This is an optimization exercise on Yosys and OpenROAD, whose aim is small area, not a production implementation.
At most, simulation tests tie the RTL to the original design; equivalence was not proved.
Some runs may be left out. An edit can pass the tests and still lose a function that they never use.
Function not checked in run 4: the RTL went through the layout flow alone.
Power figures rest on the tool's default switching activity, not on a simulated workload.

===== design.v =====
`timescale 1ns / 1ps
module AHB_master#(
    parameter ADDR_WIDTH=32,
    parameter DATA_WIDTH=32)
(
    input wire HRESETn,
    input wire HCLK,
    input wire HREADY,
    input wire HRESP,                         
    input wire [DATA_WIDTH-1:0] HRDATA,
    output reg [ADDR_WIDTH-1:0] HADDR,
    output reg HWRITE,
    output reg [2:0] HSIZE,
    output reg [2:0] HBURST,
    output reg [3:0] HPROT,
    output reg [1:0] HTRANS,
    output reg HMASTLOCK,
    output reg [DATA_WIDTH-1:0] HWDATA,
    input wire cmd_valid,
    input wire cmd_write,
    input wire [ADDR_WIDTH-1:0] cmd_addr,
    input wire [DATA_WIDTH-1:0] cmd_wdata,
    input wire [7:0] cmd_len, 
    input wire [2:0] cmd_size,
    output reg cmd_ready,
    output reg resp_valid,
    output reg [DATA_WIDTH-1:0] resp_rdata,
    output reg resp_err
);
    localparam HTRANS_IDLE   = 2'b00;
    localparam HTRANS_BUSY   = 2'b01;
    localparam HTRANS_NONSEQ = 2'b10;
    localparam HTRANS_SEQ    = 2'b11;
    localparam S_IDLE = 3'd0;
    localparam S_ADDR = 3'd1;
    localparam S_DATA = 3'd2;
    reg [2:0] state, next_state;
    reg [7:0] beat_count;
    reg [ADDR_WIDTH-1:0] addr_reg;
    reg [DATA_WIDTH-1:0] wdata_reg;
    reg write_reg;
    reg [2:0] size_reg;
    always @(posedge HCLK or negedge HRESETn) begin
        if (!HRESETn) begin
            HADDR       <= {ADDR_WIDTH{1'b0}};
            HWRITE      <= 1'b0;
            HSIZE       <= 3'd2;
            HBURST      <= 3'd0;
            HPROT       <= 4'b0011;  
            HTRANS      <= HTRANS_IDLE;
            HMASTLOCK   <= 1'b0;
            HWDATA      <= {DATA_WIDTH{1'b0}};
            cmd_ready   <= 1'b1;
            resp_valid  <= 1'b0;
            resp_rdata  <= {DATA_WIDTH{1'b0}};
            resp_err    <= 1'b0;
            state       <= S_IDLE;
            beat_count  <= 8'd0;
            addr_reg    <= {ADDR_WIDTH{1'b0}};
            wdata_reg   <= {DATA_WIDTH{1'b0}};
            write_reg   <= 1'b0;
            size_reg    <= 3'd2;
        end else begin
            state <= next_state;
            case (state)
                S_IDLE: begin
                    HTRANS <= HTRANS_IDLE;
                    resp_valid <= 1'b0;
                    if (cmd_valid && cmd_ready) begin
                        addr_reg   <= cmd_addr;
                        wdata_reg  <= cmd_wdata;
                        write_reg  <= cmd_write;
                        size_reg   <= cmd_size;
                        beat_count <= (cmd_len == 0) ? 8'd1 : cmd_len;
                        HADDR      <= cmd_addr;
                        HSIZE      <= cmd_size;
                        HBURST     <= (cmd_len > 1) ? 3'b001 : 3'b000;  
                        HWRITE     <= cmd_write;
                        HPROT      <= 4'b0011;
                        HMASTLOCK  <= 1'b0;
                        HTRANS     <= HTRANS_NONSEQ;
                        cmd_ready  <= 1'b0;  
                    end else begin
                        cmd_ready  <= 1'b1;
                    end
                end
                S_ADDR: begin
                    if (HREADY) begin
                        if (write_reg)
                            HWDATA <= wdata_reg;
                    end
                end
                S_DATA: begin
                    if (HREADY) begin
                        if (write_reg) begin
                            if (beat_count > 1) begin
                                beat_count <= beat_count - 1;
                                addr_reg   <= addr_reg + (1 << size_reg);
                                HADDR      <= addr_reg + (1 << size_reg);
                                HTRANS     <= HTRANS_SEQ;
                                HWDATA     <= wdata_reg;  
                            end else begin
                                HTRANS     <= HTRANS_IDLE;
                                cmd_ready  <= 1'b1;
                                resp_valid <= 1'b1;
                                resp_err   <= HRESP;  
                            end
                        end else begin
                            resp_rdata <= HRDATA;
                            if (beat_count > 1) begin
                                beat_count <= beat_count - 1;
                                addr_reg   <= addr_reg + (1 << size_reg);
                                HADDR      <= addr_reg + (1 << size_reg);
                                HTRANS     <= HTRANS_SEQ;
                            end else begin
                                HTRANS     <= HTRANS_IDLE;
                                cmd_ready  <= 1'b1;
                                resp_valid <= 1'b1;
                                resp_err   <= HRESP;
                            end
                        end
                    end else begin
                        HTRANS <= HTRANS_BUSY;  
                    end
                end
                default: ;
            endcase
            if (resp_valid && cmd_valid == 0)
                resp_valid <= 1'b0;
        end
    end
    always @(*) begin
        next_state = state;
        case (state)
            S_IDLE: begin
                if (cmd_valid && cmd_ready)
                    next_state = S_ADDR;
            end
            S_ADDR: begin
                if (HREADY)
                    next_state = S_DATA;
            end
            S_DATA: begin
                if (HREADY && (beat_count == 1))
                    next_state = S_IDLE;
            end
            default: next_state = S_IDLE;
        endcase
    end
endmodule

===== run.sh =====
#!/bin/bash
# synth_recipe.tcl (not shown) runs the flow's synth.tcl, then flattens the netlist and writes it again
# the make line also repeats each setting of config.mk as NAME=value (left out here)
make -C /OpenROAD-flow-scripts/flow DESIGN_CONFIG=/design/flow/config.mk WORK_HOME=/design/flow/orfs CLKGATE_MAP_FILE= SYNTH_SCRIPT=/design/flow/synth_recipe.tcl finish

===== config.mk =====
export PLATFORM = sky130hd
export DESIGN_NAME = AHB_master
export DESIGN_NICKNAME = AHB_master
export VERILOG_FILES = /design/flow/design.v
export SDC_FILE = /design/flow/constraint.sdc
export NUM_CORES = 4
export LEC_CHECK = 0
export CAP_MARGIN = 20
export CORE_MARGIN = 2
export CORE_UTILIZATION = 40
export SLEW_MARGIN = 20

===== constraint.sdc =====
create_clock -name core_clock -period 5.0 [get_ports {HCLK}]
set_input_delay 1.0000 -clock core_clock [delete_from_list [all_inputs] [get_ports {HCLK}]]
set_output_delay 1.0000 -clock core_clock [all_outputs]
set_load 0.01 [all_outputs]

==> run summary, run 1 <==
crit path from HREADY; Netlist cell types between 60 and 70; FP Rows 48; CP peak stage delay approximately 0.61 ns; Cell Int Power just over 0.004 W; # Post-CTS Setup Buffers 0; dpl cells 1,084; initial antenna violation count 0; multi-input combinational area share 0.3151; outcome timing/DRC/antenna clean; die height roughly 140 µm; Yosys reg bits 148; hold buffers post-CTS 0; clk buf depth 2; Final Hold Vio Count 0; multi-input logic area approximately 0.0031 mm²; Hold WC Path Type flip-flop to flip-flop; combinational share of power 0.454; storage element area 0.003706 mm²; Area contributors post-synth dfrtp_1 51%, nand2_1 8.0%, mux2_4 6.3%; Post-synth EDFFs 0; static leakage 4.351 nW; M1 WL ~9200 µm; ClkCell Share 0.05885; Worst setup EP type flip-flop; final period utilization 0.6172; first-pass GRT wire length just over 30,000 µm; final instance area 0.009993 mm²; R2R setup slack roughly 2.0 ns; Buf/Inv on CP 2; Slowest-stage cell, CP clkdlybuf4s50_1; most frequent cells in the layout 217 x clkdlybuf4s50_1, 150 x nand2_1, 146 x dfrtp_1; clock sink count between 100 and 150; Worst path depth 8
Run 1, signal wires by layer:
(3 px per µm) Two of the layers only.
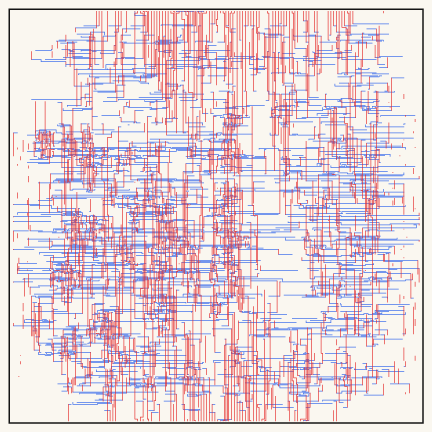
legend:
  blue:
    layer: M1
    wire_length: 9,160 µm
  red:
    layer: M2
    wire_length: 9,570 µm
vias: 5,928
DR WL/cell: 18.24 µm

Run 1, metal 1:
(3 px per µm)
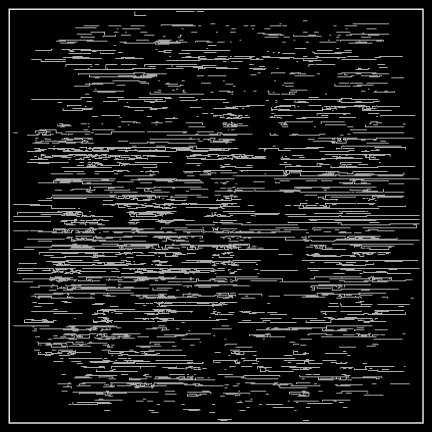
wire length on this layer: 9,160 µm
main direction: horizontal
Post-Route WL: 20,380 µm
grt met1 use: 0.3025

Run 1, routing congestion map:
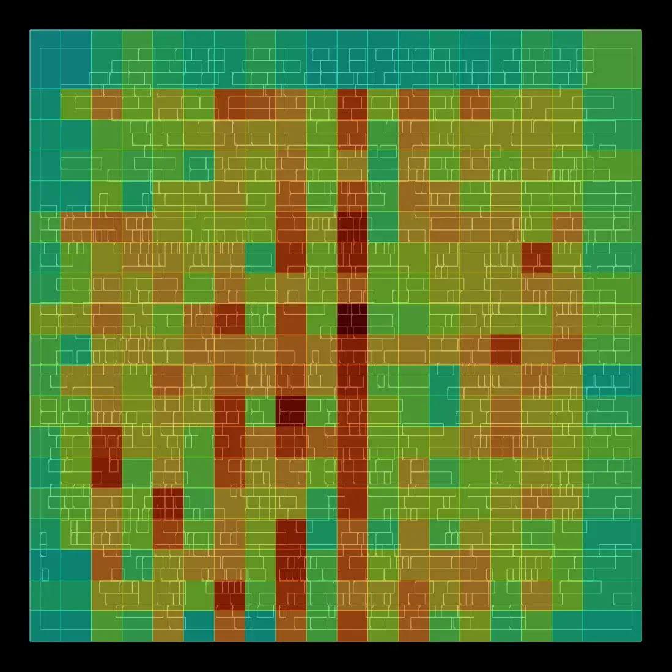
met3 Use GR: 0.04857
M2 GR Usage: 0.3231
busiest grt layer: met2
global-route usage over all layers: 0.2132

Run 1, nets reached from selected ports:
(3 px per µm)
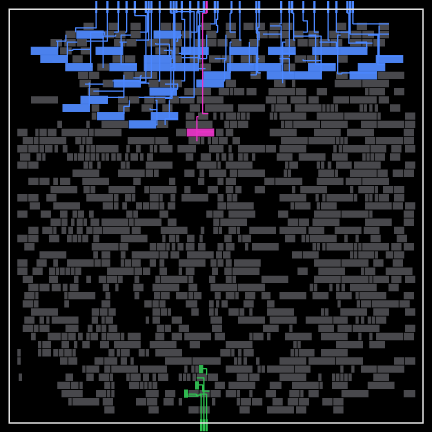
legend:
  magenta:
    port: resp_err
    direction: output
    end_cells: 1
    buffers: 1
    wire: 51.5 µm
  green:
    port: cmd_size
    direction: input
    end_cells: 3
    buffers: 3
    wire: 54.7 µm
  blue:
    port: resp_rdata
    direction: output
    end_cells: 32
    buffers: 32
    wire: 971 µm
Port Buf Inserts: 218
top-level port count: 226

Run 1, cell placement:
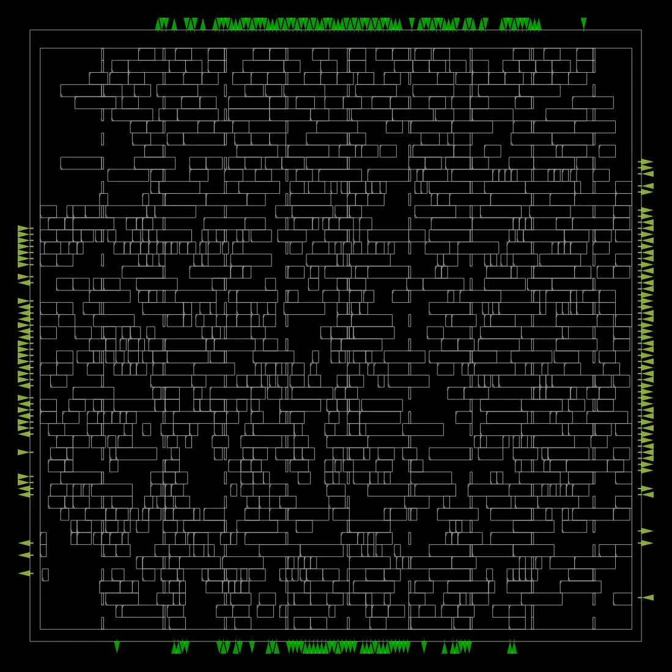

--- run 2 (diff from run 1) ---
==> design.v (replaced) <==
`timescale 1ns / 1ps
module AHB_master#(
    parameter ADDR_WIDTH=32,
    parameter DATA_WIDTH=32)
(
    input wire HRESETn,
    input wire HCLK,
    input wire HREADY,
    input wire HRESP,                         
    input wire [DATA_WIDTH-1:0] HRDATA,
    output reg [ADDR_WIDTH-1:0] HADDR,
    output reg HWRITE,
    output reg [2:0] HSIZE,
    output wire [2:0] HBURST,
    output wire [3:0] HPROT,
    output reg [1:0] HTRANS,
    output wire HMASTLOCK,
    output reg [DATA_WIDTH-1:0] HWDATA,
    input wire cmd_valid,
    input wire cmd_write,
    input wire [ADDR_WIDTH-1:0] cmd_addr,
    input wire [DATA_WIDTH-1:0] cmd_wdata,
    input wire [7:0] cmd_len,
    input wire [2:0] cmd_size,
    output wire cmd_ready,
    output wire resp_valid,
    output reg [DATA_WIDTH-1:0] resp_rdata,
    output reg resp_err
);
    reg ph;                          
    reg burst;                       
    reg [7:0] beat_count;            
    reg [DATA_WIDTH-1:0] wdata_reg;  
    wire idle    = ~(HTRANS[1] | HTRANS[0]);
    wire accept  = idle & cmd_valid;
    wire data_st = ~idle & ph;
    wire last    = ~|beat_count[7:1];
    wire step    = data_st & HREADY & ~last;
    assign cmd_ready  = idle;
    assign resp_valid = idle & ph;
    assign HBURST     = {2'b00, burst};
    assign HPROT      = 4'b0011;
    assign HMASTLOCK  = 1'b0;
    always @(posedge HCLK or negedge HRESETn) begin
        if (!HRESETn) begin
            HADDR      <= {ADDR_WIDTH{1'b0}};
            HWRITE     <= 1'b0;
            HSIZE      <= 3'd2;
            burst      <= 1'b0;
            HTRANS     <= 2'b00;
            HWDATA     <= {DATA_WIDTH{1'b0}};
            resp_rdata <= {DATA_WIDTH{1'b0}};
            resp_err   <= 1'b0;
            ph         <= 1'b0;
        end else begin
            ph        <= ~idle & (ph | HREADY);
            HTRANS[1] <= idle ? cmd_valid : (~ph | (HREADY & ~last));
            HTRANS[0] <= data_st & ~(HREADY & last);
            if (accept) begin
                HADDR  <= cmd_addr;
                HSIZE  <= cmd_size;
                HWRITE <= cmd_write;
                burst  <= |cmd_len[7:1];
            end else if (step) begin
                HADDR  <= HADDR + ({{(ADDR_WIDTH-8){1'b0}}, 8'd1} << HSIZE);
            end
            if (HREADY & HWRITE)
                HWDATA <= wdata_reg;
            if (data_st & HREADY & ~HWRITE)
                resp_rdata <= HRDATA;
            if (data_st & HREADY & last)
                resp_err <= HRESP;
        end
    end
    always @(posedge HCLK) begin
        if (accept) begin
            wdata_reg  <= cmd_wdata;
            beat_count <= cmd_len;
        end else if (step) begin
            beat_count <= beat_count - 8'd1;
        end
    end
endmodule
--- a/config.mk
+++ b/config.mk
@@ -5,6 +5,7 @@
 export SDC_FILE = /design/flow/constraint.sdc
 export NUM_CORES = 4
 export LEC_CHECK = 0
+export ABC_AREA = 1
 export CAP_MARGIN = 20
 export CORE_MARGIN = 2
 export CORE_UTILIZATION = 40
Run 2, cell placement:
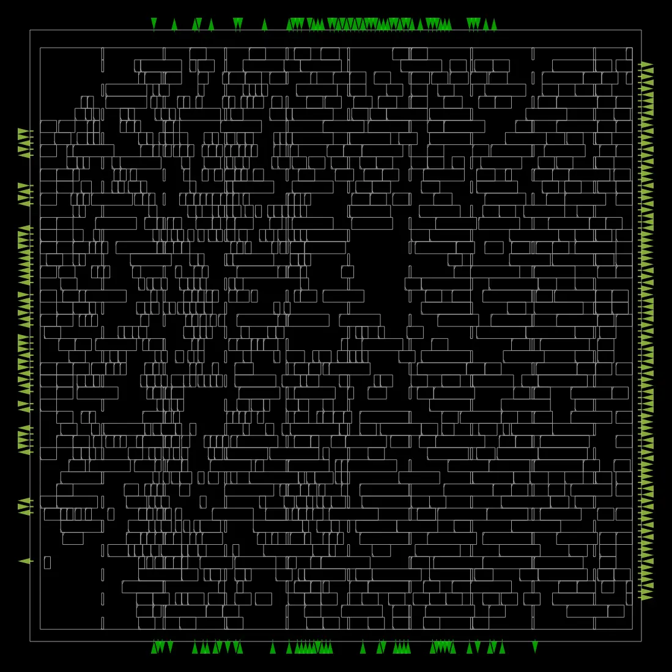
sequential fraction of total cell area: 0.3811
FP Rows: 48
core area: 0.01736 mm²
Layout Cells excl Fill: 1,188
# fillers: 1,479

==> run summary, run 2 <==
outcome timing/DRC/antenna clean; Port Buf Inserts 218 (unchanged); Slowest-stage cell, CP clkdlybuf4s50_1; Final Hold Vio Count 0 (unchanged); M2 GR Usage 0.3358 (+0.01271); hold buffers post-CTS 0 (unchanged); M1 WL 8264 µm (-9.7%); Netlist cell types 40 (-40%); top-level port count 226 (unchanged); static leakage 4.345 nW (-0.14%); dpl cells 1,155 (+6.5%); Post-synth EDFFs 40 (+40); clk buf depth 2 (unchanged); met3 Use GR 0.04857 (unchanged); final period utilization 0.5804 (-0.03678); crit path from HTRANS[0]$_DFF_PN0_; Area contributors post-synth dfrtp_1 37%, edfxtp_1 17%, mux2_2 10%; combinational share of power 0.436 (-0.018); # Post-CTS Setup Buffers 0 (unchanged); Hold WS approximately 0.47 ns; global-route usage over all layers 0.2028 (-0.01044); die height 137.3 µm (about the same); Post-Route WL 19,020 µm (-6.7%); most frequent cells in the layout 217 x clkdlybuf4s50_1, 182 x nand2_1, 104 x dfrtp_1; root buffer cell clkbuf_16; Cell Int Power 0.003923 W (-3.3%); busiest grt layer met2; Worst setup EP type primary output; vias 5,819 (-1.8%); first-pass GRT wire length 29,240 µm (-5.4%); Yosys reg bits 145 (-2.0%); Hold WC Path Type flip-flop to flip-flop; Buf/Inv on CP 2 (unchanged); multi-input logic area 0.002841 mm² (-9.8%); CP peak stage delay 0.60 ns (about the same); multi-input combinational area share 0.2828 (-0.03236); grt met1 use 0.2621 (-0.04038); clock sink count 145 (-2.0%); DR WL/cell 16.01 µm (-12%); R2R setup slack 2.60 ns (+0.61 ns); ClkCell Share 0.06076 (+0.001919)
Run 2, sizing map:
(4 px per µm)
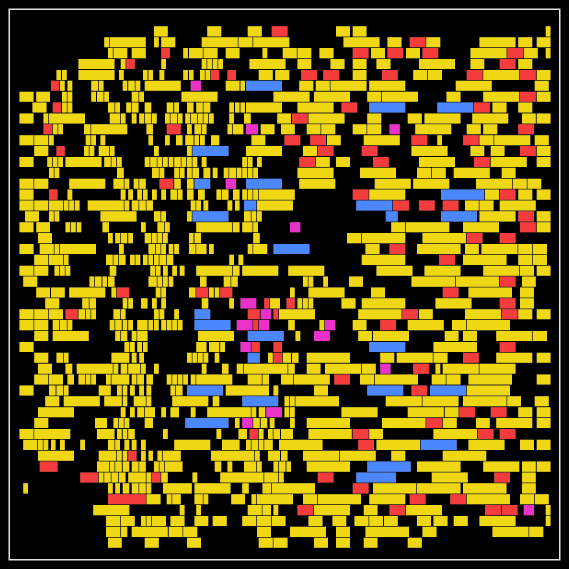
legend:
  blue:
    size: x6 and larger
    cells: 26
    share: 2.7%
  yellow:
    size: x1 and smaller
    cells: 827
    share: 86%
  magenta:
    size: x3 and x4
    cells: 16
    share: 1.7%
  red:
    size: x2
    cells: 94
    share: 9.8%
Non-CTS buffers: 225
final instance area: 0.01005 mm²
Layout area overhead: 41.44%
Setup WS post-layout: 2.098 ns

Run 2, routing congestion map:
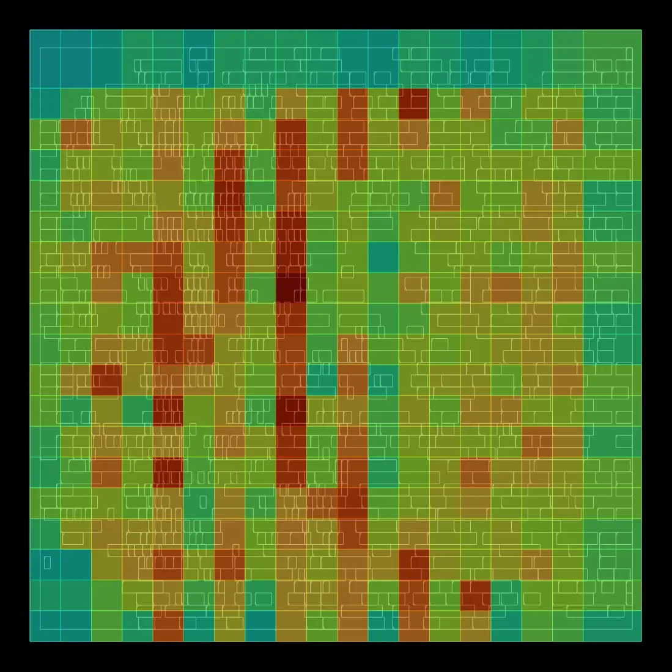

--- run 3 (diff from run 2) ---
--- a/config.mk
+++ b/config.mk
@@ -5,7 +5,6 @@
 export SDC_FILE = /design/flow/constraint.sdc
 export NUM_CORES = 4
 export LEC_CHECK = 0
-export ABC_AREA = 1
 export CAP_MARGIN = 20
 export CORE_MARGIN = 2
 export CORE_UTILIZATION = 40
Run 3, routing congestion map:
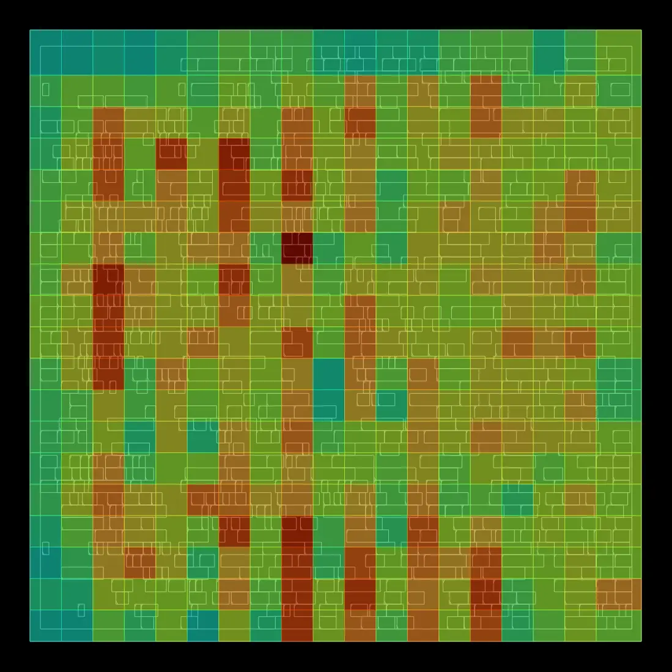
global-route usage over all layers: 0.2087
M2 GR Usage: 0.3293

==> run summary, run 3 <==
outcome timing/DRC/antenna clean; combinational share of power 0.414 (-0.022); multi-input logic area 0.002719 mm² (-4.3%); dpl cells 986 (-15%); Hold WS 0.4774 ns (+0.008409 ns); Layout area overhead 43.26%; DR WL/cell 18.34 µm (+15%); Slowest-stage cell, CP or3b_2; Num CTS Buffers 17; grt met1 use 0.2839 (+0.02179); CP peak stage delay 0.88 ns (+0.28 ns); core area 0.01658 mm² (-4.5%); Yosys reg bits 145 (unchanged); final instance area 0.009701 mm² (-3.5%); largest cell class by area registers; Cell Int Power 0.003750 W (-4.4%); Worst setup EP type flip-flop; top-level port count 226 (unchanged); vias 5,337 (-8.3%); die height 134.1 µm (-2.3%); final period utilization 0.7441 (+0.1637); static leakage 3.883 nW (-11%); Netlist cell types 60 (+50%); root buffer cell clkbuf_16; busiest grt layer met2; hold buffers post-CTS 0 (unchanged); # Post-CTS Setup Buffers 0 (unchanged); Buf/Inv on CP 3 (+1); Post-synth EDFFs 40 (unchanged); Final Hold Vio Count 0 (unchanged); first-pass GRT wire length 28,900 µm (-1.2%); M1 WL 8269 µm (about the same); met3 Use GR 0.05556 (+0.006990); Non-CTS buffers 224 (-0.44%); multi-input combinational area share 0.2803 (-0.002500); FP Rows 47 (-2.1%); ClkCell Share 0.06178 (+0.001018); most frequent cells in the layout 217 x clkdlybuf4s50_1, 104 x dfrtp_1, 67 x nand2_1; clk buf depth 2 (unchanged); sequential fraction of total cell area 0.3948 (+0.01367); Layout Cells excl Fill 1,019 (-14%); most common cell in the netlist dfrtp_1; Area contributors post-synth dfrtp_1 38%, edfxtp_1 18%, mux2_2 11%; clock sink count 145 (unchanged)
Run 3, nets reached from selected ports:
(4 px per µm)
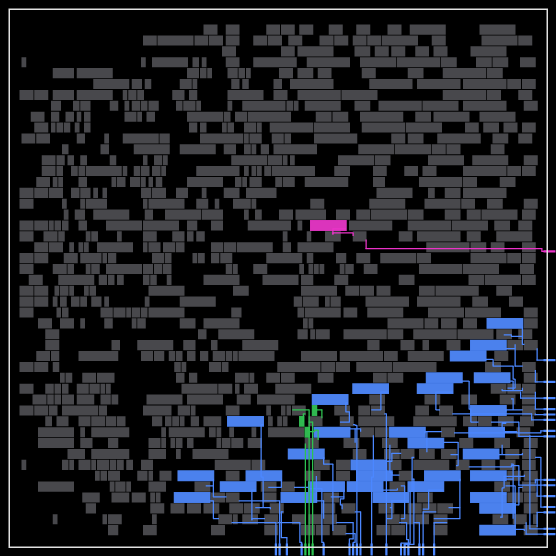
legend:
  blue:
    port: resp_rdata
    direction: output
    end_cells: 32
    buffers: 32
    wire: 824 µm
  green:
    port: cmd_size
    direction: input
    end_cells: 3
    buffers: 3
    wire: 106 µm
  magenta:
    port: resp_err
    direction: output
    end_cells: 1
    buffers: 1
    wire: 58.4 µm

Run 3, metal 1:
(3 px per µm)
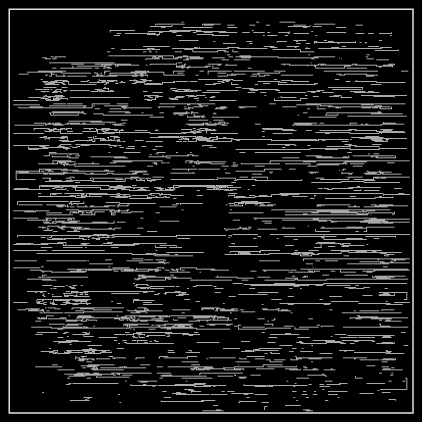

--- run 4 (diff from run 3) ---
--- a/design.v
+++ b/design.v
@@ -36,6 +36,18 @@
     wire data_st = ~idle & ph;
     wire last    = ~|beat_count[7:1];
     wire step    = data_st & HREADY & ~last;
+    wire [7:0] inc = step ? (8'd1 << HSIZE) : 8'd0;
+    wire [32:0] cy;
+    assign cy[0] = inc[0];
+    genvar gi;
+    generate for (gi = 1; gi < 32; gi = gi + 1) begin : g_cy
+        if (gi < 8) begin : g_lo
+            assign cy[gi] = inc[gi] | (cy[gi-1] & HADDR[gi-1]);
+        end else begin : g_hi
+            assign cy[gi] = cy[gi-1] & HADDR[gi-1];
+        end
+    end endgenerate
+    assign cy[32] = 1'b0;
     assign cmd_ready  = idle;
     assign resp_valid = idle & ph;
     assign HBURST     = {2'b00, burst};
@@ -61,8 +73,8 @@
                 HSIZE  <= cmd_size;
                 HWRITE <= cmd_write;
                 burst  <= |cmd_len[7:1];
-            end else if (step) begin
-                HADDR  <= HADDR + ({{(ADDR_WIDTH-8){1'b0}}, 8'd1} << HSIZE);
+            end else begin
+                HADDR  <= HADDR ^ cy[31:0];
             end
             if (HREADY & HWRITE)
                 HWDATA <= wdata_reg;
--- a/config.mk
+++ b/config.mk
@@ -8,4 +8,5 @@
 export CAP_MARGIN = 20
 export CORE_MARGIN = 2
 export CORE_UTILIZATION = 40
+export CTS_BUF_LIST = sky130_fd_sc_hd__clkbuf_4
 export SLEW_MARGIN = 20
Run 4, metal 1:
(3 px per µm)
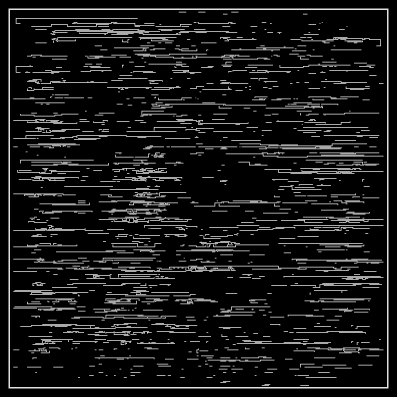
longest straight run: 40.5 µm
nets with wire on the layer: 723
main direction: horizontal
share of all routed wire: 43%
wire length on this layer: 6,080 µm
grt met1 use: 0.2160
Post-Route WL: 14,150 µm

==> run summary, run 4 <==
dpl cells 858 (-13%); multi-input logic area 0.002370 mm² (-13%); Num CTS Buffers 17 (unchanged); Worst setup EP type flip-flop; first-pass GRT wire length 22,290 µm (-23%); Area contributors post-synth dfrtp_1 44%, edfxtp_1 20%, mux2_2 12%; Final Hold Vio Count 0 (unchanged); static leakage 3.827 nW (-1.4%); sequential fraction of total cell area 0.4160 (+0.02119); final period utilization 1.507 (+0.7632); largest area contributor in the netlist dfrtp_1; vias 4,216 (-21%); Cell Int Power 0.003550 W (-5.3%); SO Viols negative setup slack; Setup Viol. Count Final 18; origin of the worst min-delay path wdata_reg[19]$_DFFE_PP_; Slowest-stage cell, CP dlygate4sd2_1; largest cell class by area registers; hold buffers post-CTS 0 (unchanged); Yosys reg bits 145 (unchanged); met3 Use GR 0.06330 (+0.007741); Layout Cells excl Fill 892 (-12%); busiest grt layer met2; tapcell count 184; global-route usage over all layers 0.1807 (-0.02798); Netlist cell types 38 (-37%); top-level port count 226 (unchanged); share of cells above drive strength 1 0.2556; most frequent cells after synthesis 110 x nand2_1, 104 x dfrtp_1, 65 x mux2_2; Buf/Inv on CP 1 (-2); Post-synth EDFFs 40 (unchanged); most frequent cells in the layout 216 x clkdlybuf4s50_1, 106 x nand2_1, 104 x dfrtp_1; core area 0.01448 mm² (-13%); most common cell in the netlist nand2_1; M2 GR Usage 0.3011 (-0.02823); reg2reg start beat_count[5]$_DFFE_PP_; Hold WS 0.4788 ns (+0.001374 ns); outcome failed layout checks; clock sink count 145 (unchanged); Setup WS post-layout -2.537 ns; M1 WL 6075 µm (-27%); clk buf depth 2 (unchanged); CP peak stage delay 0.25 ns (-0.63 ns); # Post-CTS Setup Buffers 1 (+1); combinational share of power 0.449 (+0.035); multi-input combinational area share 0.2574 (-0.02287); DR WL/cell 15.87 µm (-13%); die height 125.7 µm (-6.3%); root buffer cell clkbuf_4; ClkCell Share 0.03479 (-0.02699)
Run 4, sizing map:
(6 px per µm)
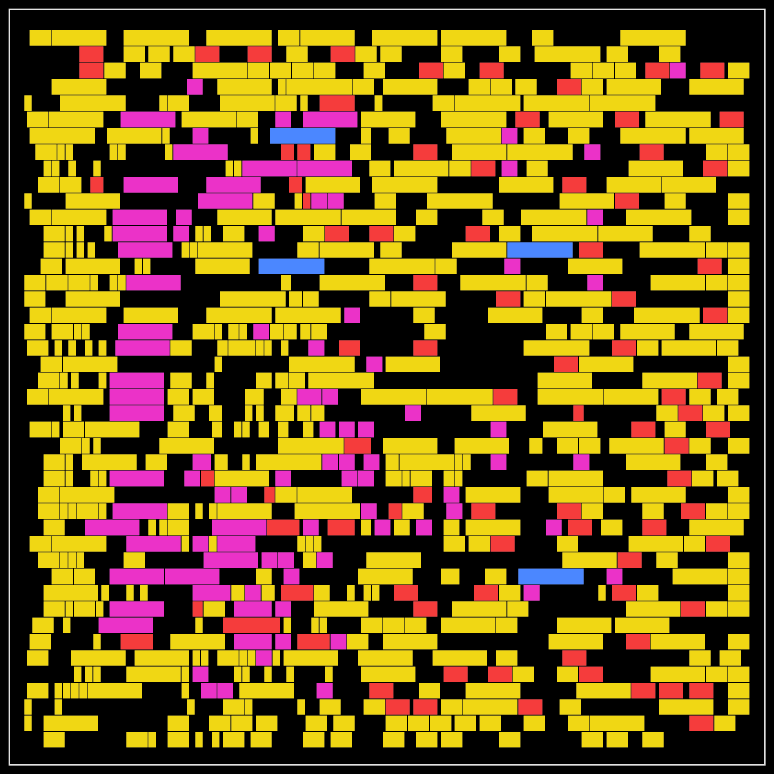
legend:
  yellow:
    size: x1 and smaller
    cells: 527
    share: 74%
  magenta:
    size: x3 and x4
    cells: 92
    share: 13%
  blue:
    size: x6 and larger
    cells: 4
    share: 0.56%
  red:
    size: x2
    cells: 85
    share: 12%
Non-CTS buffers: 253
Setup WS post-layout: -2.537 ns
final instance area: 0.009206 mm²

Run 4, nets reached from selected ports:
(4 px per µm)
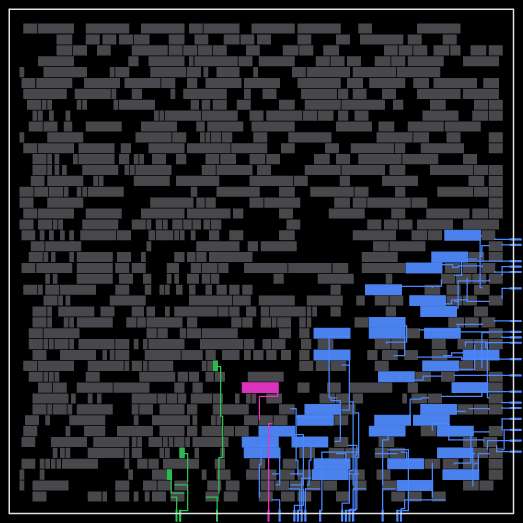

--- run 5 (diff from run 4) ---
--- a/design.v
+++ b/design.v
@@ -36,18 +36,31 @@
     wire data_st = ~idle & ph;
     wire last    = ~|beat_count[7:1];
     wire step    = data_st & HREADY & ~last;
-    wire [7:0] inc = step ? (8'd1 << HSIZE) : 8'd0;
-    wire [32:0] cy;
+    wire [7:0] onehot = 8'd1 << HSIZE;
+    wire [7:0] inc = step ? onehot : 8'd0;
+    wire [31:0] cy;
+    wire [8:0] tl;
+    assign tl[0] = 1'b0;
+    genvar gi;
+    generate for (gi = 0; gi < 8; gi = gi + 1) begin : g_tl
+        assign tl[gi+1] = (onehot[gi] | tl[gi]) & HADDR[gi];
+    end endgenerate
+    wire p1 = &HADDR[15:8];
+    wire p2 = &HADDR[23:16];
+    wire [3:1] cin;
+    assign cin[1] = step & tl[8];
+    assign cin[2] = step & tl[8] & p1;
+    assign cin[3] = step & tl[8] & p1 & p2;
     assign cy[0] = inc[0];
-    genvar gi;
     generate for (gi = 1; gi < 32; gi = gi + 1) begin : g_cy
         if (gi < 8) begin : g_lo
             assign cy[gi] = inc[gi] | (cy[gi-1] & HADDR[gi-1]);
+        end else if (gi % 8 == 0) begin : g_blk
+            assign cy[gi] = cin[gi/8];
         end else begin : g_hi
             assign cy[gi] = cy[gi-1] & HADDR[gi-1];
         end
     end endgenerate
-    assign cy[32] = 1'b0;
     assign cmd_ready  = idle;
     assign resp_valid = idle & ph;
     assign HBURST     = {2'b00, burst};
==> flow/run.sh (new file) <==
#!/bin/bash
# The standard layout, with smaller port buffers (buf_1) and a clock tree
# without dummy loads.
set -euo pipefail
export BUFFER_PORTS_ARGS="-buffer_cell sky130_fd_sc_hd__buf_1"
export CTS_ARGS="-sink_clustering_enable -repair_clock_nets -dont_use_dummy_load -buf_list {sky130_fd_sc_hd__clkbuf_4 sky130_fd_sc_hd__clkbuf_8}"
bash standard.sh > standard_flow.log 2>&1
==> standard.sh (new file) <==
#!/bin/bash
# synth_recipe.tcl (not shown) runs the flow's synth.tcl, then flattens the netlist and writes it again
# the make line also repeats each setting of config.mk as NAME=value (left out here)
make -C /OpenROAD-flow-scripts/flow DESIGN_CONFIG=/design/flow/config.mk WORK_HOME=/design/flow/orfs CLKGATE_MAP_FILE= SYNTH_SCRIPT=/design/flow/synth_recipe.tcl "${@:-finish}"
--- a/config.mk
+++ b/config.mk
@@ -8,5 +8,4 @@
 export CAP_MARGIN = 20
 export CORE_MARGIN = 2
 export CORE_UTILIZATION = 40
-export CTS_BUF_LIST = sky130_fd_sc_hd__clkbuf_4
 export SLEW_MARGIN = 20
removed: run.sh
Run 5, nets reached from selected ports:
(4 px per µm)
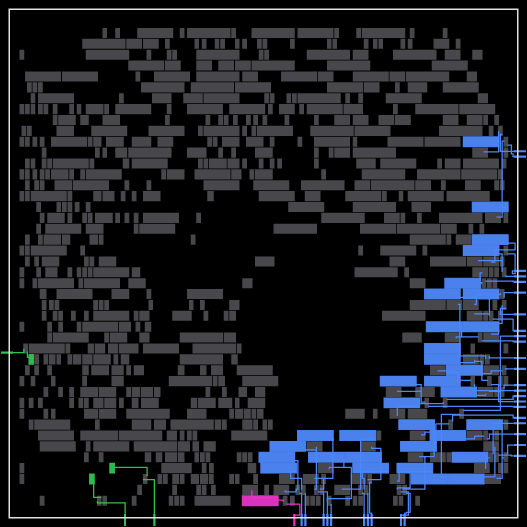

==> run summary, run 5 <==
outcome timing/DRC/antenna clean; largest cell class by area registers; most common cell in the netlist nand2_1; clock sink count 145 (unchanged); Netlist cell types 38 (unchanged); final period utilization 0.8408 (-0.6665); die height 126.8 µm (+0.87%); reg2reg start beat_count[5]$_DFFE_PP_; most frequent cells in the layout 217 x buf_1, 111 x nand2_1, 104 x dfrtp_1; Hold WS 0.4618 ns (-0.01693 ns); Num CTS Buffers 17 (unchanged); met3 Use GR 0.05947 (-0.003828); core area 0.01464 mm² (+1.1%); busiest grt layer met2; dpl cells 848 (-1.2%); final instance area 0.007231 mm² (-21%); Setup Viol. Count Final 0 (-18); CP peak stage delay 0.51 ns (+0.26 ns); Non-CTS buffers 224 (-11%); M2 GR Usage 0.2744 (-0.02671); M1 WL 5729 µm (-5.7%); hold buffers post-CTS 0 (unchanged); Worst setup EP type flip-flop; origin of the worst min-delay path wdata_reg[24]$_DFFE_PP_; Setup WS post-layout 0.7959 ns (+3.332 ns); multi-input logic area 0.002053 mm² (-13%); clk buf depth 2 (unchanged); Slowest-stage cell, CP nor4_4; top-level port count 226 (unchanged); root buffer cell clkbuf_8; Yosys reg bits 145 (unchanged); combinational share of power 0.356 (-0.093); Post-synth EDFFs 40 (unchanged); Cell Int Power 0.002703 W (-24%); # Post-CTS Setup Buffers 0 (-1); first-pass GRT wire length 21,000 µm (-5.8%); global-route usage over all layers 0.1689 (-0.01188); most frequent cells after synthesis 111 x nand2_1, 104 x dfrtp_1, 63 x mux2_2; largest area contributor in the netlist dfrtp_1; ClkCell Share 0.03236 (-0.002434); tapcell count 184 (unchanged)
Run 5, metal 1:
(3 px per µm)
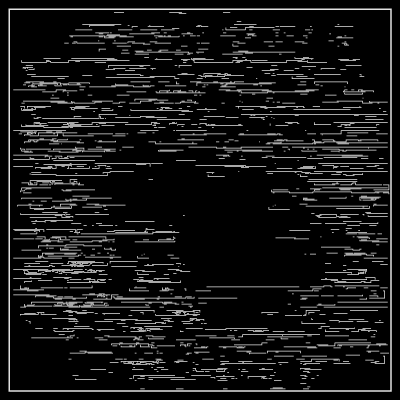
share of all routed wire: 43%
main direction: horizontal
wire length on this layer: 5,730 µm
longest straight run: 48.8 µm
nets with wire on the layer: 711
Post-Route WL: 13,310 µm
vias: 4,199
grt met1 use: 0.2049

Run 5, signal wires by layer:
(4 px per µm) Two of the layers only.
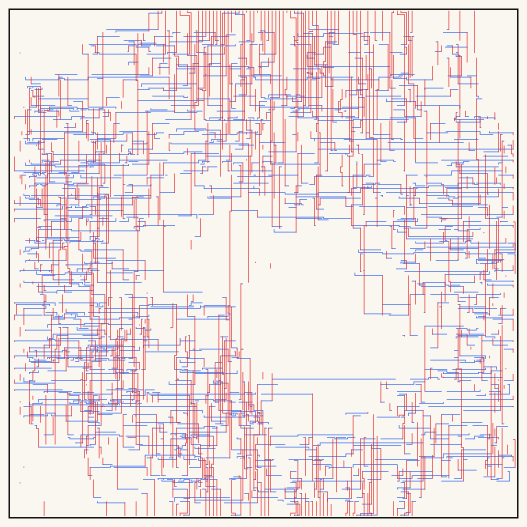

--- run 6 (diff from run 5) ---
==> flow/run.sh (replaced) <==
#!/bin/bash
# The standard layout, with smaller port buffers (buf_1), a clock tree of
# small clock buffers without dummy loads, and the tie cells left as synthesis
# made them.
set -euo pipefail
export BUFFER_PORTS_ARGS="-buffer_cell sky130_fd_sc_hd__buf_1"
export CTS_ARGS="-sink_clustering_enable -repair_clock_nets -dont_use_dummy_load -buf_list sky130_fd_sc_hd__clkbuf_4 -sink_clustering_size 8"
export SKIP_REPAIR_TIE_FANOUT=1
bash standard.sh > standard_flow.log 2>&1
--- a/config.mk
+++ b/config.mk
@@ -7,5 +7,5 @@
 export LEC_CHECK = 0
 export CAP_MARGIN = 20
 export CORE_MARGIN = 2
-export CORE_UTILIZATION = 40
+export CORE_UTILIZATION = 60
 export SLEW_MARGIN = 20
Run 6, signal wires by layer:
(4 px per µm) Two of the layers only.
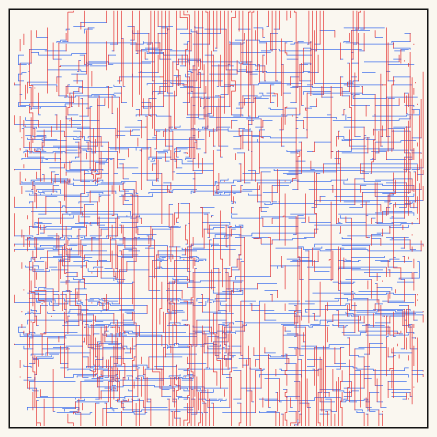
legend:
  red:
    layer: M2
    wire_length: 5,850 µm
  blue:
    layer: M1
    wire_length: 5,330 µm
Post-Route WL: 12,350 µm
vias: 4,147

Run 6, metal 1:
(4 px per µm)
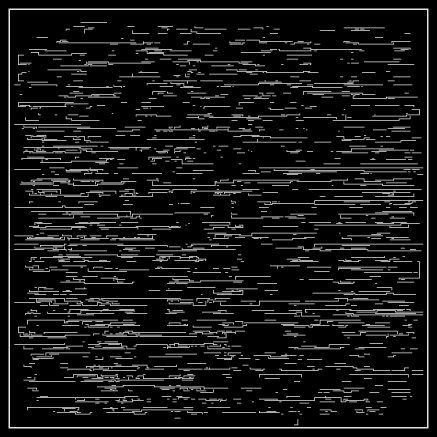
main direction: horizontal
nets with wire on the layer: 701
share of all routed wire: 43%
grt met1 use: 0.3152

==> run summary, run 6 <==
Worst Hold Depth 1; f_max roughly 240 MHz; core area 0.009774 mm² (-33%); Setup Viol. Count Final 0 (unchanged); Worst Hold Path EP HWDATA[27]$_DFFE_PN0P_; Non-CTS buffers 223 (-0.45%); clk buf depth 2 (unchanged); outcome timing/DRC/antenna clean; Worst setup EP type flip-flop; root buffer cell clkbuf_4; Num CTS Buffers 17 (unchanged); Hold WS 0.4823 ns (+0.02045 ns); origin of the worst min-delay path wdata_reg[27]$_DFFE_PP_; met3 Use GR 0.08083 (+0.02136); top-level port count 226 (unchanged); global-route usage over all layers 0.2404 (+0.07156); hold buffers post-CTS 0 (unchanged); Netlist cell types 38 (unchanged); ClkCell Share 0.01815 (-0.01421); M2 GR Usage 0.3708 (+0.09637); combinational share of power 0.370 (+0.014); clk pwr between 0.0004 and 0.0005 W; Setup WS post-layout 0.8185 ns (+0.02262 ns); Slowest-stage cell, CP edfxtp_1; Yosys reg bits 145 (unchanged); Slew HR 0.3797; fin util 0.7195; Tmin final ~4.2 ns; dpl cells 791 (-6.7%); most frequent cells in the layout 217 x buf_1, 111 x nand2_1, 104 x dfrtp_1; Layout area overhead 16.64%; die height 104.2 µm (-18%); Cell Int Power 0.002556 W (-5.4%); largest cell class by area registers; most common cell in the netlist nand2_1; busiest grt layer met2; CP peak stage delay 0.47 ns (-0.04 ns); reg2reg start beat_count[4]$_DFFE_PP_; tapcell count 133 (-28%); M1 WL 5327 µm (-7.0%); final period utilization 0.8363 (-0.004525); clock sink count 145 (unchanged); sequential cell fraction of total power 0.511; met2 WL between 5000 and 6000 µm; multi-input logic area 0.002034 mm² (-0.91%); largest family of logic cells by synthesized area multiplexers; mapped cell area 0.006030 mm²; initial core utilization 0.6169; final instance area 0.007033 mm² (-2.7%)
Run 6, sizing map:
(6 px per µm)
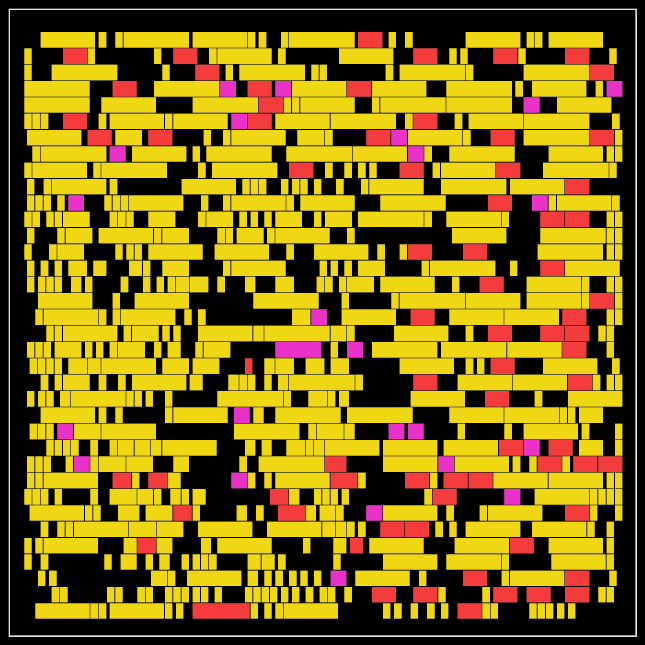

--- run 7 (diff from run 6) ---
==> flow/run.sh (replaced) <==
#!/bin/bash
# Layout flow: the standard synthesis; then the combinational logic between
# the registers re-mapped by ABC for area (flow/resynth.ys: registers, half
# adders and tie cells kept as synthesis made them, with their names); then
# the standard layout, with buf_1 port buffers, a clock tree of small clock
# buffers without dummy loads, and the tie cells left as synthesis made them.
set -euo pipefail
here=$(pwd)
res=$here/orfs/results/$FLOW_PLATFORM/AHB_master/base
platform=$FLOW_HOME/platforms/$FLOW_PLATFORM
lib=$platform/lib/sky130_fd_sc_hd__tt_025C_1v80.lib

bash standard.sh synth > synth_flow.log 2>&1

cp "$res/1_2_yosys.v" "$here/std_synth.v"
dont_use=$(sed -n '/DONT_USE_CELLS += /,/^#/p' "$platform/config.mk" \
  | grep -o 'sky130_fd_sc_hd__[a-z0-9_]*' | sed 's/^/-dont_use /' | tr '\n' ' ')
sed -e "s#@LIB@#$lib#g" -e "s#@DONT_USE@#$dont_use#" \
    -e "s#@IN@#$here/std_synth.v#" -e "s#@OUT@#$here/resynth.v#" \
    flow/resynth.ys > resynth_run.ys
yosys -s resynth_run.ys > resynth.log 2>&1
cp "$here/resynth.v" "$res/1_2_yosys.v"
rm -f "$res/1_synth.odb" "$res/1_synth.sdc"

export BUFFER_PORTS_ARGS="-buffer_cell sky130_fd_sc_hd__buf_1"
export CTS_ARGS="-sink_clustering_enable -repair_clock_nets -dont_use_dummy_load -buf_list sky130_fd_sc_hd__clkbuf_4"
export SKIP_REPAIR_TIE_FANOUT=1
bash standard.sh > standard_flow.log 2>&1
==> flow/resynth.ys (new file) <==
# Re-map the combinational logic of the standard synthesis for area.
# Registers, half adders and tie cells stay the cells synthesis made, with
# their names; only the logic between them is mapped again by ABC.
read_liberty -ignore_miss_func @LIB@
read_verilog @IN@
hierarchy -top AHB_master
blackbox sky130_fd_sc_hd__df* sky130_fd_sc_hd__edf* sky130_fd_sc_hd__ha_* sky130_fd_sc_hd__fa_* sky130_fd_sc_hd__conb_1
flatten
opt_clean
abc -liberty @LIB@ @DONT_USE@ -script "+strash;dch -f;amap;topo"
opt_clean -purge
setundef -zero
splitnets
insbuf -buf sky130_fd_sc_hd__buf_4 A X
opt_clean -purge
stat -liberty @LIB@
write_verilog -noattr -nohex -nodec @OUT@
Run 7, sizing map:
(6 px per µm)
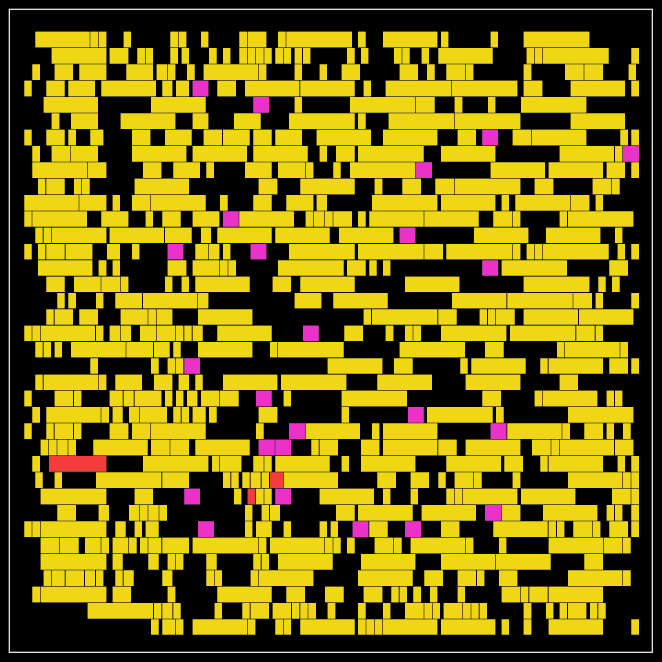
legend:
  magenta:
    size: x3 and x4
    cells: 24
    share: 3.8%
  red:
    size: x2
    cells: 3
    share: 0.48%
  yellow:
    size: x1 and smaller
    cells: 597
    share: 96%
Non-CTS buffers: 224
final instance area: 0.006765 mm²
Setup WS post-layout: 0.4951 ns
Layout area overhead: 6.437%

==> run summary, run 7 <==
clk pwr 0.000487 W (+1%); Setup Viol. Count Final 0 (unchanged); Slew HR 0.3359 (-0.04377); Cell Int Power 0.002600 W (+1.7%); outcome timing/DRC/antenna clean; dpl cells 743 (-6.1%); Slowest-stage cell, CP or4_1; Post-Route WL 12,640 µm (+2.3%); clock sink count 145 (unchanged); CP peak stage delay 0.58 ns (+0.11 ns); met2 WL 6129 µm (+4.7%); multi-input logic area 0.001703 mm² (-16%); top-level port count 226 (unchanged); hold buffers post-CTS 0 (unchanged); fin util 0.6553 (-0.06422); grt met1 use 0.2802 (-0.03494); busiest grt layer met2; combinational share of power 0.384 (+0.014); ClkCell Share 0.01886 (+0.0007182); core area 0.01032 mm² (+5.6%); vias 4,164 (+0.41%); Num CTS Buffers 17 (unchanged); Worst Hold Depth 1 (unchanged); mapped cell area 0.006356 mm² (+5.4%); Worst Hold Path EP HWDATA[5]$_DFFE_PN0P_; initial core utilization 0.6157 (-0.001189); final period utilization 0.9010 (+0.06467); Worst setup EP type flip-flop; tapcell count 136 (+2.3%); M1 WL 5228 µm (-1.9%); clk buf depth 2 (unchanged); most frequent cells in the layout 217 x buf_1, 104 x dfrtp_1, 100 x o22a_1
Run 7, nets reached from selected ports:
(4 px per µm)
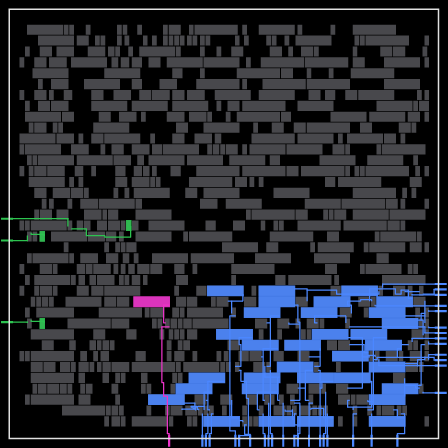
legend:
  green:
    port: cmd_size
    direction: input
    end_cells: 3
    buffers: 3
    wire: 52.4 µm
  blue:
    port: resp_rdata
    direction: output
    end_cells: 32
    buffers: 32
    wire: 696 µm
  magenta:
    port: resp_err
    direction: output
    end_cells: 1
    buffers: 1
    wire: 37.3 µm

Run 7, signal wires by layer:
(4 px per µm) Two of the layers only.
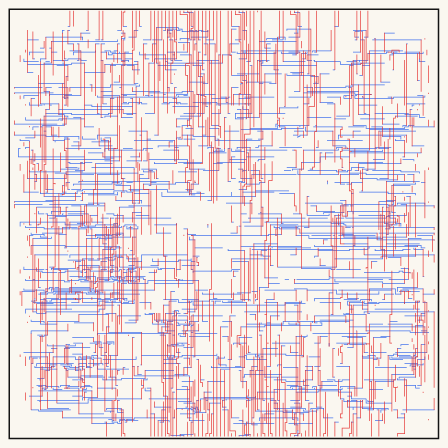

--- run 8 (diff from run 7) ---
--- a/flow/run.sh
+++ b/flow/run.sh
@@ -3,7 +3,8 @@
 # the registers re-mapped by ABC for area (flow/resynth.ys: registers, half
 # adders and tie cells kept as synthesis made them, with their names); then
 # the standard layout, with buf_1 port buffers, a clock tree of small clock
-# buffers without dummy loads, and the tie cells left as synthesis made them.
+# buffers without dummy loads, and the tie-high and tie-low cells merged into
+# one cell (flow/merge_ties.py) and left where synthesis put them.
 set -euo pipefail
 here=$(pwd)
 res=$here/orfs/results/$FLOW_PLATFORM/AHB_master/base
@@ -19,6 +20,7 @@
     -e "s#@IN@#$here/std_synth.v#" -e "s#@OUT@#$here/resynth.v#" \
     flow/resynth.ys > resynth_run.ys
 yosys -s resynth_run.ys > resynth.log 2>&1
+python3 flow/merge_ties.py "$here/resynth.v" > merge_ties.log 2>&1
 cp "$here/resynth.v" "$res/1_2_yosys.v"
 rm -f "$res/1_synth.odb" "$res/1_synth.sdc"
 
==> flow/merge_ties.py (new file) <==
"""Merge the tie-high and tie-low cells of a netlist into one conb_1 cell,
which drives its HI and LO outputs at once. Leaves the netlist as it is unless
it has exactly one tie-high-only and one tie-low-only conb_1 cell."""
import re
import sys

path = sys.argv[1]
text = open(path).read()
pat = re.compile(r"  sky130_fd_sc_hd__conb_1 (\S+) \(\n\s*\.(HI|LO)\(([^()]*)\)\n  \);\n")
ties = list(pat.finditer(text))
hi = [m for m in ties if m.group(2) == "HI"]
lo = [m for m in ties if m.group(2) == "LO"]
if len(ties) == 2 and len(hi) == 1 and len(lo) == 1:
    h, l = hi[0], lo[0]
    merged = (f"  sky130_fd_sc_hd__conb_1 {h.group(1)} (\n"
              f"    .HI({h.group(3)}),\n    .LO({l.group(3)})\n  );\n")
    parts = sorted([(h.start(), h.end(), merged), (l.start(), l.end(), "")], reverse=True)
    for start, end, new in parts:
        text = text[:start] + new + text[end:]
    open(path, "w").write(text)
    print("merged tie cells", h.group(1), "and", l.group(1))
else:
    print("tie cells left as they are:", len(ties))
--- a/flow/resynth.ys
+++ b/flow/resynth.ys
@@ -7,7 +7,7 @@
 blackbox sky130_fd_sc_hd__df* sky130_fd_sc_hd__edf* sky130_fd_sc_hd__ha_* sky130_fd_sc_hd__fa_* sky130_fd_sc_hd__conb_1
 flatten
 opt_clean
-abc -liberty @LIB@ @DONT_USE@ -script "+strash;dch -f;amap;topo"
+abc -liberty @LIB@ @DONT_USE@ -script "+strash;dch -f;amap -m;topo"
 opt_clean -purge
 setundef -zero
 splitnets
Run 8, signal wires by layer:
(4 px per µm) Two of the layers only.
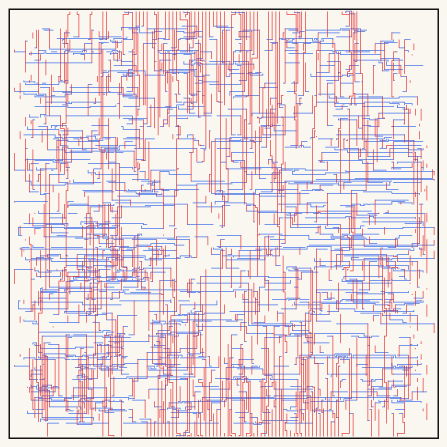
legend:
  red:
    layer: M2
    wire_length: 6,050 µm
  blue:
    layer: M1
    wire_length: 5,360 µm
DR WL/cell: 16.73 µm
global-route usage over all layers: 0.2264
vias: 4,148
Post-Route WL: 12,680 µm

==> run summary, run 8 <==
most frequent cells in the layout 217 x buf_1, 104 x dfrtp_1, 100 x o22a_1; Slew HR 0.3646 (+0.02870); Worst Hold Depth 1 (unchanged); RSZ-0062 raised after global routing false; area post-placement 0.006623 mm²; CP Class flip-flop to flip-flop; WL met3 between 900 and 1000 µm; Num CTS Buffers 17 (unchanged); Slowest-stage cell, CP or4_1; Layout area overhead 6.642%; final period utilization 0.9255 (+0.02454); P_sw approximately 0.0015 W; Cell Int Power 0.002569 W (-1.2%); M1 WL 5362 µm (+2.6%); sw frac 0.3687; clk pwr 0.000484 W (about the same); antenna viol nets, final 0; Non-CTS buffers 224 (unchanged); Hold WC Path Type flip-flop to flip-flop; synth warn 1; core area 0.01028 mm² (-0.45%); hold buffers post-CTS 0 (unchanged); busiest grt layer met2; ClkCell Share 0.01885 (about the same); outcome timing/DRC/antenna clean; dpl cells 740 (-0.40%); Data arrival, critical path between 4 and 5 ns; Worst Hold Path EP HWDATA[1]$_DFFE_PN0P_; sequential cell fraction of total power 0.501; Worst setup EP type flip-flop; Die W between 100 and 150 µm; met2 WL 6051 µm (-1.3%); final instance area 0.006770 mm² (about the same); CP endpoint HADDR[7]$_DFF_PN0_; origin of the worst min-delay path wdata_reg[1]$_DFFE_PP_; initial core utilization 0.6177 (+0.002043); clk buf depth 2 (unchanged); clock sink count 145 (unchanged); Setup Viol. Count Final 0 (unchanged); clk_skew 0.02980 ns; largest cell class by area registers; Setup WS post-layout 0.3724 ns (-0.1227 ns); static leakage between 2 and 3 nW; tapcell count 136 (unchanged); top-level port count 226 (unchanged); CP peak stage delay 0.59 ns (about the same); number of global-route vias before repair roughly 4k; Tmin final 4.628 ns; mapped cell area 0.006349 mm² (-0.12%); CP delay by family, top compound AO/OA/AOI/OAI gates; combinational share of power 0.380 (-0.004); multi-input logic area 0.001699 mm² (-0.22%); Worst Reg-to-Reg Cells 23
Run 8, routing congestion map:
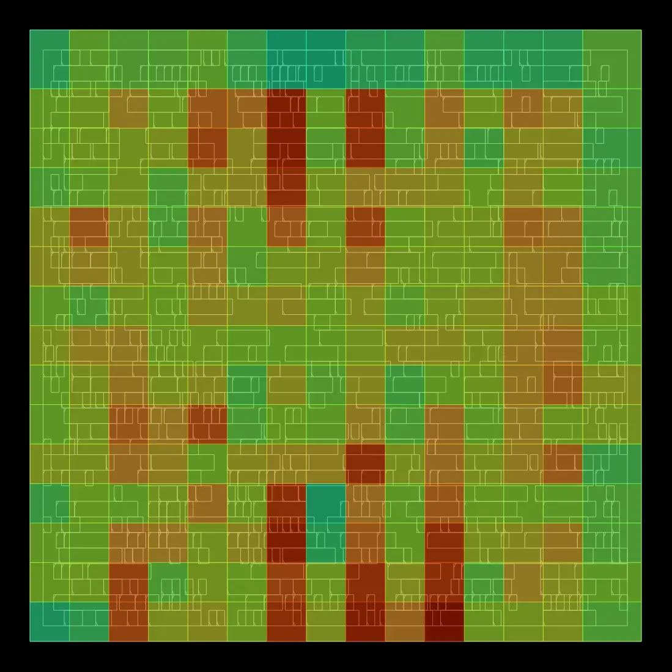
M2 GR Usage: 0.3635
met3 Use GR: 0.07660
grt met1 use: 0.2861
fin util: 0.6588

Run 8, cell placement:
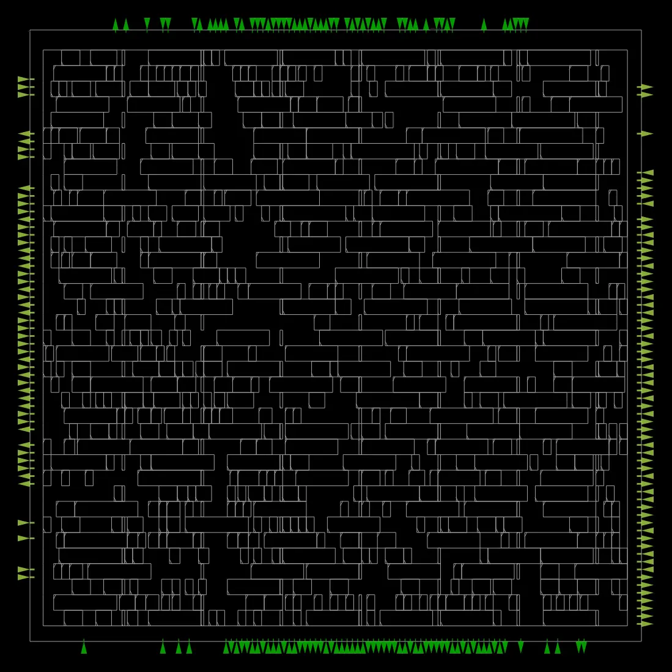

--- run 9 (diff from run 8) ---
--- a/config.mk
+++ b/config.mk
@@ -5,7 +5,7 @@
 export SDC_FILE = /design/flow/constraint.sdc
 export NUM_CORES = 4
 export LEC_CHECK = 0
-export CAP_MARGIN = 20
+export CAP_MARGIN = 0
 export CORE_MARGIN = 2
 export CORE_UTILIZATION = 60
-export SLEW_MARGIN = 20
+export SLEW_MARGIN = 0
Run 9, cell placement:
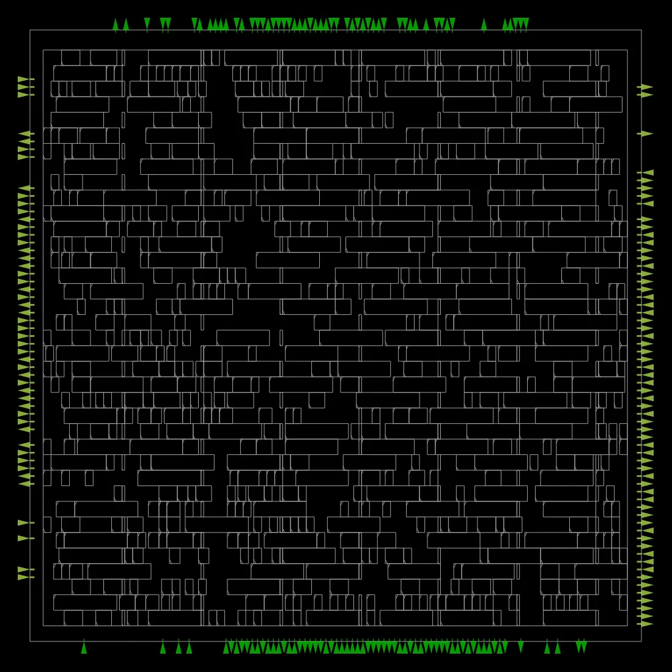
sequential fraction of total cell area: 0.5674
sequential cell count: 145
# fillers: 876
tapcell count: 136
FP Rows: 37

==> run summary, run 9 <==
origin of the worst min-delay path wdata_reg[1]$_DFFE_PP_; Tmin final 4.625 ns (-0.003029 ns); Setup Viol. Count Final 0 (unchanged); core area 0.01028 mm² (unchanged); P_sw 0.001497 W (-0.25%); CTS clk-pin slew, worst paths approximately 0.11 ns; Worst Hold Path EP HWDATA[1]$_DFFE_PN0P_; clk pwr 0.000484 W (about the same); largest cell class by area registers; clk buf depth 2 (unchanged); CP delay by family, top compound AO/OA/AOI/OAI gates; Worst Reg-to-Reg Cells 23 (unchanged); hpwl dp approximately 9000 µm; area post-placement 0.006623 mm² (unchanged); outcome timing/DRC/antenna clean; Num CTS Buffers 17 (unchanged); Slowest-stage cell, CP or4_1; clk_skew 0.02981 ns (+0.00001880 ns); global-route usage over all layers 0.2264 (unchanged); synth warn 1 (unchanged); top-level port count 226 (unchanged); Data arrival, critical path 4.98 ns (about the same); Die W 106.9 µm (unchanged); hold buffers post-CTS 0 (unchanged); Hold WC Path Type flip-flop to flip-flop; CTS HTree Levels 4; number of global-route vias before repair 4,101 (unchanged); max-slew violations 0; final instance area 0.006750 mm² (-0.30%); RSZ-0062 raised after global routing false; share of cells above drive strength 1 0.04187; most frequent cells in the layout 217 x buf_1, 104 x dfrtp_1, 100 x o22a_1; grt met1 use 0.2861 (unchanged); CP peak stage delay 0.58 ns (about the same); antenna viol nets, final 0 (unchanged); largest net degree at the start of global routing between 70 and 80; M2 GR Usage 0.3635 (unchanged); multi-input logic area 0.001699 mm² (unchanged); ClkCell Share 0.01891 (+0.00005591); busiest grt layer met2; met2 WL 6037 µm (-0.23%); final period utilization 0.9249 (about the same); sw frac 0.3683 (-0.0004317); clock sink count 145 (unchanged); static leakage 2.544 nW (-0.37%); Layout area overhead 6.326%; CP endpoint HADDR[7]$_DFF_PN0_; mapped cell area 0.006349 mm² (unchanged); dpl cells 740 (unchanged); CP Class flip-flop to flip-flop; WL met3 959 µm (-0.42%); fin util 0.6568 (-0.001948); Setup WS post-layout 0.3755 ns (+0.003029 ns); initial core utilization 0.6177 (unchanged)
Run 9, metal 1:
(4 px per µm)
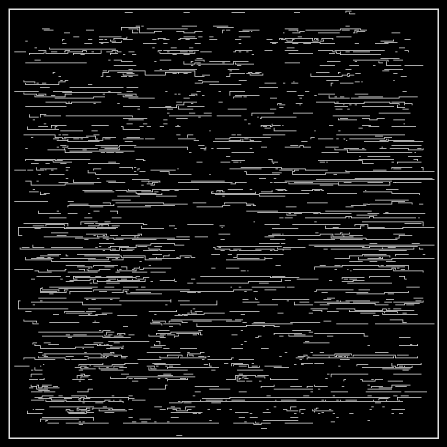
vias: 4,131
Post-Route WL: 12,580 µm

Run 9, routing congestion map:
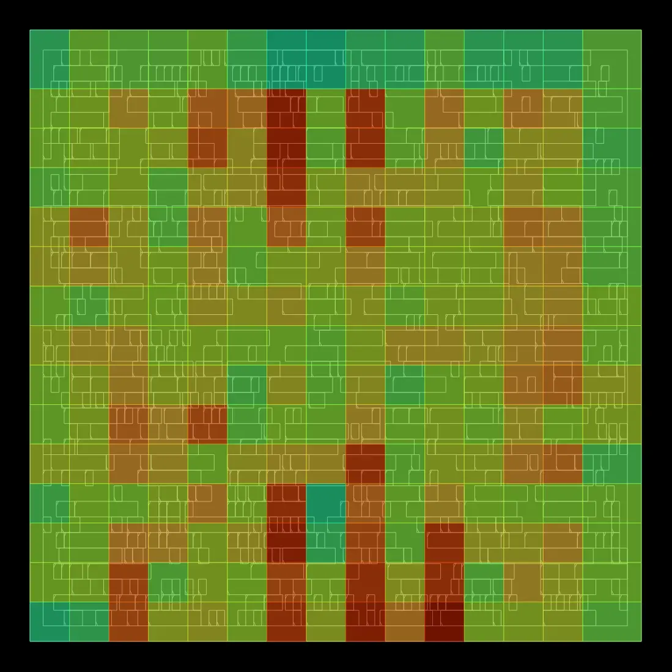

--- run 10 (diff from run 9) ---
--- a/config.mk
+++ b/config.mk
@@ -7,5 +7,5 @@
 export LEC_CHECK = 0
 export CAP_MARGIN = 0
 export CORE_MARGIN = 2
-export CORE_UTILIZATION = 60
+export CORE_UTILIZATION = 50
 export SLEW_MARGIN = 0
Run 10, routing congestion map:
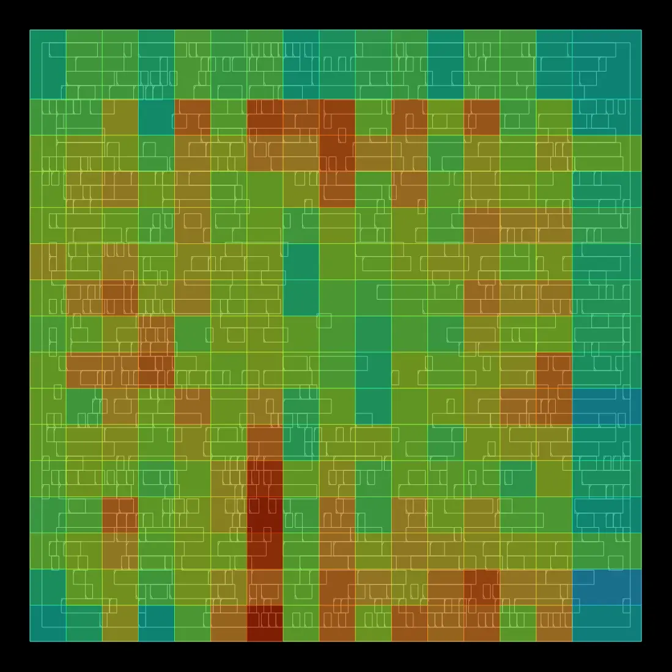
global-route usage over all layers: 0.1926
met3 Use GR: 0.06850

==> run summary, run 10 <==
outcome timing/DRC/antenna clean; synth warn 1 (unchanged); tapcell count 172 (+26%); most frequent cells in the layout 217 x buf_1, 104 x dfrtp_1, 100 x o22a_1; Die W 116.7 µm (+9.2%); mapped cell area 0.006349 mm² (unchanged); final period utilization 0.9227 (-0.002243); ClkCell Share 0.01878 (-0.0001253); CTS HTree Levels 4 (unchanged); largest net degree at the start of global routing 79 (+8.2%); vias 4,128 (-0.073%); multi-input logic area 0.001699 mm² (unchanged); antenna viol nets, final 0 (unchanged); max-slew violations 0 (unchanged); sequential cell count 145 (unchanged); Slowest-stage cell, CP or4_1; sequential fraction of total cell area 0.5636 (-0.003761); Hold WC Path Type flip-flop to flip-flop; initial core utilization 0.5072 (-0.1105); CTS clk-pin slew, worst paths 0.12 ns (about the same); clk pwr 0.000493 W (+2%); Worst Hold Path EP HWDATA[23]$_DFFE_PN0P_; met2 WL 6211 µm (+2.9%); WL met3 949 µm (-1.0%); Layout area overhead 7.036%; Post-Route WL 12,820 µm (+1.9%); hold buffers post-CTS 0 (unchanged); FP Rows 41 (+11%); busiest grt layer met2; CP peak stage delay 0.58 ns (about the same); top-level port count 226 (unchanged); CP delay by family, top compound AO/OA/AOI/OAI gates; final instance area 0.006795 mm² (+0.67%); sw frac 0.3688 (+0.0005414); CP Class flip-flop to flip-flop; clk_skew 0.02488 ns (-0.004931 ns)
Run 10, cell placement:
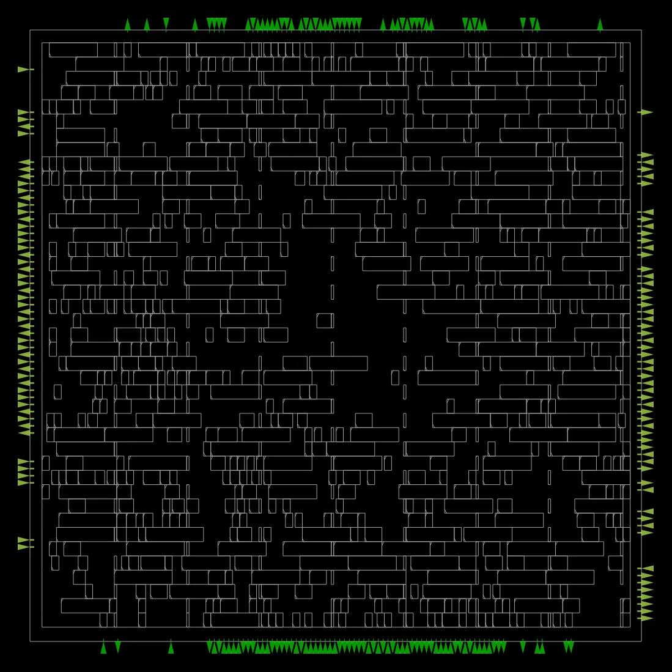
Layout Cells excl Fill: 793
core area: 0.01252 mm²


==> gallery <==
Nets reached from selected ports.
(a)
(4 px per µm)
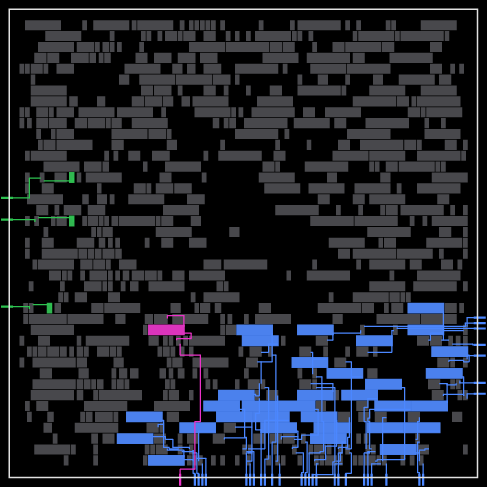
(b)
(4 px per µm)
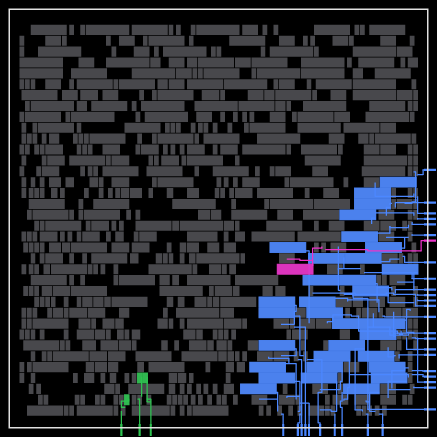
(c)
(4 px per µm)
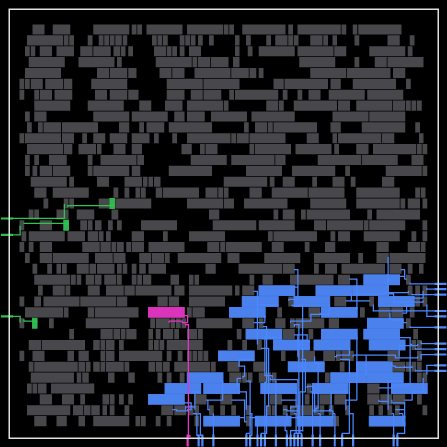
(d)
(3 px per µm)
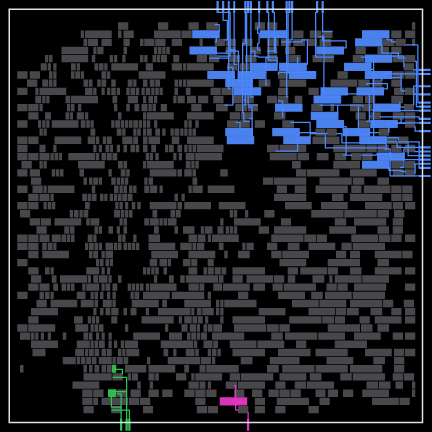
- run 6 = (b)
- run 2 = (d)
- run 10 = (a)
- run 8 = (c)


==> screenshots <==
Cell placement.
picture 1
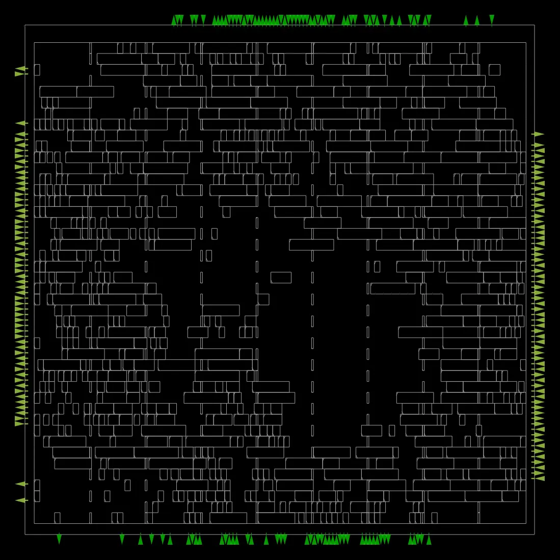
picture 2
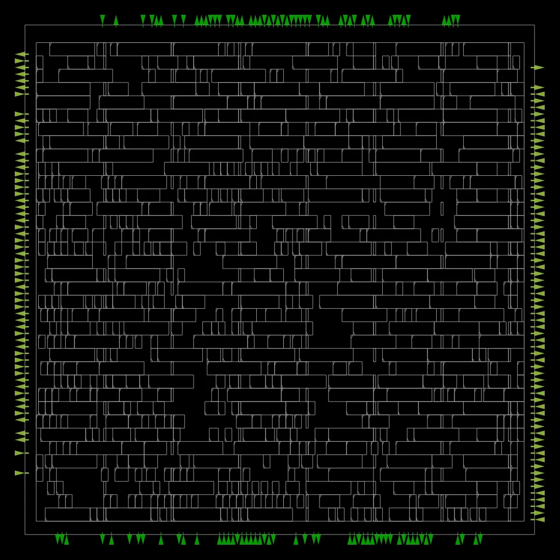
picture 3
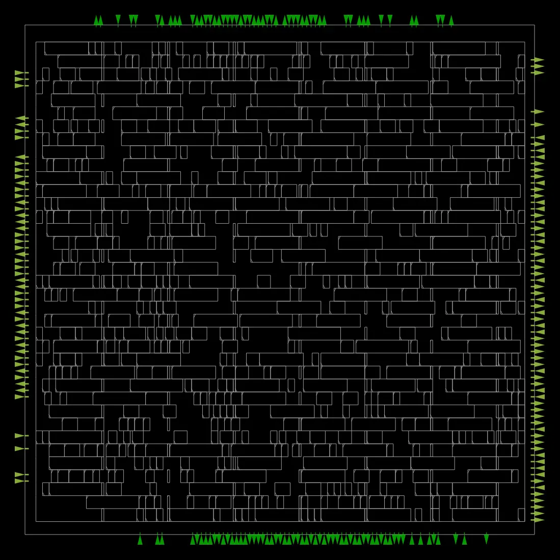
picture 4
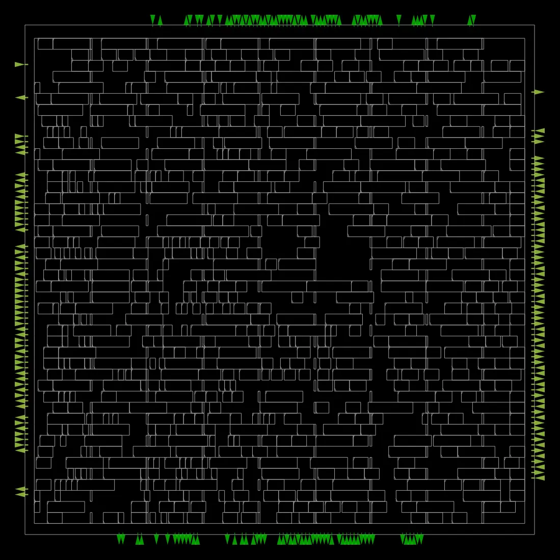
The one with the lowest utilization is picture 1.
- picture 3 = run 7
- picture 4 = run 4
- picture 1 = run 5
- picture 2 = run 6

==> re-timing with driven ports <==
How much do the figures lean on ideal ports? The routed layouts below were timed once more, with nothing changed but the port constraints.
Step 1, drivers: a clkbuf_16 drives HCLK and a buf_2 each remaining input, both assumed.
Step 2 also shifts input and output timing later by t, the mid clock arrival at the registers, as if the neighbouring blocks saw the same clock.
Slacks: ideal / step 1 / step 2; pairs: ideal / step 1.
| run | t (ns) | setup slack, ns | worst register clock-pin slew, ns | worst data-port slew with drivers (ns) | pins driven straight from the clock port |
|---|---|---|---|---|---|
| run 1 | 0.462 | 1.914 / 1.914 / 1.452 | 0.07 / 0.07 | 0.07 | 1 |
| run 2 | 0.453 | 2.098 / 2.059 / 1.786 | 0.07 / 0.07 | 0.07 | 1 |
| run 3 | 0.456 | 1.279 / 1.268 / 0.812 | 0.06 / 0.06 | 0.09 | 1 |
| run 4 | 0.573 | -2.537 / -2.533 / -3.105 | 0.12 / 0.12 | 0.06 | 1 |
| run 5 | 0.468 | 0.796 / 0.796 / 0.483 | 0.08 / 0.08 | 0.06 | 1 |
| run 6 | 0.530 | 0.819 / 0.819 / 0.505 | 0.11 / 0.11 | 0.07 | 1 |
| run 7 | 0.530 | 0.495 / 0.495 / 0.495 | 0.12 / 0.12 | 0.06 | 1 |
| run 8 | 0.508 | 0.372 / 0.372 / 0.372 | 0.11 / 0.11 | 0.06 | 1 |
| run 9 | 0.506 | 0.375 / 0.375 / 0.375 | 0.11 / 0.11 | 0.06 | 1 |
| run 10 | 0.537 | 0.387 / 0.387 / 0.387 | 0.12 / 0.12 | 0.06 | 1 |
The setup slack of run 4, which loses most, moves by +0.004 ns with the drivers and by -0.568 ns with both steps.
